Source: an optimization exercise on an open RTL-to-GDS flow (aim: small area and a short achievable clock period). Production flows keep margins and buffers that such runs may drop. Where RTL was checked, it was by simulation tests only, not by an equivalence proof against the original. The series may have gaps, and a smaller design here may also do less where the tests do not look. The RTL of runs 1 to 6 was laid out without a check of its function.

==> flow/design.v, too long to show whole: its modules and the start of the top module <==
// module izhikevich: 5466 lines
module izhikevich (clk, a, b, c, d, v, u, i, v_prime, u_prime, fired);
  // ...
==> flow/flow/run.sh <==
#!/bin/bash
# Standard ORFS layout (standard.sh, unchanged synthesis), with the
# timing-repair steps aiming for a larger setup slack than the default.
set -euo pipefail
bash standard.sh SETUP_SLACK_MARGIN=8 finish > standard_flow.log 2>&1
==> flow/standard.sh <==
#!/bin/bash
# synth_recipe.tcl (not shown) runs the flow's synth.tcl, then flattens the netlist and writes it again
# the make line also repeats each setting of config.mk as NAME=value (left out here)
make -C /OpenROAD-flow-scripts/flow DESIGN_CONFIG=/design/flow/config.mk WORK_HOME=/design/flow/orfs CLKGATE_MAP_FILE= SYNTH_SCRIPT=/design/flow/synth_recipe.tcl "${@:-finish}"
==> flow/config.mk <==
export PLATFORM = sky130hd
export DESIGN_NAME = izhikevich
export DESIGN_NICKNAME = izhikevich
export VERILOG_FILES = /design/flow/design.v
export SDC_FILE = /design/flow/constraint.sdc
export NUM_CORES = 4
export LEC_CHECK = 0
export ABC_AREA = 1
export CAP_MARGIN = 20
export CORE_MARGIN = 2
export CORE_UTILIZATION = 40
export SLEW_MARGIN = 20
==> flow/constraint.sdc <==
create_clock -name core_clock -period 24.0 [get_ports {clk}]
set_input_delay 4.8000 -clock core_clock [delete_from_list [all_inputs] [get_ports {clk}]]
set_output_delay 4.8000 -clock core_clock [all_outputs]
set_load 0.01 [all_outputs]
==> run_1/port_nets.png <==
Drawn at 3 px/µm.
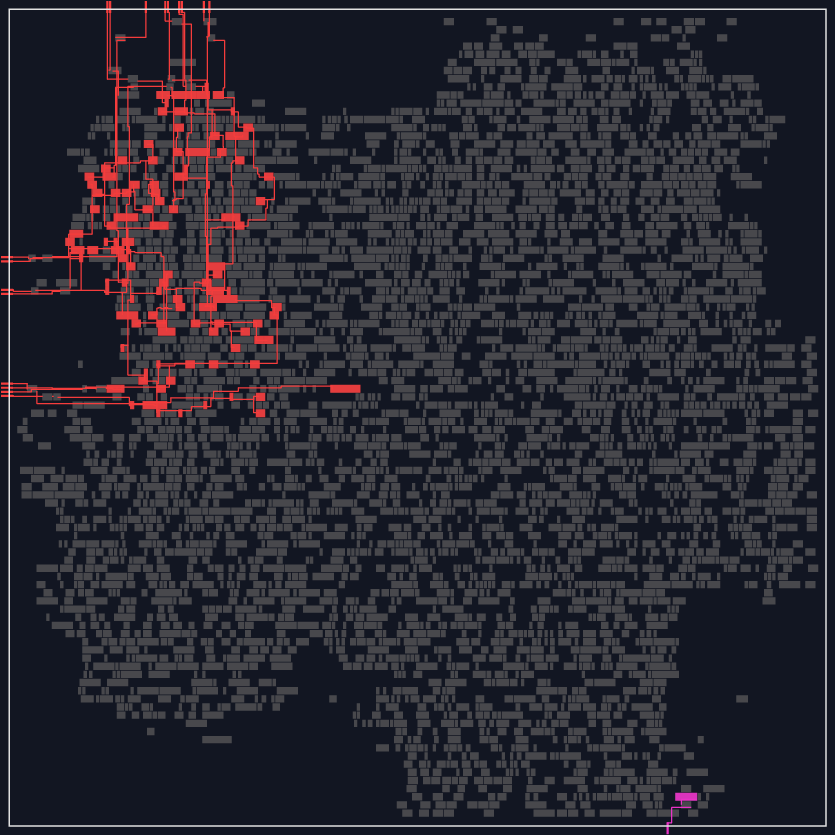
[red] b | direction: input | edge: 9 top, 8 left | end cells: 111 | buffers: 23 | wire: 2040 µm
[magenta] fired | direction: output | edge: bottom | end cells: 1 | buffers: 1 | wire: 20.2 µm

==> run_1/metal_stack.png <==
Drawn at 3 px/µm. Only two layers are drawn.
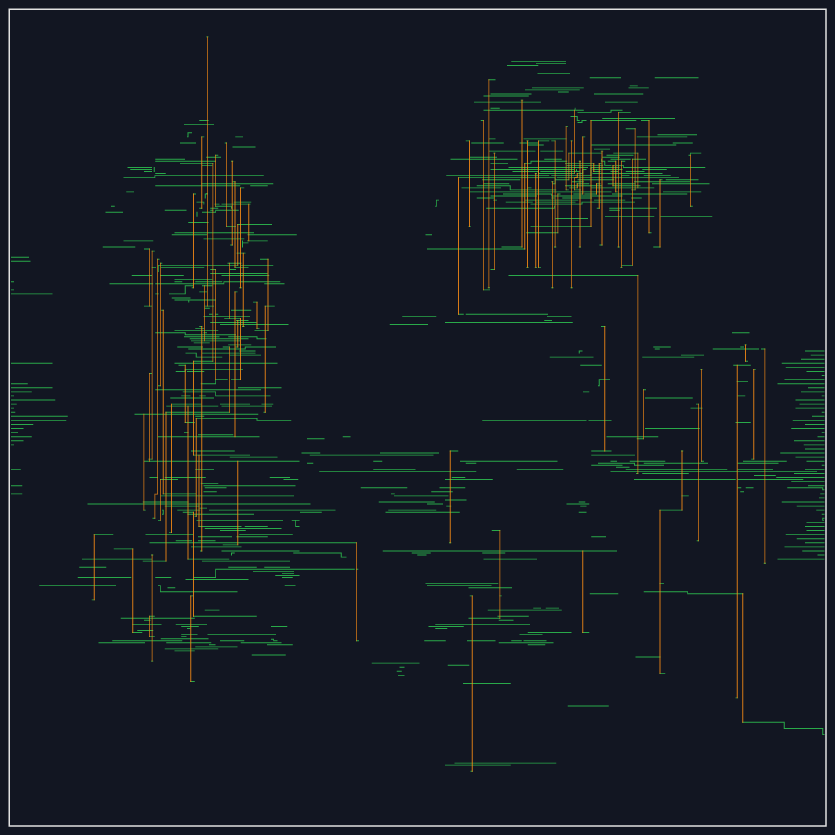
[orange] met4 | wire length: 3210 µm
[green] met3 | wire length: 6250 µm

==> run_1/density.png <==
Drawn at 1.5 px/µm. 27 x 27 tiles, from black (low) to pale yellow (high), 0 to 100% covered.
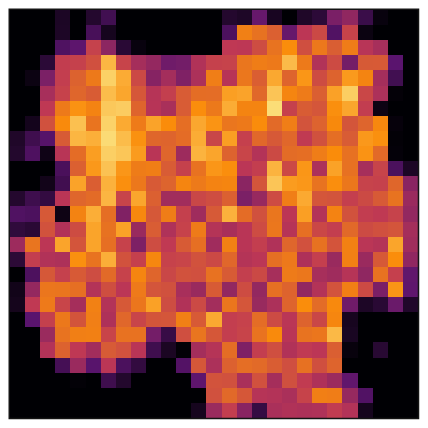
tiles over 75% full: 11%
nearly empty tiles: 19%
mean over tiles: 44%
fullest tile: 93%

==> run_1/clock_map.png <==
Drawn at 1.5 px/µm.
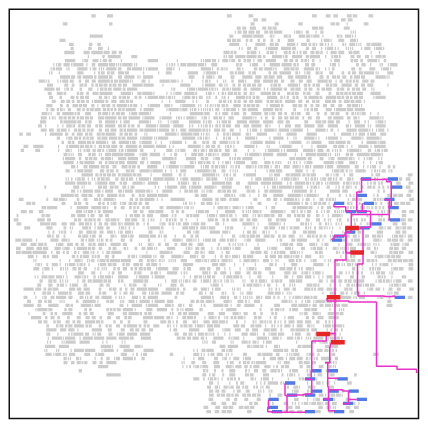
[magenta] clock wires | length: 728 µm
[red] cells driving clock nets | count: 5
[blue] flip-flops | count: 35
routed clock nets: 6

==> metrics.md, run 1 <==
| Metric | Value |
|---|---|
| Synth Area in XOR/XNOR | `0.1871` |
| Fmax | `63.68 MHz` |
| H-tree levels | `2` |
| Comb_multi_in | `2776` |
| Syn_area_per_cell | `~7.7 µm²` |
| Post-synth top cells | `743 x inv_1, 462 x xor2_1, 418 x ha_1, 408 x nand2_1, 308 x fa_1` |
| Pre-CTS WS | `between 5000 and 6000 ps` |
| DIE HEIGHT | `271.8 µm` |
| RSZ-0062 raised after global routing | `true` |
| Max Used Layer | `met4` |
| Largest net degree at the start of global routing | `42` |
| Slew Viols, Final | `0` |
| Nets@finish | `about 4800` |
| Final Hold Viols | `0` |
| Non-Clock Inverter Count | `786` |
| Register area | `700.7 µm²` |
| Design Area, Final | `33840 µm²` |
| Post-cts resize count | `133` |
| Status | `finished clean` |
| Seq cells post-synth | `35` |
| CP bufs+invs | `17` |
| Final setup viols | `0` |
| NonClk Buf Share | `0.09313` |
| Syn-to-layout area delta | `17.99%` |
| Total global-route track usage | `0.2398` |
| Post-synthesis mux area share | `0.004886` |
| Synth Area in Adders | `0.3973` |
| Most frequent cell after synthesis | `inv_1` |
--- run 2: outline of the changes from run 1 ---
flow/design.v: 5466 -> 5462 lines; modules unchanged: 0
  izhikevich: edited, 5466 -> 5462 lines
==> run_2/density.png <==
Drawn at 1.5 px/µm. 27 x 27 tiles, from black (low) to pale yellow (high), 0 to 100% covered.
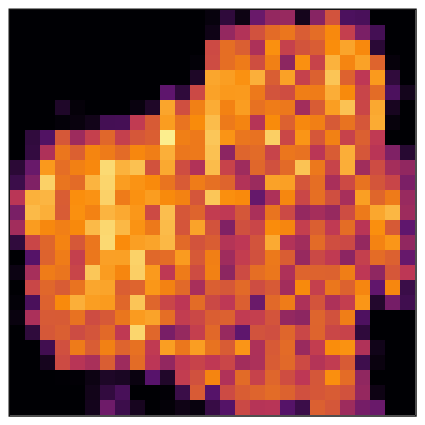
mean over tiles: 45%
emptiest ninth of the die: upper left
nearly empty tiles: 20%
tiles over 75% full: 15%
fullest tile: 96%

==> run_2/metal_stack.png <==
Drawn at 3 px/µm. Only two layers are drawn.
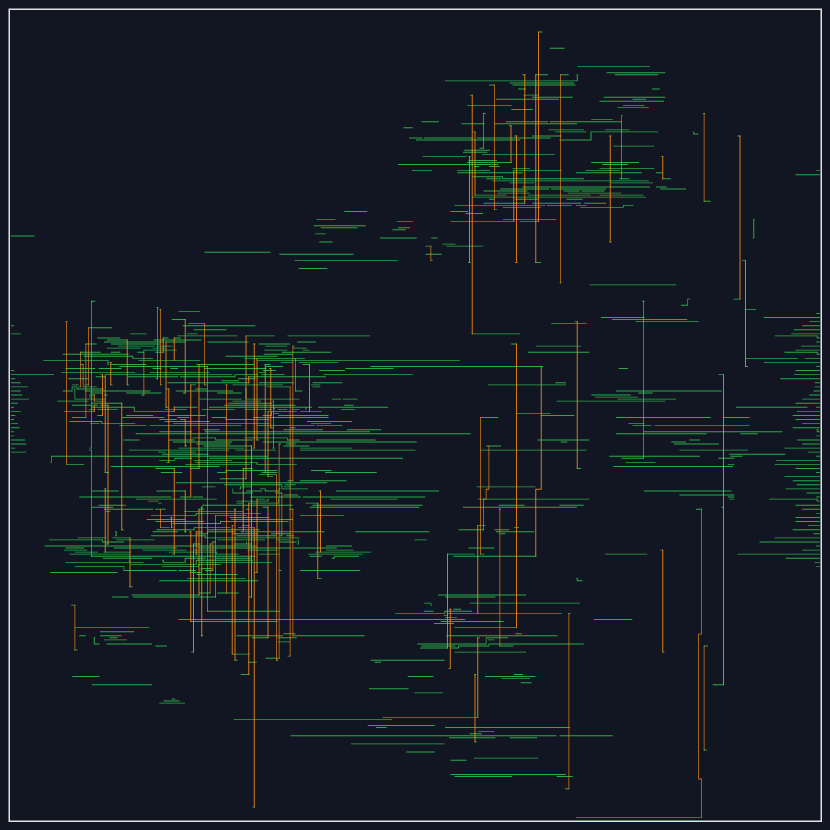
[orange] met4 | wire length: 3570 µm
[green] met3 | wire length: 8750 µm

==> run_2/port_nets.png <==
Drawn at 3 px/µm.
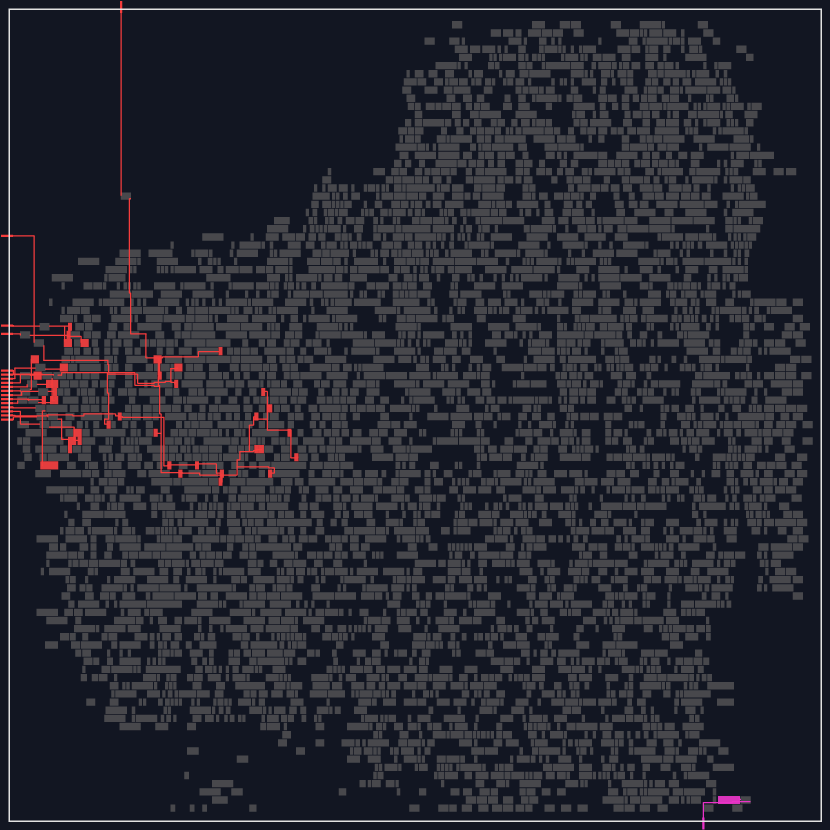
[red] b | direction: input | edge: 16 left, 1 top | end cells: 39 | buffers: 17 | wire: 805 µm
[magenta] fired | direction: output | edge: bottom | end cells: 1 | buffers: 1 | wire: 22.7 µm

==> run 2 against run 1 <==
Net effect: still clean on timing, DRC and antenna; die area is 1.2% lower; non-clock buffer count increased by 58; critical path depth grew 10; wire length grew 3.1%; sequential share of layout area is essentially flat; design area is 1.2% higher; area after synthesis decreased by 1.2%; sequential cell count did not move.
==> metrics.md, run 2 <==
| Metric | Value |
|---|---|
| CP top delay family | `adder cells` |
| Syn_area_per_cell | `7.644 µm² (-0.27%)` |
| Slew headroom | `0.2740` |
| Routed WL | `~96 mm` |
| Design Area, Final | `34260 µm² (+1.2%)` |
| Post-route DRC | `0` |
| Max Used Layer | `met4` |
| Clock network area share | `0.004018` |
| Tcrit/Tclk final | `0.6628` |
| Syn Inst Count | `3706` |
| Comb_multi_in | `2737 (-1.4%)` |
| Final WS setup | `between 8000 and 9000 ps` |
| Largest net degree at the start of global routing | `44 (+4.8%)` |
| Top cell category | `multi-input gates` |
| Area fraction of the dominant cell type after synthesis | `0.2184` |
| Fmax | `62.87 MHz (-1.3%)` |
| CP bufs+invs | `22 (+5)` |
| Pre-CTS WS | `4902 ps (-663.9 ps)` |
| Status | `finished clean` |
| Slew Viols, Final | `0 (unchanged)` |
| DR iter-0 viols | `approximately 2700` |
| Final setup viols | `0 (unchanged)` |
| Final Hold Viols | `0 (unchanged)` |
| NonClk Buf Share | `0.1142 (+0.02112)` |
| Post-synthesis mux area share | `0.002473 (-0.002412)` |
| DIE HEIGHT | `270.1 µm (-0.61%)` |
| Seq cells post-synth | `35 (unchanged)` |
| Post-synth top cells | `751 x inv_1, 483 x xor2_1, 408 x nand2_1, 404 x ha_1, 309 x fa_1` |
| Synth Area in XOR/XNOR | `0.1893 (+0.002198)` |
| RSZ-0062 raised after global routing | `true` |
| Post-cts resize count | `150 (+13%)` |
| Nets@finish | `4802 (+0.27%)` |
| Total global-route track usage | `0.2446 (+0.004851)` |
| Multi-input combinational area share | `0.7332` |
| Syn-to-layout area delta | `20.92%` |
| Non-Clock Inverter Count | `793 (+0.89%)` |
| Max Fanout on Critical Path | `8` |
| Crit. End Element | `flip-flop` |
| Via/cell ratio | `5.418` |
| H-tree levels | `2 (unchanged)` |
| Most frequent cell after synthesis | `inv_1` |
| Synth Area in Adders | `0.3971 (about the same)` |
| Register area | `700.7 µm² (unchanged)` |
| Met2 wire length | `42.17 mm` |
==> run_2/clock_map.png <==
Drawn at 1.5 px/µm.
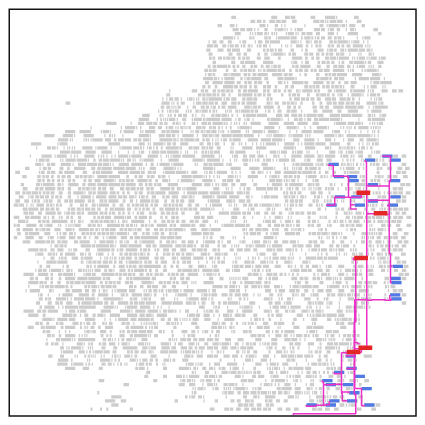

--- run 3 (diff from run 2) ---
==> flow/flow/run.sh (replaced) <==
#!/bin/bash
# Standard ORFS layout (standard.sh, unchanged synthesis), with the
# timing-repair steps aiming for a larger setup slack than the default.
set -euo pipefail
bash standard.sh SETUP_SLACK_MARGIN=7 finish > standard_flow.log 2>&1
==> run_3/clock_map.png <==
Drawn at 1.5 px/µm.
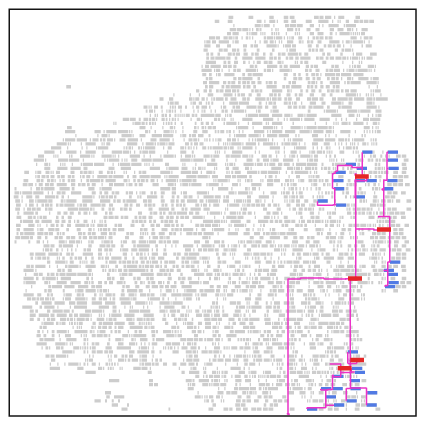
[red] cells driving clock nets | count: 5
[magenta] clock wires | length: 662 µm
[blue] flip-flops | count: 35
routed clock nets: 6

==> run_3/density.png <==
Drawn at 1.5 px/µm. 27 x 27 tiles, from black (low) to pale yellow (high), 0 to 100% covered.
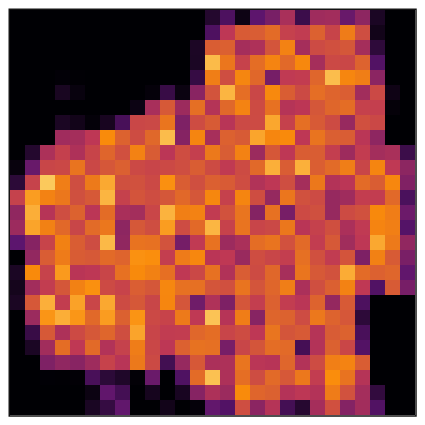
fullest tile: 88%
nearly empty tiles: 21%
tiles over 75% full: 5.1%

==> run 3 against run 2 <==
Net effect: cell count is 3.3% lower; non-clock buffer count decreased by 154; worst setup slack got worse by 380 ps; first-iteration DRC count fell by 22%; fmax fell by 2.3%; area after synthesis unchanged; synthesized cell count unchanged; critical endpoint is now u_prime[16].
==> metrics.md, run 3 <==
| Metric | Value |
|---|---|
| CP top delay family | `adder cells` |
| Crit. End Element | `flip-flop` |
| Largest net degree at the start of global routing | `44 (unchanged)` |
| DIE HEIGHT | `270.1 µm (unchanged)` |
| DR iter-0 viols | `2126 (-22%)` |
| Comb_multi_in | `2736 (-0.037%)` |
| Syn Inst Count | `3706 (unchanged)` |
| Fmax | `61.39 MHz (-2.3%)` |
| CP bufs+invs | `16 (-27%)` |
| Register area | `700.7 µm² (unchanged)` |
| Syn_area_per_cell | `7.644 µm² (unchanged)` |
| Area fraction of the dominant cell type after synthesis | `0.2184 (unchanged)` |
| Via/cell ratio | `5.350 (-1.2%)` |
| Total global-route track usage | `0.2393 (-0.005368)` |
| Nets@finish | `4642 (-3.3%)` |
| Max Used Layer | `met4` |
| Post-route DRC | `0 (unchanged)` |
| Clock network area share | `0.005930 (+0.001912)` |
| Final WS setup | `7712 ps (-381.6 ps)` |
| Post-cts resize count | `61 (-59%)` |
| Met2 wire length | `40.08 mm (-4.9%)` |
| Synth Area in XOR/XNOR | `0.1893 (unchanged)` |
| Final Hold Viols | `0 (unchanged)` |
| Seq cells post-synth | `35 (unchanged)` |
| Top cell category | `multi-input gates` |
| RSZ-0062 raised after global routing | `false` |
| Tcrit/Tclk final | `0.6787 (+0.01590)` |
| Status | `finished clean` |
==> run_3/port_nets.png <==
Drawn at 3 px/µm.
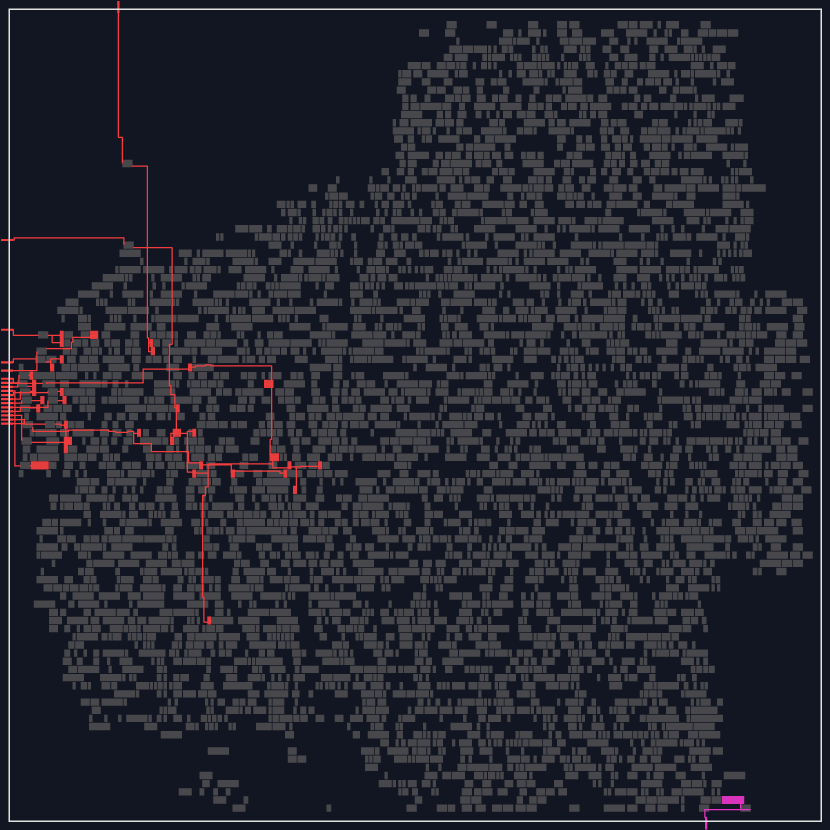
[red] b | direction: input | edge: 16 left, 1 top | end cells: 39 | buffers: 17 | wire: 830 µm
[magenta] fired | direction: output | edge: bottom | end cells: 1 | buffers: 1 | wire: 21.8 µm

==> run_3/metal_stack.png <==
Drawn at 3 px/µm. Only two layers are drawn.
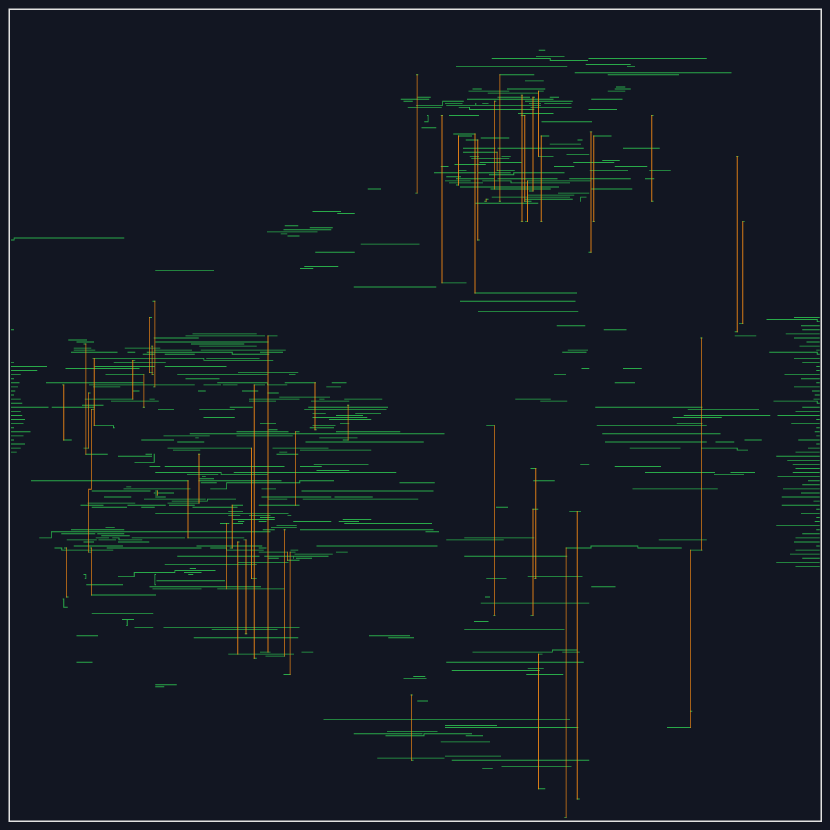

--- run 4: outline of the changes from run 3 ---
flow/design.v: 5462 -> 5332 lines; modules unchanged: 0
  izhikevich: edited, 5462 -> 5332 lines
==> flow/flow/run.sh (replaced) <==
#!/bin/bash
# Standard ORFS layout (standard.sh, unchanged synthesis), with the
# timing-repair steps aiming for a larger setup slack than the default.
set -euo pipefail
bash standard.sh SETUP_SLACK_MARGIN=8 finish > standard_flow.log 2>&1
==> run_4/metal_stack.png <==
Drawn at 3 px/µm. Only two layers are drawn.
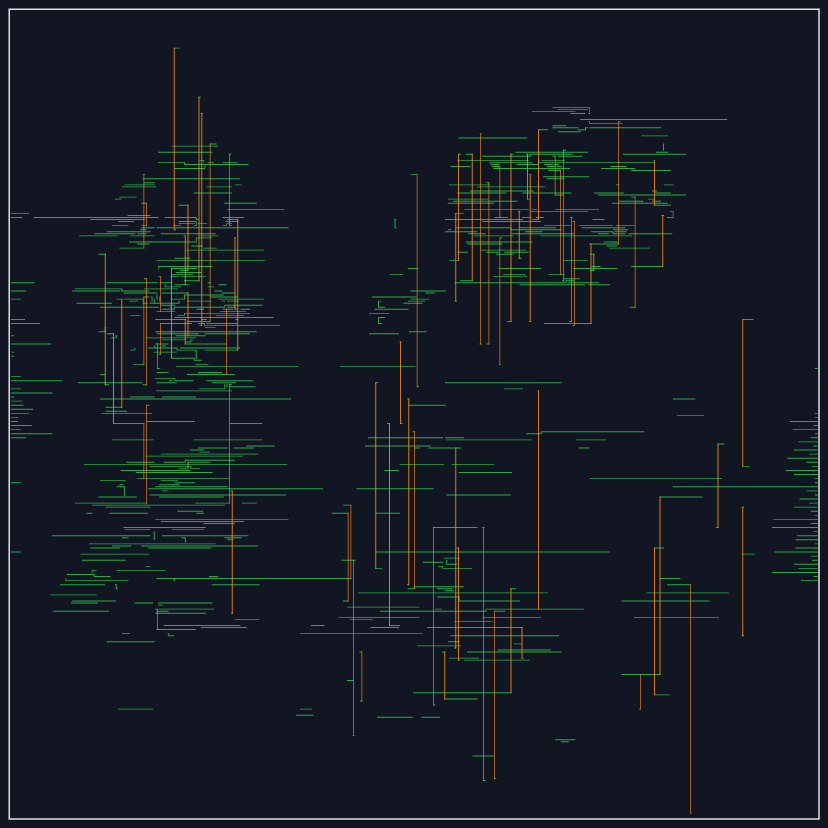
[orange] met4 | wire length: 2800 µm
[green] met3 | wire length: 6100 µm

==> run_4/density.png <==
Drawn at 1.5 px/µm. 27 x 27 tiles, from black (low) to pale yellow (high), 0 to 100% covered.
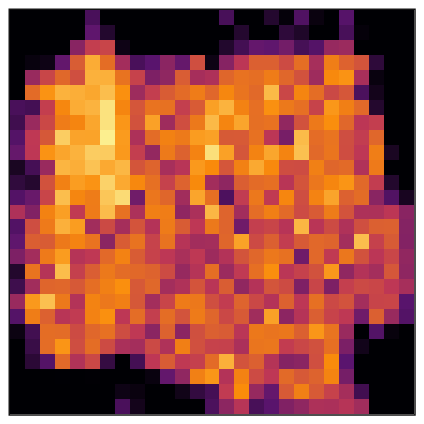
fullest tile: 96%
nearly empty tiles: 17%
tiles over 75% full: 11%
mean over tiles: 45%

==> run_4/port_nets.png <==
Drawn at 3 px/µm.
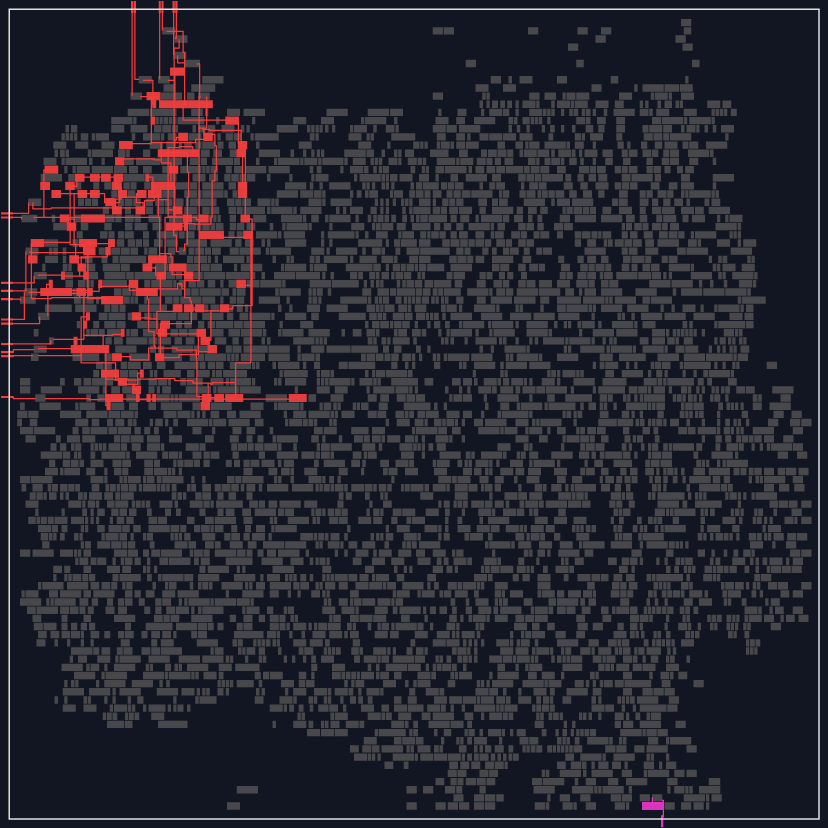
[magenta] fired | direction: output | edge: bottom | end cells: 1 | buffers: 1 | wire: 12.2 µm
[red] b | direction: input | edge: 11 left, 6 top | end cells: 112 | buffers: 22 | wire: 2000 µm

==> run 4 against run 3 <==
Net effect: wire length rose by 3.3%; sequential share of layout area fell by 0.14 points; still clean; area after synthesis fell by 0.53%; count of clock-buffer cells in the layout did not move; sequential cell count did not move; core utilization rose by 3.2 points; critical path depth rose by 1; critical path type unchanged; global-route usage fell by 0.061 points; fmax rose by 3.5%; worst setup slack improved by 560 ps.
==> metrics.md, run 4 <==
| Metric | Value |
|---|---|
| Synth Area in Simple Gates | `0.1409` |
| Post-cts resize count | `158 (+160%)` |
| WP data required | `roughly 24000 ps` |
| Worst hold stages | `3` |
| Register area | `700.7 µm² (unchanged)` |
| Final WS setup | `8267 ps (+555.8 ps)` |
| Syn_area_per_cell | `7.485 µm² (-2.1%)` |
| Row Count | `97` |
| # hold bufs at CTS | `0` |
| Largest net degree at the start of global routing | `40 (-9.1%)` |
| Fmax | `63.56 MHz (+3.5%)` |
| Tcrit/Tclk final | `0.6555 (-0.02316)` |
| CP bufs+invs | `22 (+6)` |
| Fin cells | `about 5000` |
| Total global-route track usage | `0.2386 (-0.0006105)` |
| Final Hold Viols | `0 (unchanged)` |
| Comb_multi_in | `2782 (+1.7%)` |
| Syn Inst Count | `3765 (+1.6%)` |
| Worst-path clk slew | `~50 ps` |
| Syn Std Cell Area | `28180 µm²` |
| Via/cell ratio | `5.314 (-0.68%)` |
| Antenna diodes | `0` |
| RSZ-0062 raised after global routing | `false` |
| Drt wl/cell | `18.75 µm` |
| First-pass GRT wire length | `139.2 mm` |
| Synth Area in XOR/XNOR | `0.1767 (-0.01263)` |
| Commonest non-fill, non-tap cell in the layout | `inv_1` |
| Clock network area share | `0.004227 (-0.001702)` |
| Total CTS buffers | `5` |
| Syn-to-layout area delta | `20.78%` |
| Seq cells post-synth | `35 (unchanged)` |
| Top cell category | `multi-input gates` |
| Final TNS setup | `0 ps` |
| Post-route DRC | `0 (unchanged)` |
| Worst-Margin Slew | `between 1000 and 1500 ps` |
| Levels on crit path | `58` |
| Dpl hpwl | `about 71 mm` |
| DIE HEIGHT | `269.4 µm (-0.26%)` |
| Syn nets | `4590` |
| Met2 wire length | `43.63 mm (+8.8%)` |
| Area occupied by multi-input gates | `25280 µm²` |
| Nets@finish | `4836 (+4.2%)` |
| Area fraction of the dominant cell type after synthesis | `0.2174 (-0.0009775)` |
| Max Used Layer | `met4` |
| Crit. End Element | `flip-flop` |
| Status | `finished clean` |
| DR iter-0 viols | `2093 (-1.6%)` |
| Core area | `69910 µm²` |
==> run_4/clock_map.png <==
Drawn at 2 px/µm.
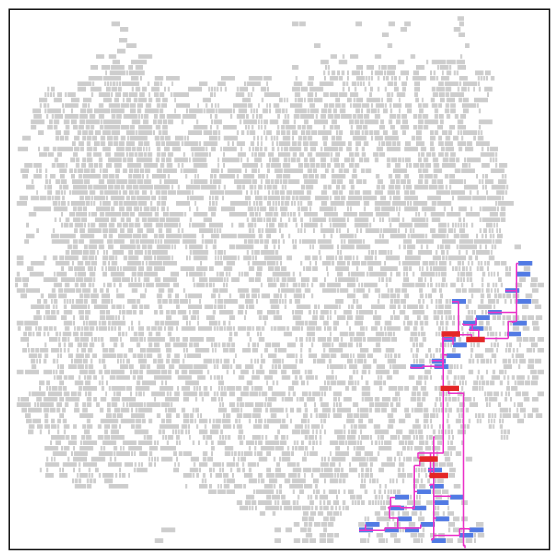

--- run 5: outline of the changes from run 4 ---
flow/design.v: 5332 -> 5455 lines; modules unchanged: 0
  izhikevich: edited, 5332 -> 5455 lines
==> flow/run.sh (new file) <==
#!/bin/bash
# synth_recipe.tcl (not shown) runs the flow's synth.tcl, then flattens the netlist and writes it again
# the make line also repeats each setting of config.mk as NAME=value (left out here)
make -C /OpenROAD-flow-scripts/flow DESIGN_CONFIG=/design/flow/config.mk WORK_HOME=/design/flow/orfs CLKGATE_MAP_FILE= SYNTH_SCRIPT=/design/flow/synth_recipe.tcl finish
--- a/flow/config.mk
+++ b/flow/config.mk
@@ -6,5 +6,4 @@
 export NUM_CORES = 4
 export LEC_CHECK = 0
-export ABC_AREA = 1
 export CAP_MARGIN = 20
 export CORE_MARGIN = 2
removed: flow/flow/run.sh
removed: flow/standard.sh
==> run_5/clock_map.png <==
Drawn at 2 px/µm.
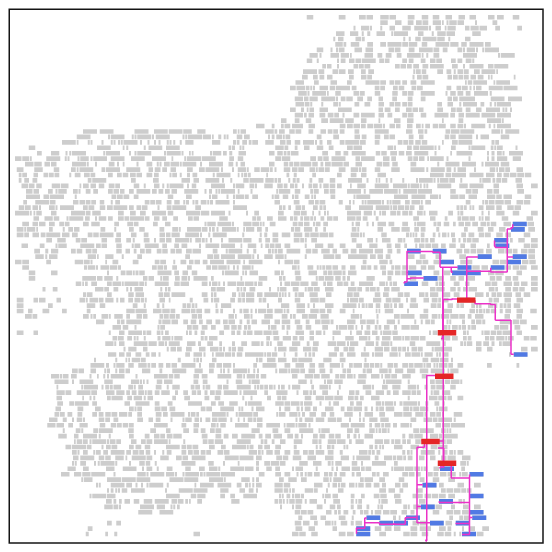
[red] cells driving clock nets | count: 5
[blue] flip-flops | count: 35
[magenta] clock wires | length: 634 µm
routed clock nets: 6

==> run_5/port_nets.png <==
Drawn at 3 px/µm.
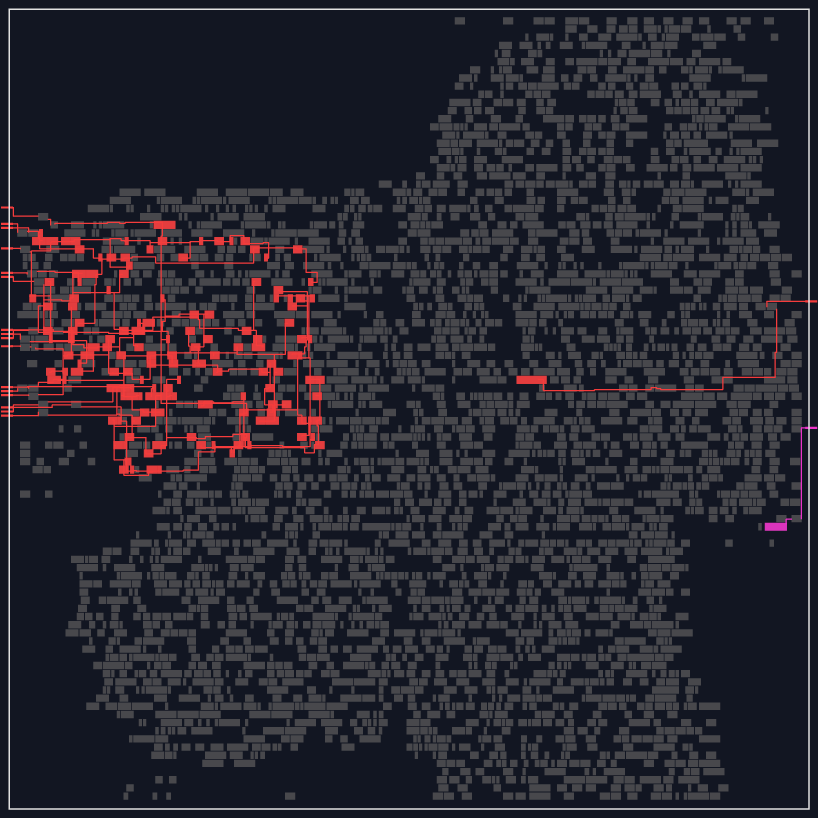
[red] b | direction: input | edge: 16 left, 1 right | end cells: 146 | buffers: 19 | wire: 2120 µm
[magenta] fired | direction: output | edge: right | end cells: 1 | buffers: 1 | wire: 35.6 µm

==> run 5 against run 4 <==
Net effect: critical path type unchanged; area after synthesis fell by 2.5%; first-iteration DRC count fell by 6.7%; synthesized cell count fell by 13%; non-clock buffer count fell by 188; core utilization fell by 4.9 points; worst setup slack got worse by 4700 ps; worst hold slack improved by 23 ps; critical path depth rose by 1; cell count fell by 16%; critical endpoint is now u_prime[1].
==> metrics.md, run 5 <==
| Metric | Value |
|---|---|
| Core area | `68350 µm² (-2.2%)` |
| Area fraction of the dominant cell type after synthesis | `0.1872 (-0.03015)` |
| Nets@finish | `4063 (-16%)` |
| Area occupied by multi-input gates | `24350 µm² (-3.7%)` |
| Drt wl/cell | `19.83 µm (+5.8%)` |
| Post-route DRC | `0 (unchanged)` |
| Total global-route track usage | `0.2315 (-0.007188)` |
| Syn Std Cell Area | `27480 µm² (-2.5%)` |
| Fin cells | `4175 (-16%)` |
| Antenna diodes | `0 (unchanged)` |
| Via/cell ratio | `5.566 (+4.7%)` |
| Synth Area in XOR/XNOR | `0.2238 (+0.04713)` |
| Row Count | `96 (-1.0%)` |
| Worst hold stages | `3 (unchanged)` |
| Comb_multi_in | `2579 (-7.3%)` |
| Final WS setup | `3555 ps (-4712 ps)` |
| Syn_area_per_cell | `8.416 µm² (+12%)` |
| Syn Inst Count | `3265 (-13%)` |
| First-pass GRT wire length | `131.0 mm (-5.9%)` |
| Fmax | `48.91 MHz (-23%)` |
| WP data required | `24170 ps (about the same)` |
| Synth Area in Simple Gates | `0.07722 (-0.06370)` |
| Register area | `700.7 µm² (unchanged)` |
| Met3 usage | `0.01608` |
| Syn-to-layout area delta | `8.984%` |
| Max Used Layer | `met4` |
| Final TNS setup | `0 ps (unchanged)` |
| Final Hold Viols | `0 (unchanged)` |
| Worst-path clk slew | `60 ps (about the same)` |
| Tcrit/Tclk final | `0.8519 (+0.1963)` |
| Crit. End Element | `flip-flop` |
| Post-cts resize count | `0 (-100%)` |
| Slew Viols, Final | `0` |
| Top cell category | `multi-input gates` |
| Top Usage Layer GRT | `met2` |
| DIE HEIGHT | `266.1 µm (-1.2%)` |
| Met2 wire length | `37.64 mm (-14%)` |
| Sequential area share after synthesis | `0.02550` |
| CP bufs+invs | `10 (-55%)` |
| Status | `finished clean` |
| Largest net degree at the start of global routing | `44 (+10%)` |
| Seq cells post-synth | `35 (unchanged)` |
| Dpl hpwl | `64.83 mm (-8.1%)` |
| Asr flop ratio synth | `0` |
| Worst-Margin Slew | `1146 ps (+52.61 ps)` |
| RSZ-0062 raised after global routing | `false` |
| Clock network area share | `0.005222 (+0.0009950)` |
| # hold bufs at CTS | `0 (unchanged)` |
| Syn nets | `4036 (-12%)` |
==> run_5/metal_stack.png <==
Drawn at 3 px/µm. Only two layers are drawn.
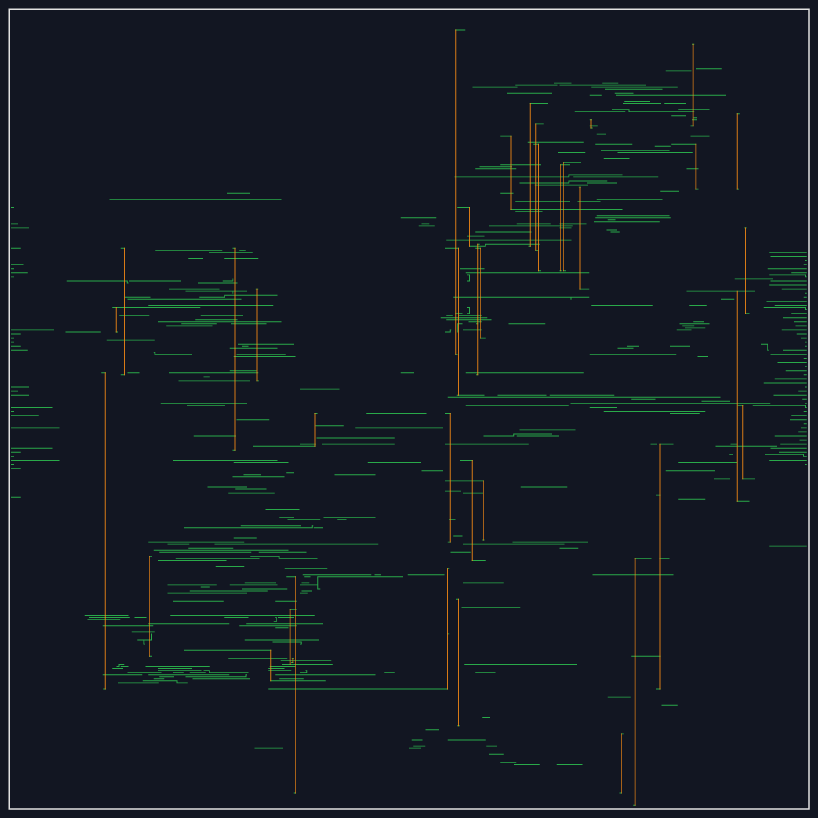
[orange] met4 | wire length: 1460 µm
[green] met3 | wire length: 4970 µm

==> run_5/density.png <==
Drawn at 1.5 px/µm. 27 x 27 tiles, from black (low) to pale yellow (high), 0 to 100% covered.
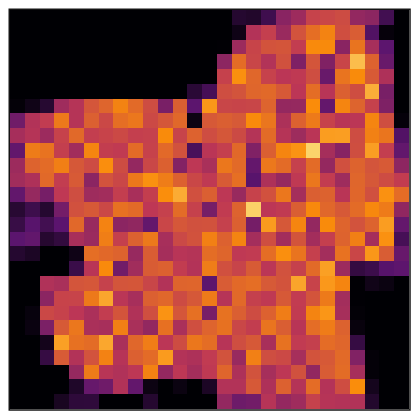

--- run 6 (diff from run 5) ---
--- a/flow/config.mk
+++ b/flow/config.mk
@@ -8,4 +8,5 @@
 export CAP_MARGIN = 20
 export CORE_MARGIN = 2
 export CORE_UTILIZATION = 40
+export SETUP_SLACK_MARGIN = 5
 export SLEW_MARGIN = 20
==> run_6/density.png <==
Drawn at 1.5 px/µm. 27 x 27 tiles, from black (low) to pale yellow (high), 0 to 100% covered.
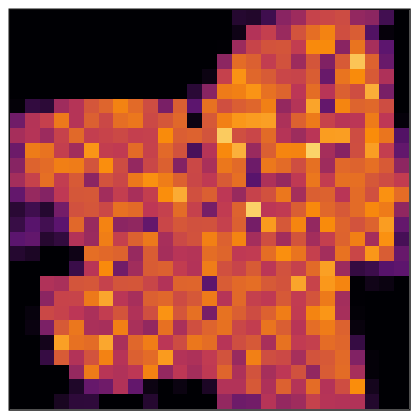
fullest tile: 90%
mean over tiles: 41%
nearly empty tiles: 21%
emptiest ninth of the die: upper left

==> run_6/metal_stack.png <==
Drawn at 3 px/µm. Only two layers are drawn.
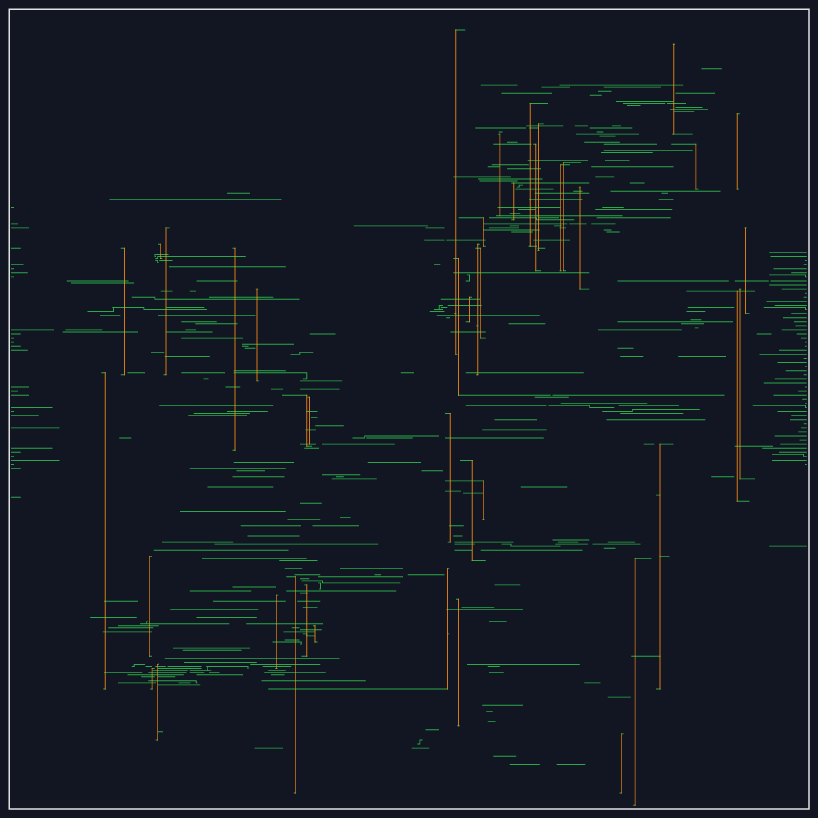
[orange] met4 | wire length: 1630 µm
[green] met3 | wire length: 4880 µm

==> run_6/clock_map.png <==
Drawn at 2 px/µm.
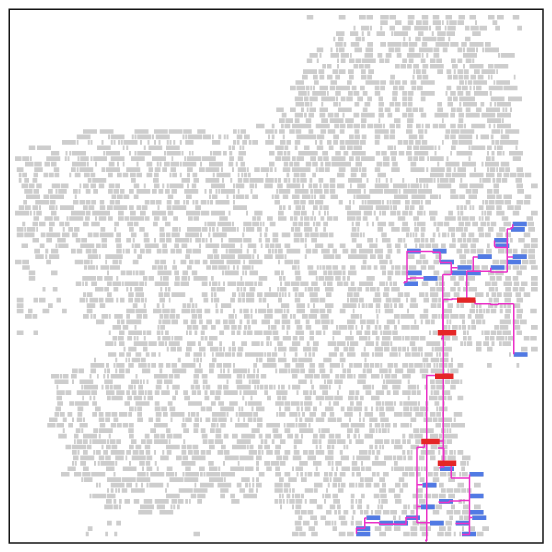
[magenta] clock wires | length: 634 µm
[red] cells driving clock nets | count: 5
[blue] flip-flops | count: 35
routed clock nets: 6

==> run 6 against run 5 <==
Net effect: still clean; non-clock buffer count rose by 18; die area did not move; worst setup slack improved by 2100 ps; critical path depth is the same; cell count increased by 0.43%; worst hold slack hardly changed; design area grew 1.4%; sequential cell count is the same.
==> metrics.md, run 6 <==
| Metric | Value |
|---|---|
| Final WS setup | `5662 ps (+2106 ps)` |
| Top Usage Layer GRT | `met2` |
| Synth Area in Simple Gates | `0.07722 (unchanged)` |
| Fmax | `54.53 MHz (+11%)` |
| Worst-path clk slew | `60 ps (about the same)` |
| Syn Std Cell Area | `27480 µm² (unchanged)` |
| RSZ-0062 raised after global routing | `false` |
| Slew Viols, Final | `0 (unchanged)` |
| Final Hold Viols | `0 (unchanged)` |
| First-pass GRT wire length | `131.2 mm (+0.14%)` |
| Sequential area share after synthesis | `0.02550 (unchanged)` |
| Met3 usage | `0.01516 (-0.0009242)` |
| Crit. End Element | `flip-flop` |
| Top cell category | `multi-input gates` |
| Largest net degree at the start of global routing | `44 (unchanged)` |
| Clock network area share | `0.005151 (-0.00007103)` |
| Dpl hpwl | `64.83 mm (unchanged)` |
| Area occupied by multi-input gates | `24570 µm² (+0.90%)` |
| # hold bufs at CTS | `0 (unchanged)` |
| Asr flop ratio synth | `0 (unchanged)` |
| Status | `finished clean` |
| Syn_area_per_cell | `8.416 µm² (unchanged)` |
| Row Count | `96 (unchanged)` |
| Register area | `700.7 µm² (unchanged)` |
| Post-cts resize count | `22 (+22)` |
| Worst hold stages | `3 (unchanged)` |
==> run_6/port_nets.png <==
Drawn at 3 px/µm.
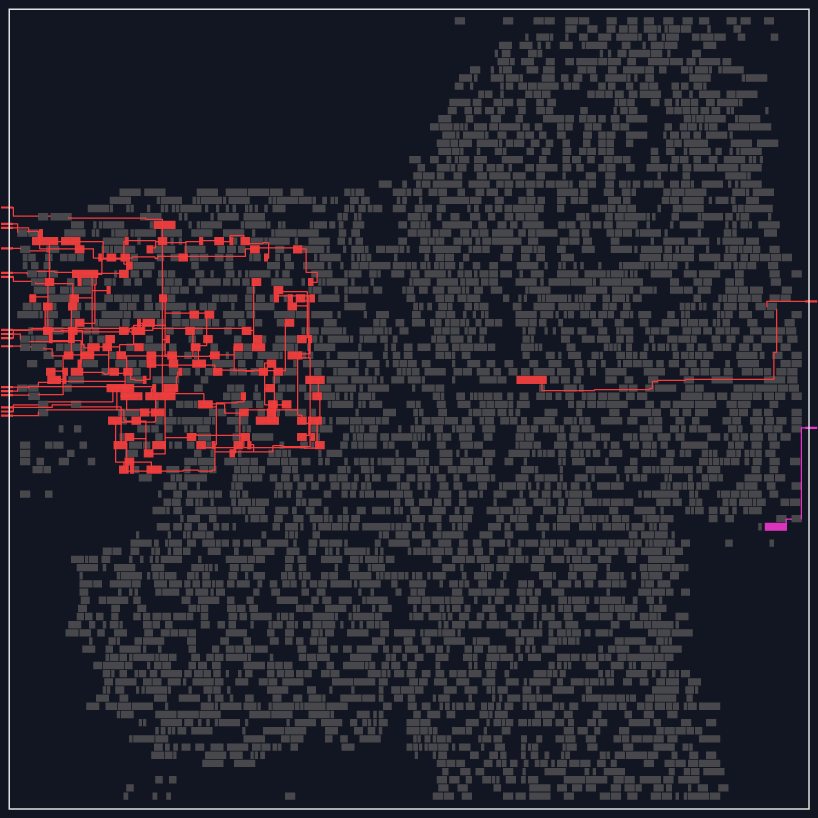

==> run 7: too many edits to list; what changed since run 6 <==
flow/design.v: 5455 -> 5435 lines; modules unchanged: 0
  izhikevich: edited, 5455 -> 5435 lines
--- a/flow/config.mk
+++ b/flow/config.mk
@@ -9,4 +9,3 @@
 export CORE_MARGIN = 2
 export CORE_UTILIZATION = 40
-export SETUP_SLACK_MARGIN = 5
 export SLEW_MARGIN = 20
==> run_7/port_nets.png <==
Drawn at 3 px/µm.
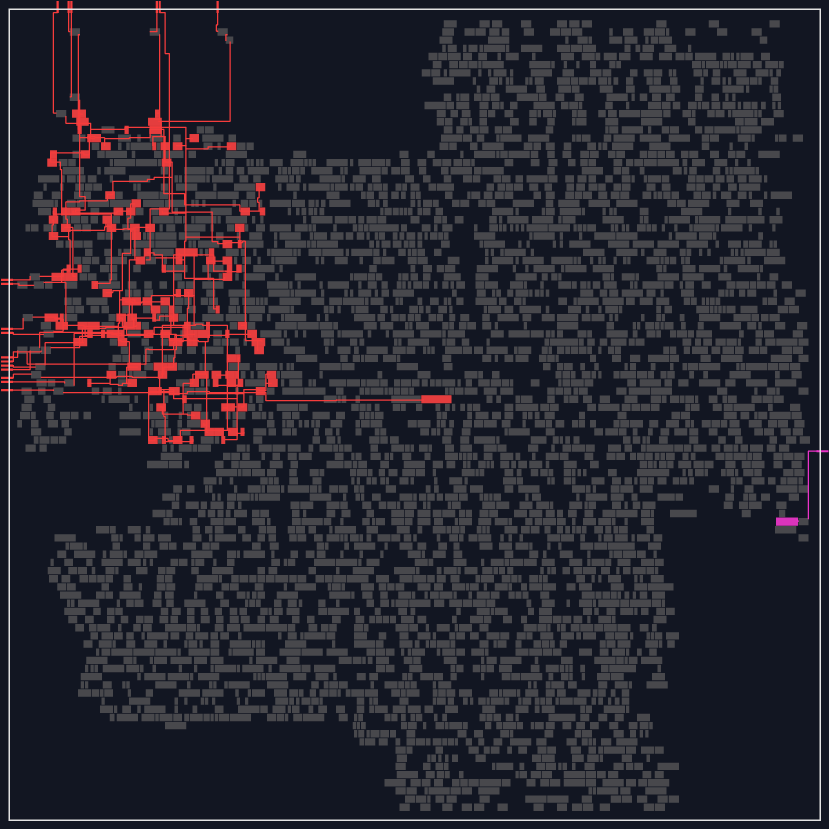
[magenta] fired | direction: output | edge: right | end cells: 1 | buffers: 1 | wire: 26.7 µm
[red] b | direction: input | edge: 11 left, 6 top | end cells: 139 | buffers: 18 | wire: 2370 µm

==> run_7/density.png <==
Drawn at 1.5 px/µm. 27 x 27 tiles, from black (low) to pale yellow (high), 0 to 100% covered.
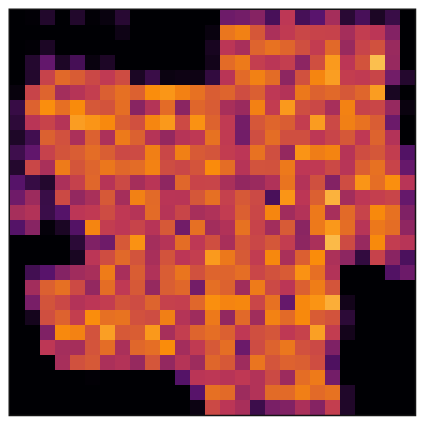
nearly empty tiles: 20%
tiles over 75% full: 4.1%
emptiest ninth of the die: lower right
mean over tiles: 41%
fullest tile: 86%

==> run 7 against run 6 <==
Net effect: count of clock-buffer cells in the layout decreased by 3; via count increased by 1.3%; worst setup slack got worse by 370 ps; worst hold slack got worse by 13 ps; still clean on timing, DRC and antenna.
==> metrics.md, run 7 <==
| Metric | Value |
|---|---|
| Sequential area share after synthesis | `0.02479 (-0.0007089)` |
| Met2 wire length | `roughly 38 mm` |
| Synth Area in Adders | `0.3848` |
| Fmax | `53.44 MHz (-2.0%)` |
| DR iter-0 viols | `1824` |
| Final WS setup | `5289 ps (-373.2 ps)` |
| Core area | `70030 µm²` |
| Most frequent cell after synthesis | `inv_1` |
| DIE HEIGHT | `269.8 µm` |
| Asr flop ratio synth | `0 (unchanged)` |
| Largest net degree at the start of global routing | `47 (+6.8%)` |
| First-pass GRT wire length | `133.5 mm (+1.8%)` |
| Tcrit/Tclk final | `0.7796` |
| Area occupied by multi-input gates | `24860 µm² (+1.2%)` |
| Final Hold Viols | `0 (unchanged)` |
| Met3 usage | `0.02178 (+0.006625)` |
| Worst-path clk slew | `60 ps (about the same)` |
| Vias in the first global route | `23290` |
| RSZ-0062 raised after global routing | `false` |
| Final min period | `18710 ps` |
| Clock network area share | `0.005475 (+0.0003237)` |
| Crit. End Element | `flip-flop` |
| Area of the die | `72800 µm²` |
| Initial Util | `0.4036` |
| Post-cts resize count | `0 (-100%)` |
| Dpl hpwl | `66.83 mm (+3.1%)` |
| Syn Std Cell Area | `28260 µm² (+2.9%)` |
| Layout cell share with drive strength beyond 1 | `0.04642` |
| Comb_multi_in | `2614` |
| Top Usage Layer GRT | `met2` |
| Slew Viols, Final | `0 (unchanged)` |
| Hold WC Path Type | `in -> reg` |
| Worst hold stages | `3 (unchanged)` |
| Top cell category | `multi-input gates` |
| Syn_area_per_cell | `8.367 µm² (-0.58%)` |
| Row Count | `97 (+1.0%)` |
| Register area | `700.7 µm² (unchanged)` |
| Startpoint Class | `primary input` |
| Via/cell ratio | `5.469` |
| Total CTS buffers | `5` |
| Synth Area in Simple Gates | `0.08172 (+0.004493)` |
| Worst-Margin Slew | `roughly 1100 ps` |
| Ranking of synthesized cells by area | `fa_1 21%, ha_1 18%, xnor2_1 15%, a22oi_1 7.0%, inv_1 6.9%` |
| Status | `finished clean` |
| Non-Clock Inverter Count | `537` |
| Syn. warnings | `1` |
| Slowest CP cell | `clkdlybuf4s50_1` |
| # hold bufs at CTS | `0 (unchanged)` |
| Final setup viols | `0` |
==> run_7/clock_map.png <==
Drawn at 2 px/µm.
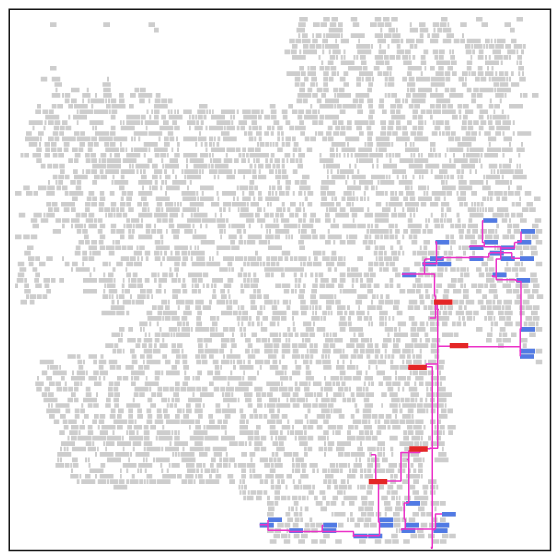
[blue] flip-flops | count: 35
[red] cells driving clock nets | count: 5
[magenta] clock wires | length: 721 µm
routed clock nets: 6

==> run_7/metal_stack.png <==
Drawn at 3 px/µm. Only two layers are drawn.
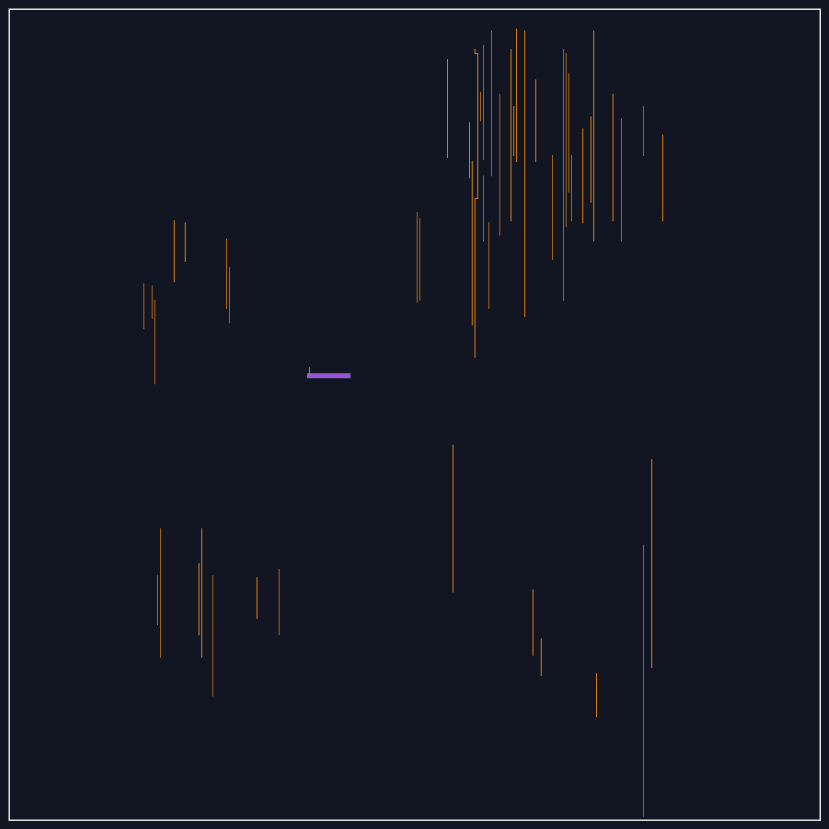

--- run 8 (diff from run 7) ---
==> flow/flow/run.sh (new file) <==
#!/bin/bash
# Standard ORFS layout (standard.sh, unchanged synthesis), with the
# timing-repair steps aiming for a larger setup slack than the default.
set -euo pipefail
bash standard.sh SETUP_SLACK_MARGIN=8 finish > standard_flow.log 2>&1
==> flow/standard.sh (new file) <==
#!/bin/bash
# synth_recipe.tcl (not shown) runs the flow's synth.tcl, then flattens the netlist and writes it again
# the make line also repeats each setting of config.mk as NAME=value (left out here)
make -C /OpenROAD-flow-scripts/flow DESIGN_CONFIG=/design/flow/config.mk WORK_HOME=/design/flow/orfs CLKGATE_MAP_FILE= SYNTH_SCRIPT=/design/flow/synth_recipe.tcl "${@:-finish}"
removed: flow/run.sh
==> run_8/metal_stack.png <==
Drawn at 3 px/µm. Only two layers are drawn.
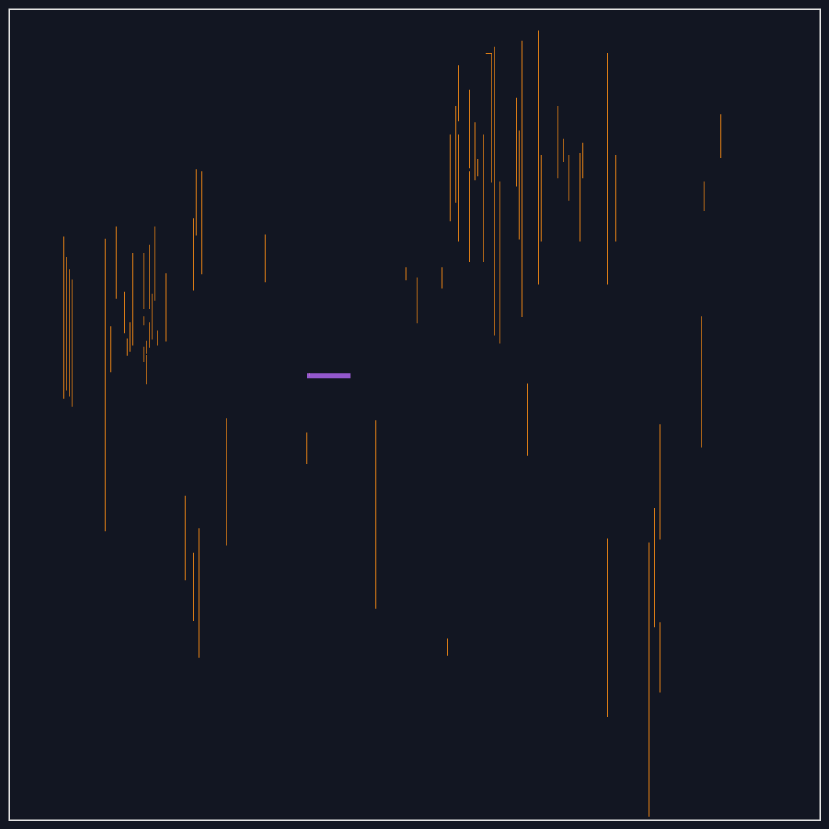
[purple] met5 | wire length: 12.9 µm
[orange] met4 | wire length: 2080 µm

==> run_8/density.png <==
Drawn at 1.5 px/µm. 27 x 27 tiles, from black (low) to pale yellow (high), 0 to 100% covered.
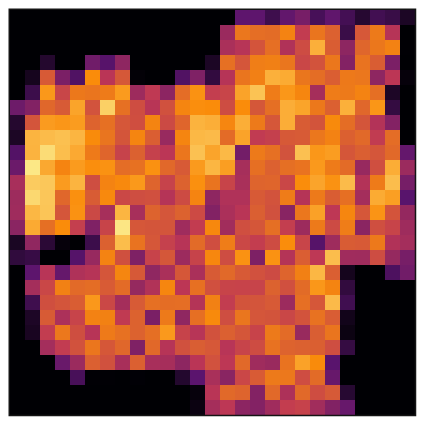
mean over tiles: 45%
fullest tile: 95%
tiles over 75% full: 12%
nearly empty tiles: 21%

==> run 8 against run 7 <==
Net effect: area after synthesis unchanged; count of clock-buffer cells in the layout unchanged; cell count increased by 3.3%.
==> metrics.md, run 8 <==
| Metric | Value |
|---|---|
| Status | `finished clean` |
| CP bufs+invs | `12` |
| Comb_multi_in | `2620 (+0.23%)` |
| Post-cts resize count | `291 (+291)` |
| Initial Util | `0.4036 (unchanged)` |
| Register area | `700.7 µm² (unchanged)` |
| Final min period | `16150 ps (-2559 ps)` |
| Clk buf depth | `2` |
| Fmax | `61.91 MHz (+16%)` |
| Final Hold Viols | `0 (unchanged)` |
| Worst-Margin Slew | `1123 ps (+22.64 ps)` |
| Final WS setup | `7848 ps (+2559 ps)` |
| Met2 wire length | `40.56 mm (+6.3%)` |
| Dpl hpwl | `66.37 mm (-0.69%)` |
| Final TNS setup | `0 ps` |
| Area occupied by multi-input gates | `26190 µm² (+5.3%)` |
| Synth Area in Adders | `0.3848 (unchanged)` |
| Final setup viols | `0 (unchanged)` |
| Area of the die | `72800 µm² (unchanged)` |
| Row Count | `97 (unchanged)` |
| Hold WC Path Type | `in -> reg` |
| Via/cell ratio | `5.547 (+1.4%)` |
| Die width | `~270 µm` |
| RSZ-0062 raised after global routing | `true` |
| Met3 usage | `0.02427 (+0.002489)` |
| Sinks on Clock Net | `35` |
| Tcrit/Tclk final | `0.6730 (-0.1066)` |
| Total CTS buffers | `5 (unchanged)` |
| Top cell category | `multi-input gates` |
| Slew Viols, Final | `0 (unchanged)` |
| Syn Std Cell Area | `28260 µm² (unchanged)` |
| Clock buf count | `5` |
| Non-Clock Inverter Count | `537 (unchanged)` |
| Worst hold stages | `3 (unchanged)` |
| Asr flop ratio synth | `0 (unchanged)` |
| Syn. warnings | `1 (unchanged)` |
| Top Usage Layer GRT | `met2` |
| Startpoint Class | `primary input` |
| Slowest CP cell | `or4_4` |
| Max Used Layer | `met5` |
| Largest family of logic cells by synthesized area | `adder cells` |
| DIE HEIGHT | `269.8 µm (unchanged)` |
| Largest net degree at the start of global routing | `47 (unchanged)` |
| Ranking of synthesized cells by area | `fa_1 21%, ha_1 18%, xnor2_1 15%, a22oi_1 7.0%, inv_1 6.9%` |
| Vias in the first global route | `24360 (+4.6%)` |
| First-pass GRT wire length | `138.4 mm (+3.7%)` |
| Worst-path clk slew | `60 ps (about the same)` |
| Layout cell share with drive strength beyond 1 | `0.1488 (+0.1024)` |
| Core area | `70030 µm² (unchanged)` |
| Seq area share | `0.02071` |
| Synth Area in Simple Gates | `0.08172 (unchanged)` |
==> run_8/clock_map.png <==
Drawn at 2 px/µm.
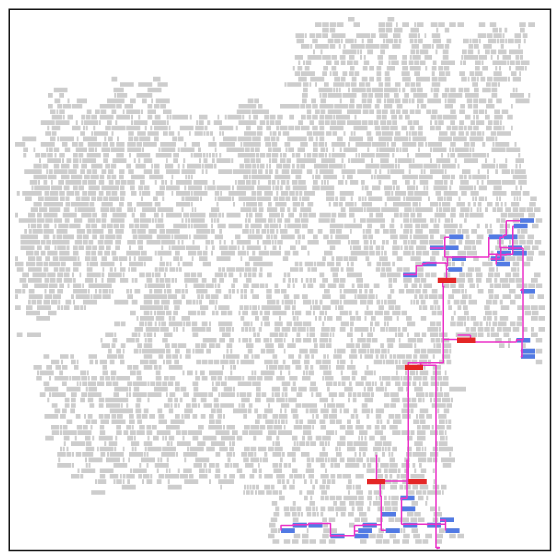
[magenta] clock wires | length: 713 µm
[red] cells driving clock nets | count: 5
[blue] flip-flops | count: 35
routed clock nets: 6

==> run_8/port_nets.png <==
Drawn at 3 px/µm.
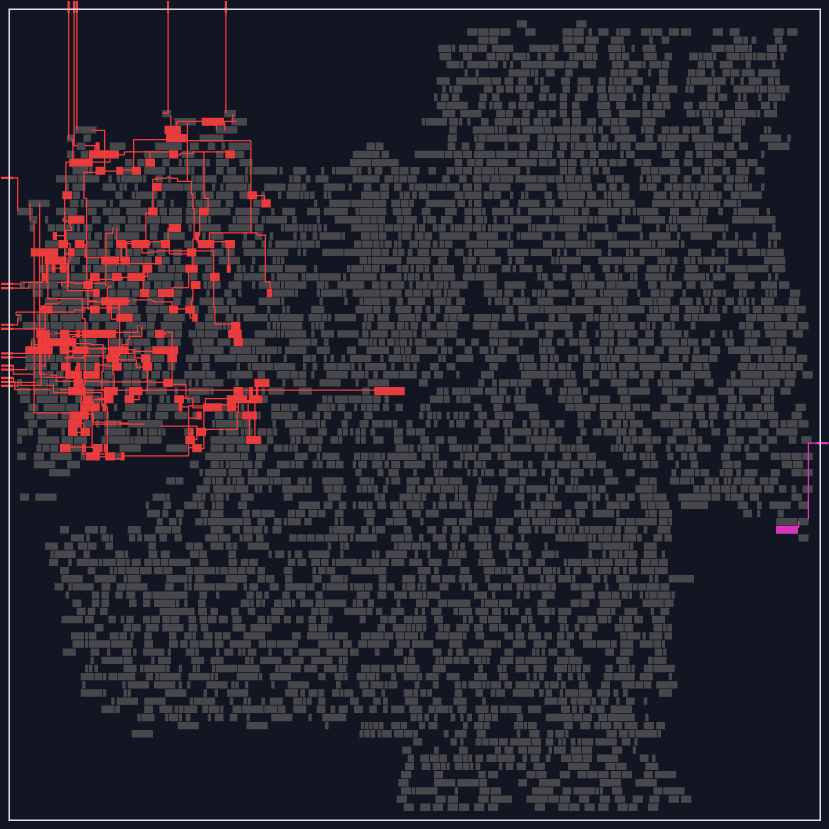

--- run 9 (diff from run 8) ---
==> flow/flow/run.sh (replaced) <==
#!/bin/bash
# Standard ORFS layout (standard.sh, unchanged synthesis), with the
# timing-repair steps aiming for a larger setup slack than the default.
set -euo pipefail
bash standard.sh SETUP_SLACK_MARGIN=12 finish > standard_flow.log 2>&1
==> run_9/port_nets.png <==
Drawn at 3 px/µm.
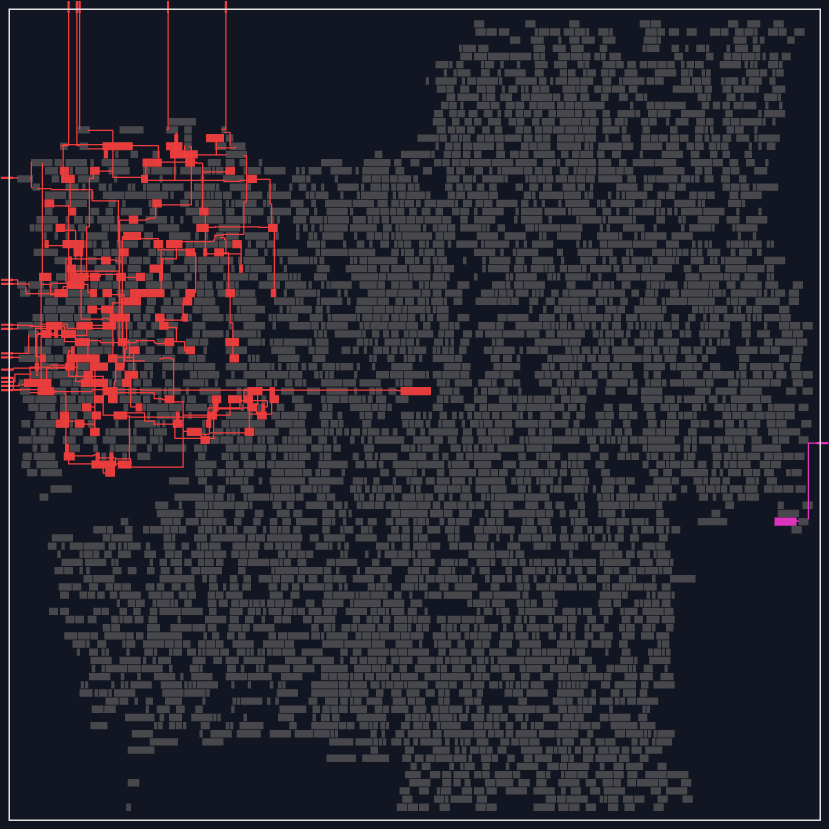
[magenta] fired | direction: output | edge: right | end cells: 1 | buffers: 1 | wire: 29.9 µm
[red] b | direction: input | edge: 12 left, 5 top | end cells: 143 | buffers: 25 | wire: 2370 µm

==> run_9/metal_stack.png <==
Drawn at 3 px/µm. Only two layers are drawn.
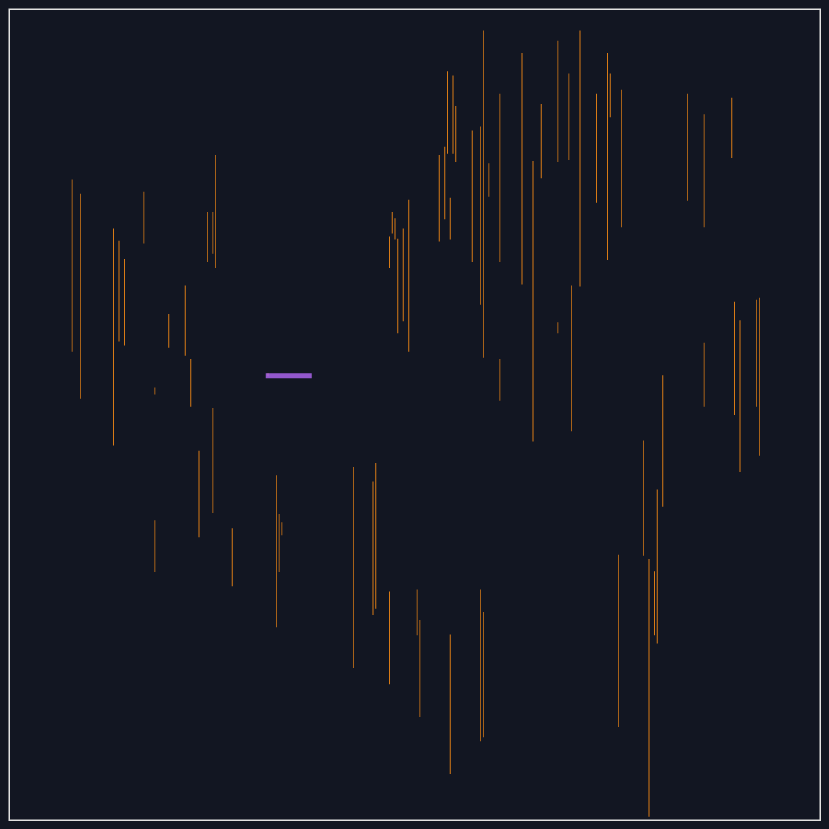
[orange] met4 | wire length: 2660 µm
[purple] met5 | wire length: 13.8 µm

==> run 9 against run 8 <==
Net effect: core utilization rose by 3.7 points; cell count rose by 2.9%; still clean; highest routed layer unchanged; sequential cell count did not move; critical path type unchanged.
==> metrics.md, run 9 <==
| Metric | Value |
|---|---|
| Final Hold Viols | `0 (unchanged)` |
| Via/cell ratio | `5.546 (about the same)` |
| Top cell category | `multi-input gates` |
| Comb_multi_in | `2620 (unchanged)` |
| Total CTS buffers | `5 (unchanged)` |
| Clock buf count | `5 (unchanged)` |
| Final min period | `16220 ps (+71.60 ps)` |
| Synth Area in Simple Gates | `0.08172 (unchanged)` |
| Hold WC Path Type | `in -> reg` |
| Non-Clock Inverter Count | `537 (unchanged)` |
| Seq area share | `0.01925 (-0.001466)` |
| Fmax | `61.64 MHz (-0.44%)` |
| Asr flop ratio synth | `0 (unchanged)` |
| Worst-path clk slew | `60 ps (about the same)` |
| Slowest CP cell | `fa_1` |
| Top Usage Layer GRT | `met2` |
| Slew Viols, Final | `0 (unchanged)` |
| RSZ-0062 raised after global routing | `true` |
| Status | `finished clean` |
| Row Count | `97 (unchanged)` |
| Synth Area in Adders | `0.3848 (unchanged)` |
| Sinks on Clock Net | `35 (unchanged)` |
| Final setup viols | `0 (unchanged)` |
==> run_9/density.png <==
Drawn at 1.5 px/µm. 27 x 27 tiles, from black (low) to pale yellow (high), 0 to 100% covered.
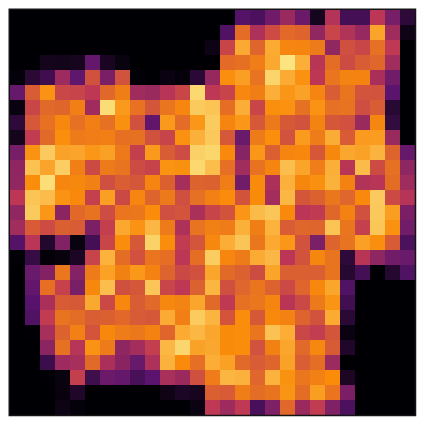
densest ninth of the die: center
nearly empty tiles: 18%
tiles over 75% full: 19%
mean over tiles: 48%
fullest tile: 94%

==> run_9/clock_map.png <==
Drawn at 2 px/µm.
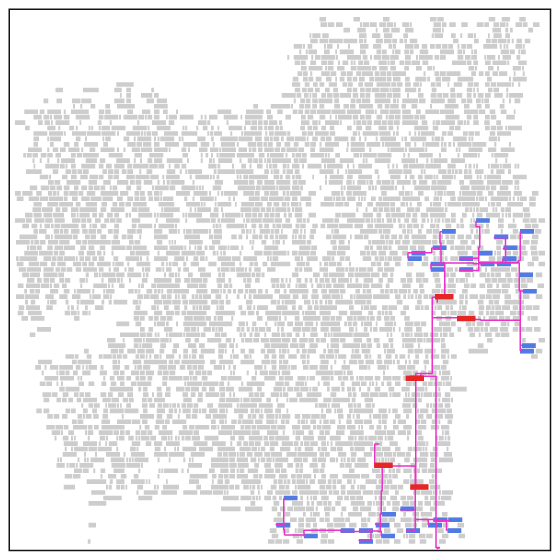

--- run 10 (diff from run 9) ---
==> flow/flow/run.sh (replaced) <==
#!/bin/bash
# Standard ORFS layout (standard.sh, unchanged synthesis), with the
# timing-repair steps aiming for a larger setup slack than the default.
set -euo pipefail
bash standard.sh SETUP_SLACK_MARGIN=6 finish > standard_flow.log 2>&1
==> run_10/clock_map.png <==
Drawn at 2 px/µm.
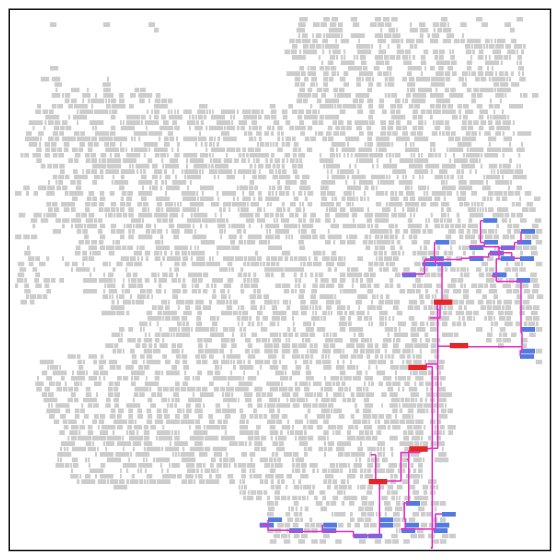
[magenta] clock wires | length: 724 µm
[blue] flip-flops | count: 35
[red] cells driving clock nets | count: 5
routed clock nets: 6

==> run_10/metal_stack.png <==
Drawn at 3 px/µm. Only two layers are drawn.
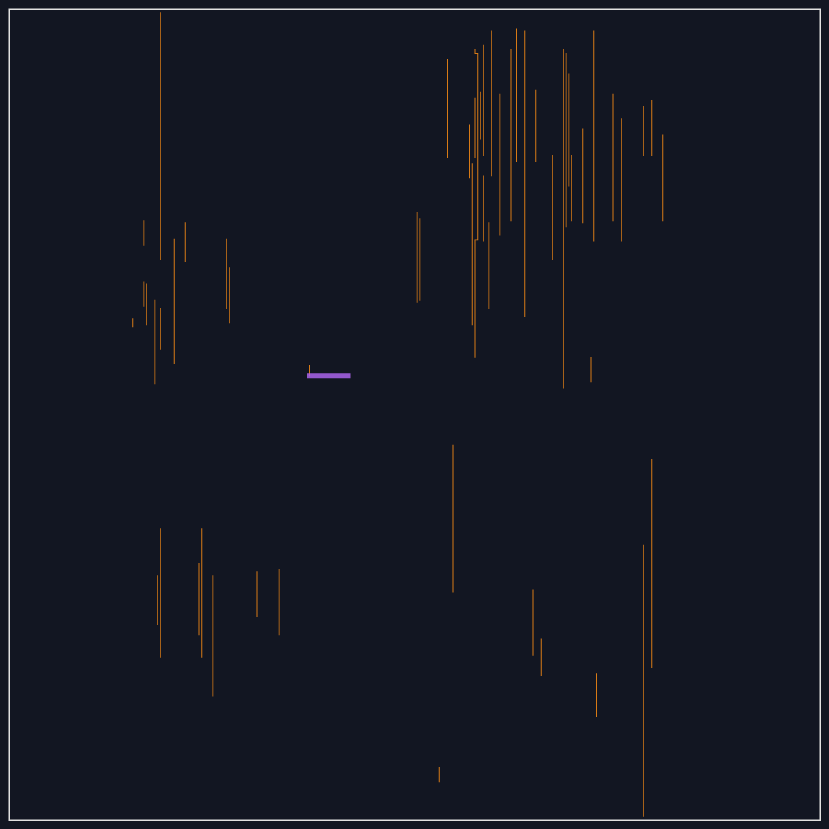
[purple] met5 | wire length: 12.9 µm
[orange] met4 | wire length: 1940 µm

==> run 10 against run 9 <==
Net effect: still clean; design area is 15% lower; wire length is 11% lower; via count is 6.8% lower; critical path depth is 3 lower; area after synthesis stayed put; count of clock-buffer cells in the layout stayed put; sequential share of layout area is 0.34 points higher; critical path type unchanged.
==> metrics.md, run 10 <==
| Metric | Value |
|---|---|
| Status | `finished clean` |
| Commonest non-fill, non-tap cell in the layout | `inv_1` |
| Clock buf count | `5 (unchanged)` |
| Post-cts resize count | `14` |
| Final TNS setup | `0 ps` |
| Netlist cell types | `98` |
| Worst-path clk slew | `60 ps (about the same)` |
| Routed WL | `84.63 mm` |
| Synth Area in Adders | `0.3848 (unchanged)` |
| Synth Area in Simple Gates | `0.08172 (unchanged)` |
| Fmax | `57.47 MHz (-6.8%)` |
| Total CTS buffers | `5 (unchanged)` |
| Hold WC Path Type | `in -> reg` |
| Row Count | `97 (unchanged)` |
| Final Hold Viols | `0 (unchanged)` |
| Slowest CP cell | `fa_1` |
| Top cell category | `multi-input gates` |
| Input/output buffers | `154` |
| Sinks on Clock Net | `35 (unchanged)` |
| Via/cell ratio | `5.484 (-1.1%)` |
| Asr flop ratio synth | `0 (unchanged)` |
| Top Usage Layer GRT | `met2` |
| Seq area share | `0.02264 (+0.003390)` |
| RSZ-0062 raised after global routing | `false` |
| Comb_multi_in | `2614 (-0.23%)` |
| Crit. End Element | `flip-flop` |
| Non-Clock Inverter Count | `537 (unchanged)` |
| Register area | `700.7 µm²` |
| Final setup viols | `0 (unchanged)` |
| Area fraction of the dominant cell type after synthesis | `0.2075` |
| Final min period | `17400 ps (+1178 ps)` |
| H-tree levels | `2` |
==> run_10/density.png <==
Drawn at 1.5 px/µm. 27 x 27 tiles, from black (low) to pale yellow (high), 0 to 100% covered.
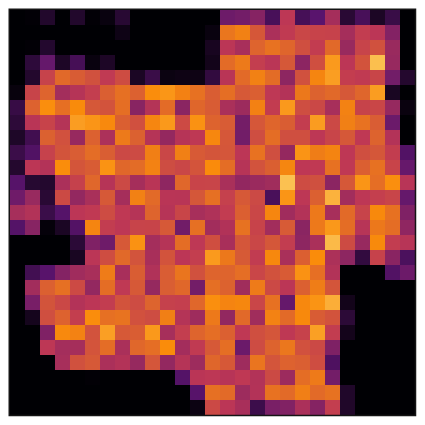
mean over tiles: 41%
tiles over 75% full: 4.5%
emptiest ninth of the die: lower right

==> run_10/port_nets.png <==
Drawn at 3 px/µm.
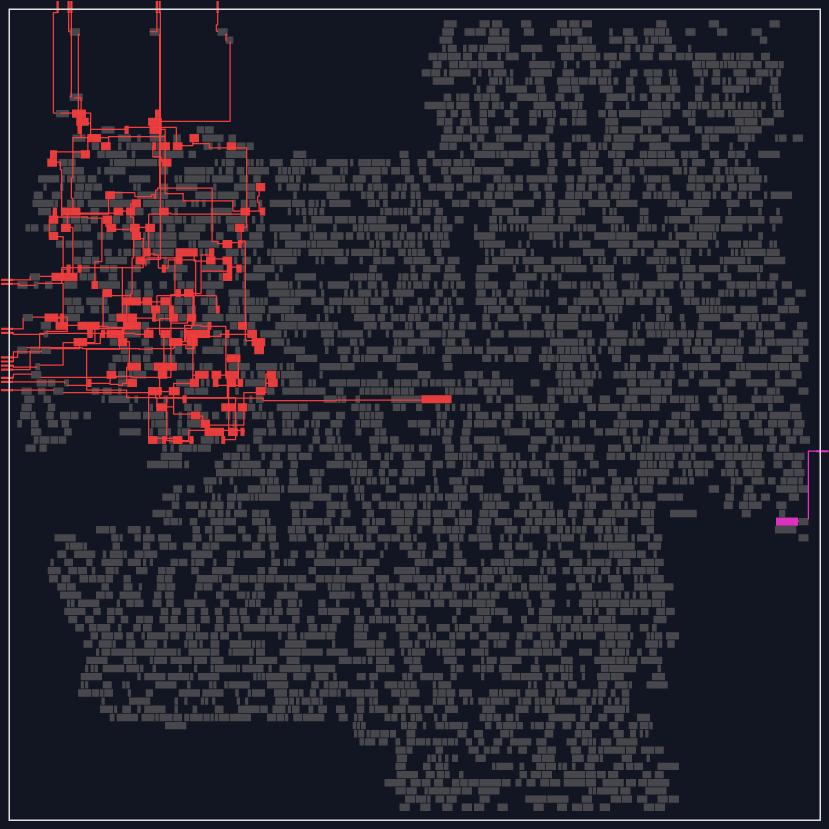

--- run 11 (diff from run 10) ---
==> flow/flow/run.sh (replaced) <==
#!/bin/bash
# Standard ORFS layout (standard.sh, unchanged synthesis), with the
# timing-repair steps aiming for a larger setup slack than the default.
set -euo pipefail
bash standard.sh SETUP_SLACK_MARGIN=10 finish > standard_flow.log 2>&1
--- a/flow/config.mk
+++ b/flow/config.mk
@@ -5,6 +5,7 @@
 export SDC_FILE = /design/flow/constraint.sdc
 export NUM_CORES = 4
 export LEC_CHECK = 0
+export ABC_AREA = 1
 export CAP_MARGIN = 20
 export CORE_MARGIN = 2
 export CORE_UTILIZATION = 40
==> run_11/port_nets.png <==
Drawn at 3 px/µm.
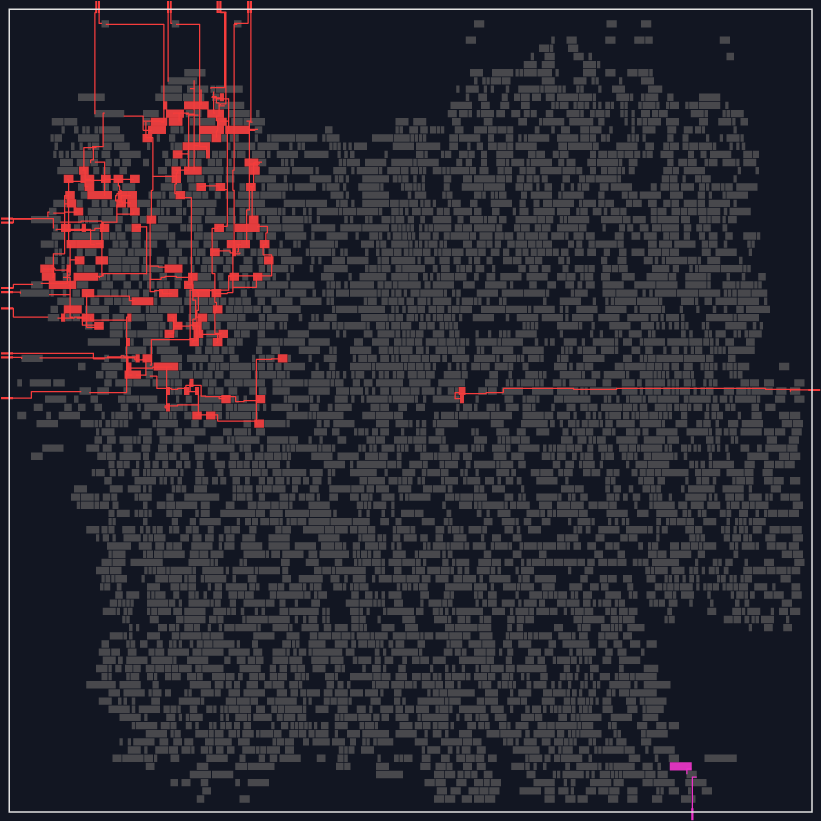
[magenta] fired | direction: output | edge: bottom | end cells: 1 | buffers: 1 | wire: 15.5 µm
[red] b | direction: input | edge: 8 left, 8 top, 1 right | end cells: 111 | buffers: 33 | wire: 1960 µm

==> run_11/metal_stack.png <==
Drawn at 3 px/µm. Only two layers are drawn.
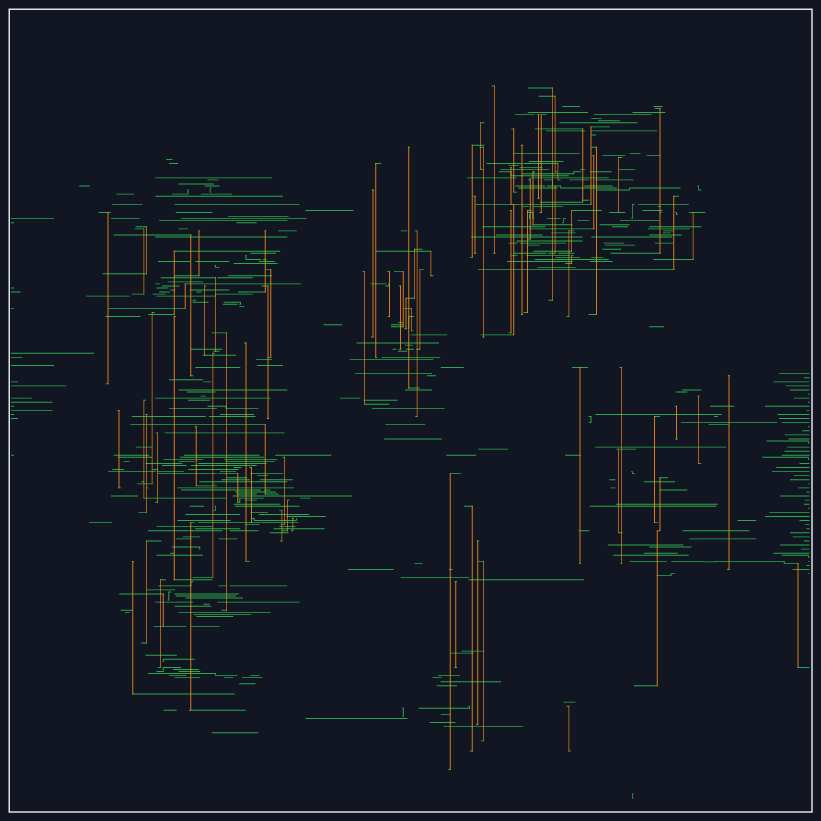
[orange] met4 | wire length: 3190 µm
[green] met3 | wire length: 5080 µm

==> run 11 against run 10 <==
Net effect: still clean; first-iteration DRC count grew 3.3%; global-route usage rose by 2.1 points; die area decreased by 2.0%.
==> metrics.md, run 11 <==
| Metric | Value |
|---|---|
| Asr flop ratio synth | `0 (unchanged)` |
| Sinks on Clock Net | `35 (unchanged)` |
| Largest area contributor in the netlist | `fa_1` |
| Final TNS setup | `0 ps (unchanged)` |
| Input/output buffers | `154 (unchanged)` |
| Total CTS buffers | `5 (unchanged)` |
| Crit. End Element | `flip-flop` |
| Comb_multi_in | `2699 (+3.3%)` |
| Via/cell ratio | `5.275 (-3.8%)` |
| Syn. warnings | `1` |
| Max cap viols | `0` |
| Worst-path clk slew | `50 ps (about the same)` |
| Seq area share | `0.01971 (-0.002930)` |
| Row Count | `96 (-1.0%)` |
| Final min period | `15330 ps (-2074 ps)` |
| Top cell category | `multi-input gates` |
| Layout cell share with drive strength beyond 1 | `0.2120` |
| Commonest non-fill, non-tap cell in the layout | `inv_1` |
| RSZ-0062 raised after global routing | `true` |
| Post-cts resize count | `528 (+514)` |
| Max Fanout on Critical Path | `12` |
| Netlist cell types | `62 (-37%)` |
| Post-synth top cells | `715 x inv_1, 492 x xor2_1, 425 x nand2_1, 398 x ha_1, 300 x o22ai_1` |
| Slowest CP cell | `fa_1` |
| Synth Area in Simple Gates | `0.1250 (+0.04324)` |
| Final Hold Viols | `0 (unchanged)` |
| Clock buf count | `6 (+1)` |
| Status | `finished clean` |
| Area fraction of the dominant cell type after synthesis | `0.2119 (+0.004342)` |
| Fmax | `65.25 MHz (+14%)` |
| WP data required | `24230 ps` |
| Ranking of synthesized cells by area | `fa_1 21%, ha_1 18%, xor2_1 16%, inv_1 9.7%, o22ai_1 6.8%` |
| Commonest cells after routing, fill and taps aside | `646 x inv_1, 471 x xor2_1, 371 x nand2_1` |
| Area of the die | `71330 µm²` |
| Register area | `700.7 µm² (unchanged)` |
| H-tree levels | `2 (unchanged)` |
| Non-Clock Inverter Count | `759 (+41%)` |
| # fillers | `6411` |
| Synth Area in Adders | `0.3925 (+0.007690)` |
| Routed WL | `92.02 mm (+8.7%)` |
| Top Usage Layer GRT | `met2` |
| Final setup viols | `0 (unchanged)` |
| CP bufs+invs | `23` |
| Worst-Margin Slew | `1130 ps` |
| Hold WC Path Type | `in -> reg` |
==> run_11/clock_map.png <==
Drawn at 2 px/µm.
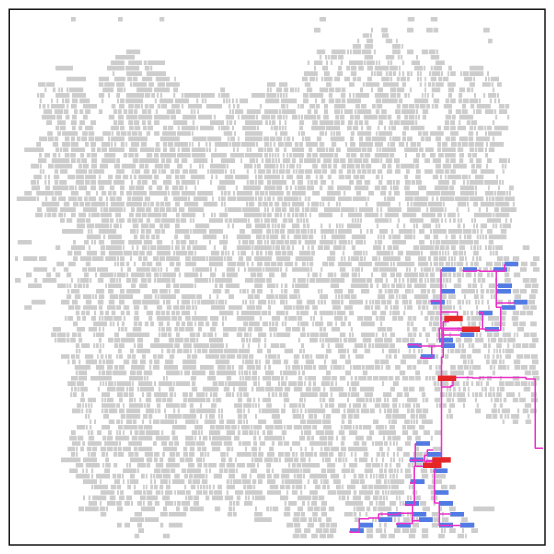
[red] cells driving clock nets | count: 5
[magenta] clock wires | length: 598 µm
[blue] flip-flops | count: 35
routed clock nets: 6

==> run_11/density.png <==
Drawn at 1.5 px/µm. 27 x 27 tiles, from black (low) to pale yellow (high), 0 to 100% covered.
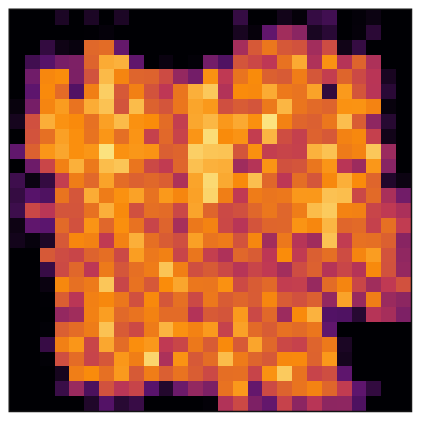

--- run 12 (diff from run 11) ---
==> flow/flow/run.sh (replaced) <==
#!/bin/bash
# Standard ORFS layout (standard.sh, unchanged synthesis), with the
# timing-repair steps aiming for a larger setup slack than the default.
set -euo pipefail
bash standard.sh SETUP_SLACK_MARGIN=9 finish > standard_flow.log 2>&1
==> run_12/density.png <==
Drawn at 1.5 px/µm. 27 x 27 tiles, from black (low) to pale yellow (high), 0 to 100% covered.
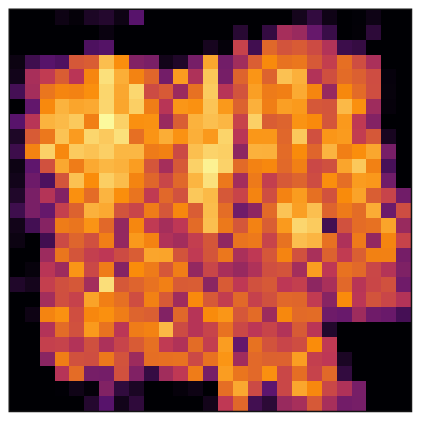
mean over tiles: 48%
tiles over 75% full: 18%
fullest tile: 99%
nearly empty tiles: 17%

==> run_12/port_nets.png <==
Drawn at 3 px/µm.
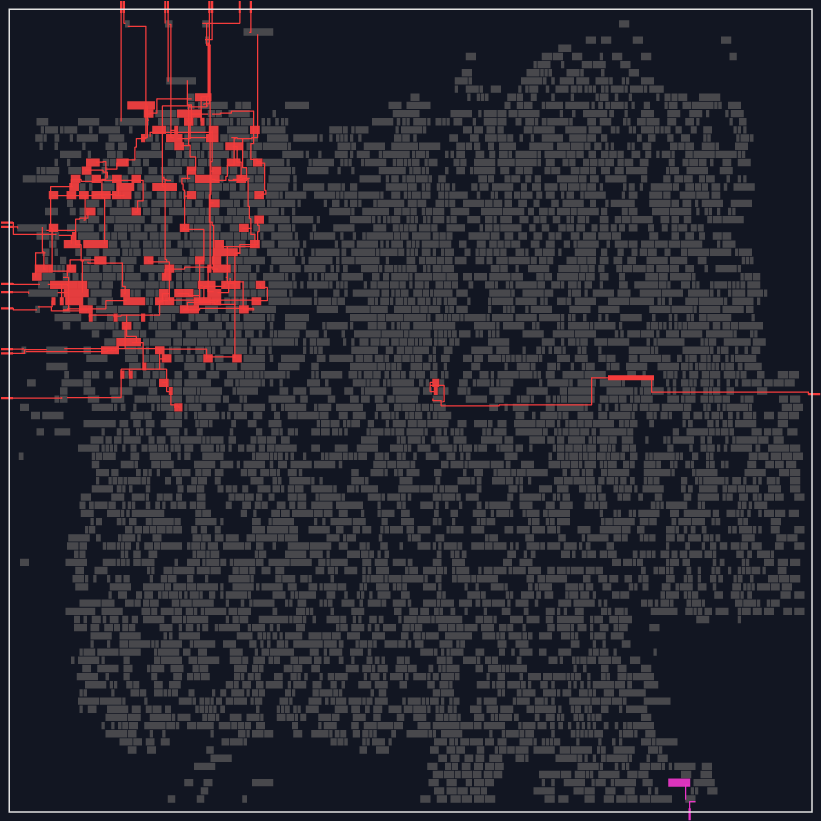
[red] b | direction: input | edge: 8 left, 8 top, 1 right | end cells: 111 | buffers: 33 | wire: 1950 µm
[magenta] fired | direction: output | edge: bottom | end cells: 1 | buffers: 1 | wire: 10.9 µm

==> run_12/metal_stack.png <==
Drawn at 3 px/µm. Only two layers are drawn.
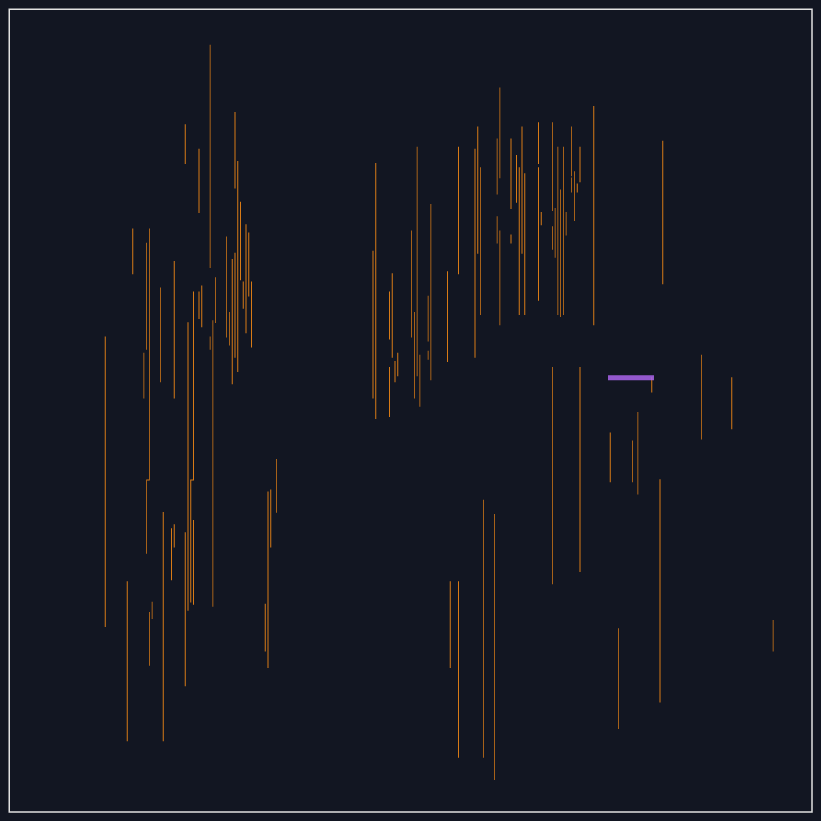
[orange] met4 | wire length: 3500 µm
[purple] met5 | wire length: 13.8 µm

==> run 12 against run 11 <==
Net effect: die area did not move; cell count fell by 0.49%; design area fell by 1.3%; fmax grew 0.15%; core utilization decreased by 0.68 points; worst hold slack gained 3.6 ps; first-iteration DRC count increased by 8.7%; critical path type unchanged; critical endpoint is now u_prime[11].
==> metrics.md, run 12 <==
| Metric | Value |
|---|---|
| Top Usage Layer GRT | `met2` |
| Netlist cell types | `62 (unchanged)` |
| Non-Clock Inverter Count | `756 (-0.40%)` |
| Commonest cells after routing, fill and taps aside | `642 x inv_1, 467 x xor2_1, 386 x nand2_1` |
| Post-synth top cells | `715 x inv_1, 492 x xor2_1, 425 x nand2_1, 398 x ha_1, 300 x o22ai_1` |
| Routability congestion estimate | `0.9105` |
| Status | `finished clean` |
| # fillers | `6475 (+1.0%)` |
| Final Hold Viols | `0 (unchanged)` |
| EDFF count, synth | `0` |
| Asr flop ratio synth | `0 (unchanged)` |
| Slowest CP cell | `fa_2` |
| Core area | `68590 µm²` |
| Crit path top cell by count | `fa_1` |
| Total CTS buffers | `5 (unchanged)` |
| CP bufs+invs | `17 (-26%)` |
| H-tree levels | `2 (unchanged)` |
| Syn. warnings | `1 (unchanged)` |
| Final TNS setup | `0 ps (unchanged)` |
| Commonest non-fill, non-tap cell in the layout | `inv_1` |
| Top cell category | `multi-input gates` |
| Hold WC Path Type | `in -> reg` |
| WP data required | `24180 ps (-50 ps)` |
| Register area | `700.7 µm² (unchanged)` |
| Max cap viols | `0 (unchanged)` |
| Syn nets | `4446` |
| Synth Area in Simple Gates | `0.1250 (unchanged)` |
| Clock buf count | `6 (unchanged)` |
| Input/output buffers | `154 (unchanged)` |
| Via/cell ratio | `5.281 (+0.12%)` |
| Layout cell share with drive strength beyond 1 | `0.2006 (-0.01139)` |
| Post-cts resize count | `418 (-21%)` |
| Crit. End Element | `flip-flop` |
| Area of the die | `71330 µm² (unchanged)` |
| Area fraction of the dominant cell type after synthesis | `0.2119 (unchanged)` |
| Routed WL | `91.65 mm (-0.41%)` |
| Row Count | `96 (unchanged)` |
| Ranking of synthesized cells by area | `fa_1 21%, ha_1 18%, xor2_1 16%, inv_1 9.7%, o22ai_1 6.8%` |
| DIE HEIGHT | `267.1 µm` |
| Fmax | `65.34 MHz (+0.15%)` |
| Most frequent cell after synthesis | `inv_1` |
| Comb_multi_in | `2698 (-0.037%)` |
| RSZ-0062 raised after global routing | `true` |
| Max Fanout on Critical Path | `7 (-5)` |
| Worst-path clk slew | `50 ps (about the same)` |
| Final min period | `15300 ps (-23.14 ps)` |
| Synth Area in Adders | `0.3925 (unchanged)` |
| Worst-Margin Slew | `1179 ps (+48.92 ps)` |
| Final setup viols | `0 (unchanged)` |
| M1 WL | `between 30 and 40 mm` |
| Largest area contributor in the netlist | `fa_1` |
==> run_12/clock_map.png <==
Drawn at 2 px/µm.
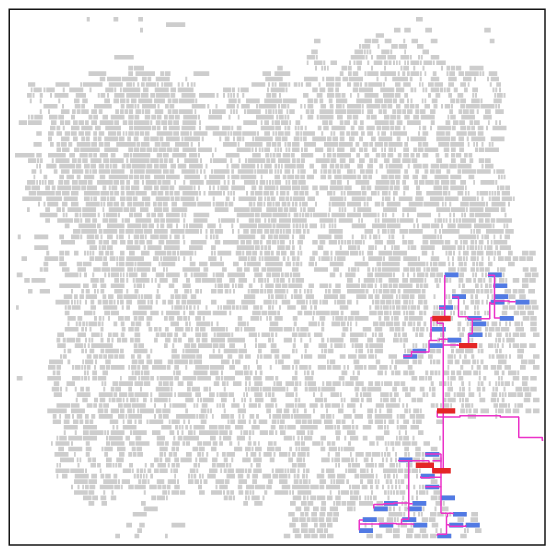

--- run 13 (diff from run 12) ---
==> flow/flow/run.sh (replaced) <==
#!/bin/bash
# Standard ORFS layout (standard.sh, unchanged synthesis), with the
# timing-repair steps aiming for a larger setup slack than the default.
set -euo pipefail
bash standard.sh SETUP_SLACK_MARGIN=7 finish > standard_flow.log 2>&1
==> run_13/clock_map.png <==
Drawn at 2 px/µm.
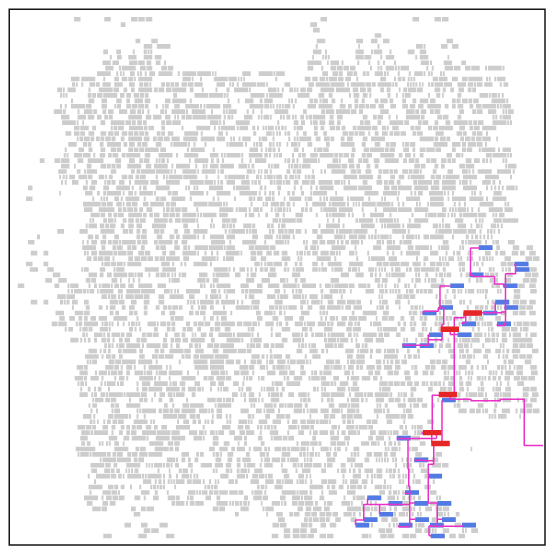
[red] cells driving clock nets | count: 5
[blue] flip-flops | count: 35
[magenta] clock wires | length: 605 µm
routed clock nets: 6

==> run_13/metal_stack.png <==
Drawn at 3 px/µm. Only two layers are drawn.
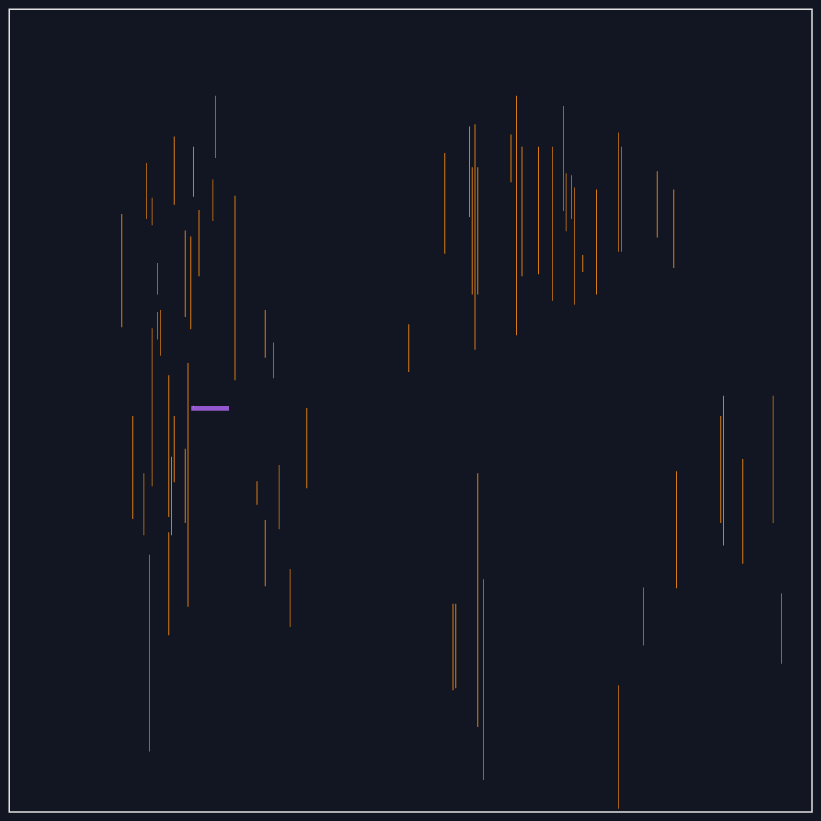
[orange] met4 | wire length: 2070 µm
[purple] met5 | wire length: 11.0 µm

==> run 13 against run 12 <==
Net effect: design area decreased by 11%; sequential cell count unchanged; critical endpoint unchanged; area after synthesis unchanged.
==> metrics.md, run 13 <==
| Metric | Value |
|---|---|
| Commonest non-fill, non-tap cell in the layout | `inv_1` |
| Largest area contributor in the netlist | `fa_1` |
| Netlist cell types | `62 (unchanged)` |
| Status | `finished clean` |
| Clock buf count | `6 (unchanged)` |
| Post-synth top cells | `715 x inv_1, 492 x xor2_1, 425 x nand2_1, 398 x ha_1, 300 x o22ai_1` |
| Routed WL | `84.58 mm (-7.7%)` |
| Top cell category | `multi-input gates` |
| Area fraction of the dominant cell type after synthesis | `0.2119 (unchanged)` |
| RSZ-0062 raised after global routing | `true` |
| Total CTS buffers | `5 (unchanged)` |
| Most frequent cell after synthesis | `inv_1` |
| EDFF count, synth | `0 (unchanged)` |
| Synth Area in Adders | `0.3925 (unchanged)` |
| Routability congestion estimate | `0.9207 (+1.1%)` |
| Crit path top cell by count | `nand2_1` |
| Register area | `700.7 µm² (unchanged)` |
| M1 WL | `37.22 mm (-6.5%)` |
| Syn. warnings | `1 (unchanged)` |
| Top Usage Layer GRT | `met2` |
| Max Fanout on Critical Path | `15 (+8)` |
| Crit. End Element | `flip-flop` |
==> run_13/port_nets.png <==
Drawn at 3 px/µm.
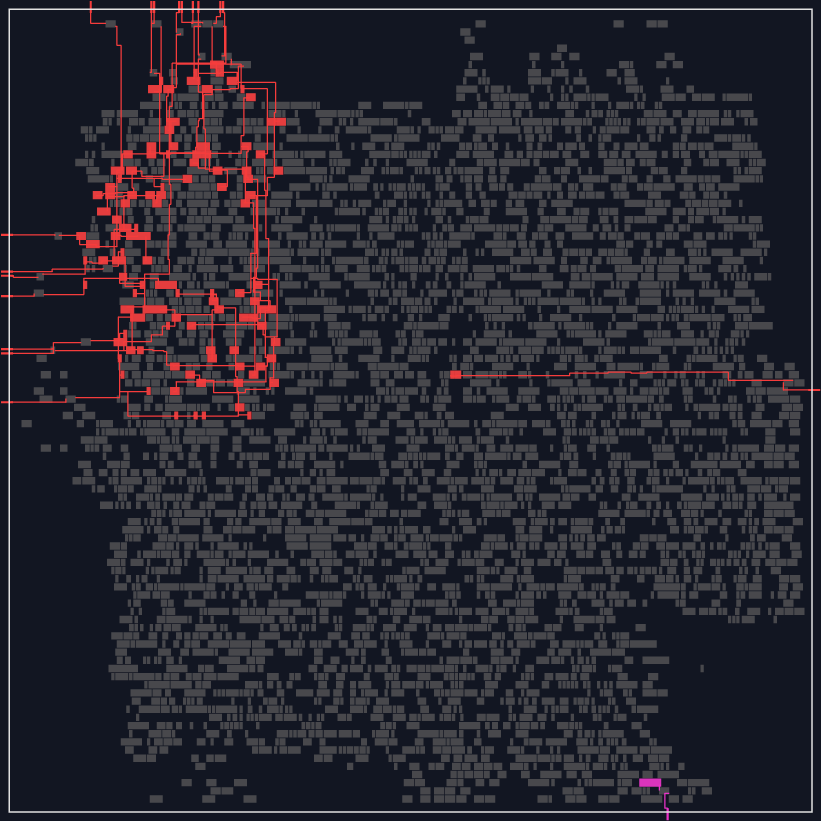
[magenta] fired | direction: output | edge: bottom | end cells: 1 | buffers: 1 | wire: 10.1 µm
[red] b | direction: input | edge: 9 top, 7 left, 1 right | end cells: 111 | buffers: 18 | wire: 2110 µm

==> run_13/density.png <==
Drawn at 1.5 px/µm. 27 x 27 tiles, from black (low) to pale yellow (high), 0 to 100% covered.
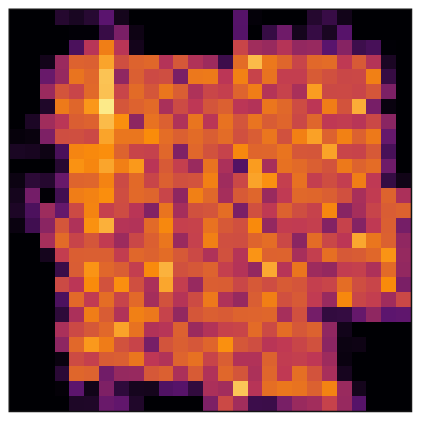

--- run 14 (diff from run 13) ---
==> flow/flow/run.sh (replaced) <==
#!/bin/bash
# Standard ORFS layout (standard.sh, unchanged synthesis), with the
# timing-repair steps aiming for a larger setup slack than the default.
set -euo pipefail
bash standard.sh SETUP_SLACK_MARGIN=8 finish > standard_flow.log 2>&1
==> run_14/density.png <==
Drawn at 1.5 px/µm. 27 x 27 tiles, from black (low) to pale yellow (high), 0 to 100% covered.
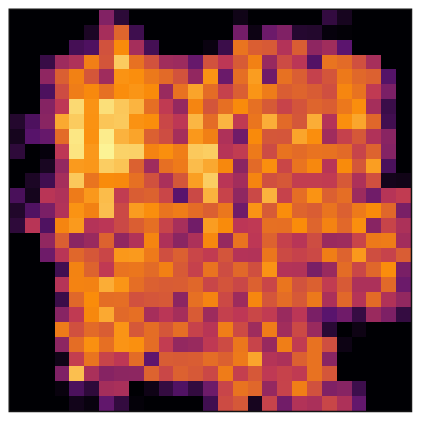
nearly empty tiles: 19%
densest ninth of the die: center
tiles over 75% full: 12%
fullest tile: 97%
mean over tiles: 45%

==> run_14/clock_map.png <==
Drawn at 2 px/µm.
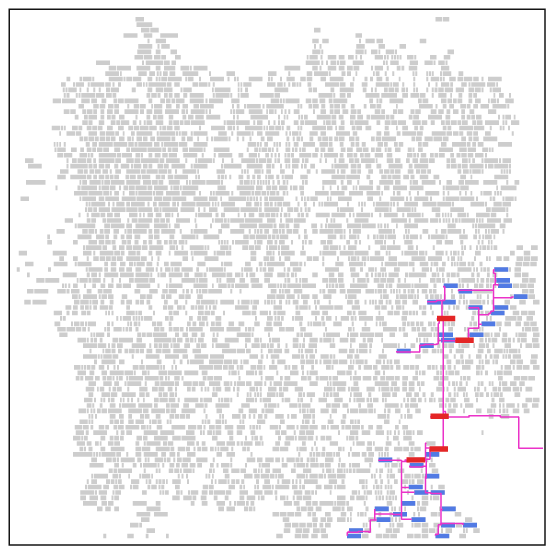
[magenta] clock wires | length: 537 µm
[red] cells driving clock nets | count: 5
[blue] flip-flops | count: 35
flops lie: lower right

==> run 14 against run 13 <==
Net effect: still clean; non-clock buffer count grew 85; sequential cell count is the same; core utilization grew 2.6 points; worst hold slack gained 4.7 ps; via count grew 2.0%; fmax grew 4.1%; area after synthesis is the same; cell count grew 1.8%; wire length grew 3.1%; largest cell class unchanged; highest routed layer is now met4.
==> metrics.md, run 14 <==
| Metric | Value |
|---|---|
| Status | `finished clean` |
| Total CTS buffers | `5 (unchanged)` |
| Slew Viols, Final | `0` |
| Routed WL | `87.21 mm (+3.1%)` |
| Area fraction of the dominant cell type after synthesis | `0.2119 (unchanged)` |
| Netlist cell types | `62 (unchanged)` |
| Crit Path Class | `in -> reg` |
| Cells after DPL | `4601` |
| Post-synth top cells | `715 x inv_1, 492 x xor2_1, 425 x nand2_1, 398 x ha_1, 300 x o22ai_1` |
| Row Count | `96` |
| Register area | `700.7 µm² (unchanged)` |
| Syn-to-layout area delta | `18.93%` |
| Fmax | `roughly 64 MHz` |
| Synth Area in Adders | `0.3925 (unchanged)` |
| Most frequent cell after synthesis | `inv_1` |
| Post-cts resize count | `between 150 and 200` |
| Met2 Usage GRT | `0.3972` |
| H-tree levels | `2` |
| Syn. warnings | `1 (unchanged)` |
| Clock buf count | `6 (unchanged)` |
| Top Usage Layer GRT | `met2` |
| Routability congestion estimate | `0.9026 (-2.0%)` |
| Crit. End Element | `flip-flop` |
| Initial Util | `0.4037` |
| M1 WL | `38.21 mm (+2.7%)` |
| Ranking of synthesized cells by area | `fa_1 21%, ha_1 18%, xor2_1 16%, inv_1 9.7%, o22ai_1 6.8%` |
| Clk root buf | `clkbuf_16` |
| EDFF count, synth | `0 (unchanged)` |
| Commonest non-fill, non-tap cell in the layout | `inv_1` |
| Max Used Layer | `met4` |
| Largest area contributor in the netlist | `fa_1` |
| Top cell category | `multi-input gates` |
| Critical Path AT | `roughly 16000 ps` |
| Post-synthesis mux area share | `0.005514` |
| RSZ-0062 raised after global routing | `false` |
| Worst hold stages | `3` |
| # Taps | `931` |
| Commonest cells after routing, fill and taps aside | `682 x inv_1, 482 x xor2_1, 404 x nand2_1` |
| Design Area, Final | `32930 µm²` |
==> run_14/metal_stack.png <==
Drawn at 3 px/µm. Only two layers are drawn.
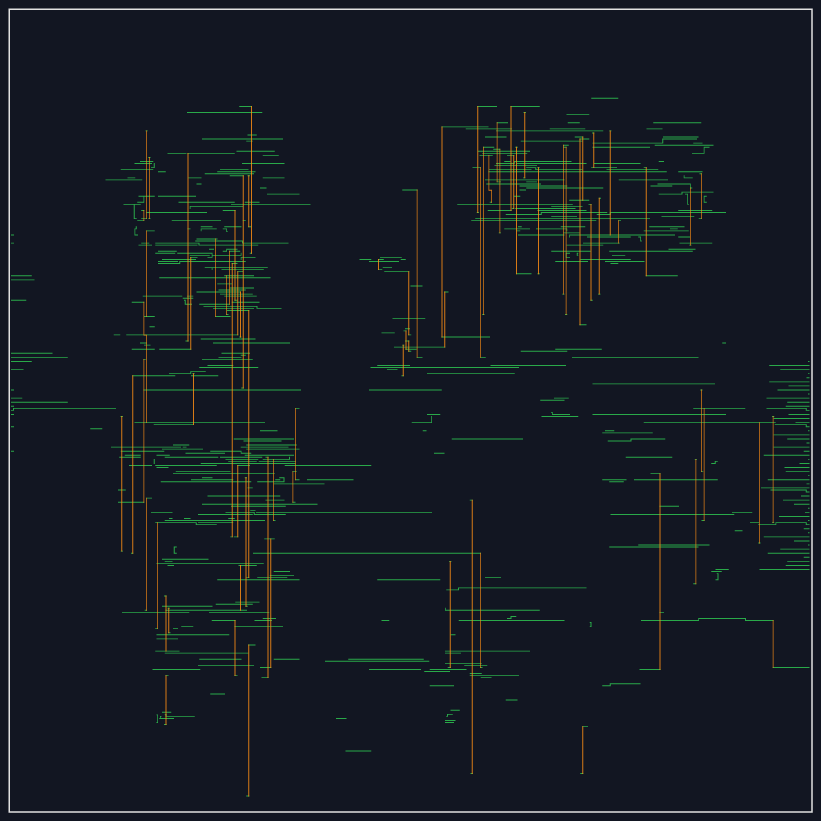
[green] met3 | wire length: 5410 µm
[orange] met4 | wire length: 2640 µm

-- afterwards: timing with drivers on the ports --
The results above use ideal ports. As a check the final layouts listed here were re-extracted and re-timed, cells and wires unchanged.
Step 1 assumes that a clkbuf_16 drives the clock port and a buf_2 every other input.
Step 2 adds t to the input delays and takes it off the output delays; t is the mean of the earliest and latest rising clock arrival at the registers after step 1. Input paths then give back, and output paths get back, about the clock's delay inside the block.
Slacks: no drivers / after step 1 / after step 2; pairs: no drivers / after step 1.
run | t, ns | setup WS [ns] | worst hold slack (ns) | worst slew at a driven data input, ns | cell pins on the clock port's net
run 1 | 0.323 | 8.296 / 8.307 / 7.984 | 5.035 / 5.020 / 5.343 | 0.06 | 1
run 2 | 0.335 | 8.093 / 8.091 / 7.756 | 5.035 / 5.008 / 5.343 | 0.06 | 1
run 3 | 0.340 | 7.712 / 7.735 / 7.396 | 5.037 / 5.015 / 5.354 | 0.07 | 1
run 4 | 0.319 | 8.267 / 8.259 / 7.941 | 5.033 / 5.021 / 5.340 | 0.11 | 1
run 5 | 0.323 | 3.555 / 3.571 / 3.249 | 5.056 / 5.038 / 5.361 | 0.06 | 1
run 6 | 0.323 | 5.662 / 5.676 / 5.353 | 5.056 / 5.038 / 5.361 | 0.06 | 1
run 7 | 0.334 | 5.289 / 5.256 / 4.922 | 5.043 / 5.024 / 5.358 | 0.12 | 1
run 8 | 0.337 | 7.848 / 7.850 / 7.513 | 5.055 / 5.033 / 5.370 | 0.12 | 1
run 9 | 0.336 | 7.776 / 7.781 / 7.446 | 5.054 / 5.033 / 5.369 | 0.11 | 1
run 10 | 0.336 | 6.599 / 6.617 / 6.282 | 5.043 / 5.023 / 5.359 | 0.13 | 1
run 11 | 0.317 | 8.673 / 8.619 / 8.302 | 5.040 / 5.024 / 5.341 | 0.10 | 1
run 12 | 0.310 | 8.696 / 8.628 / 8.318 | 5.043 / 5.037 / 5.347 | 0.14 | 1
run 13 | 0.314 | 7.718 / 7.722 / 7.408 | 5.036 / 5.026 / 5.340 | 0.07 | 1
run 14 | 0.309 | 8.365 / 8.326 / 8.016 | 5.041 / 5.032 / 5.341 | 0.08 | 1
After both steps setup and hold are still met in every run listed. For run 12, which loses most, drivers alone change the setup slack by -0.068 ns; drivers and shift together by -0.378 ns.
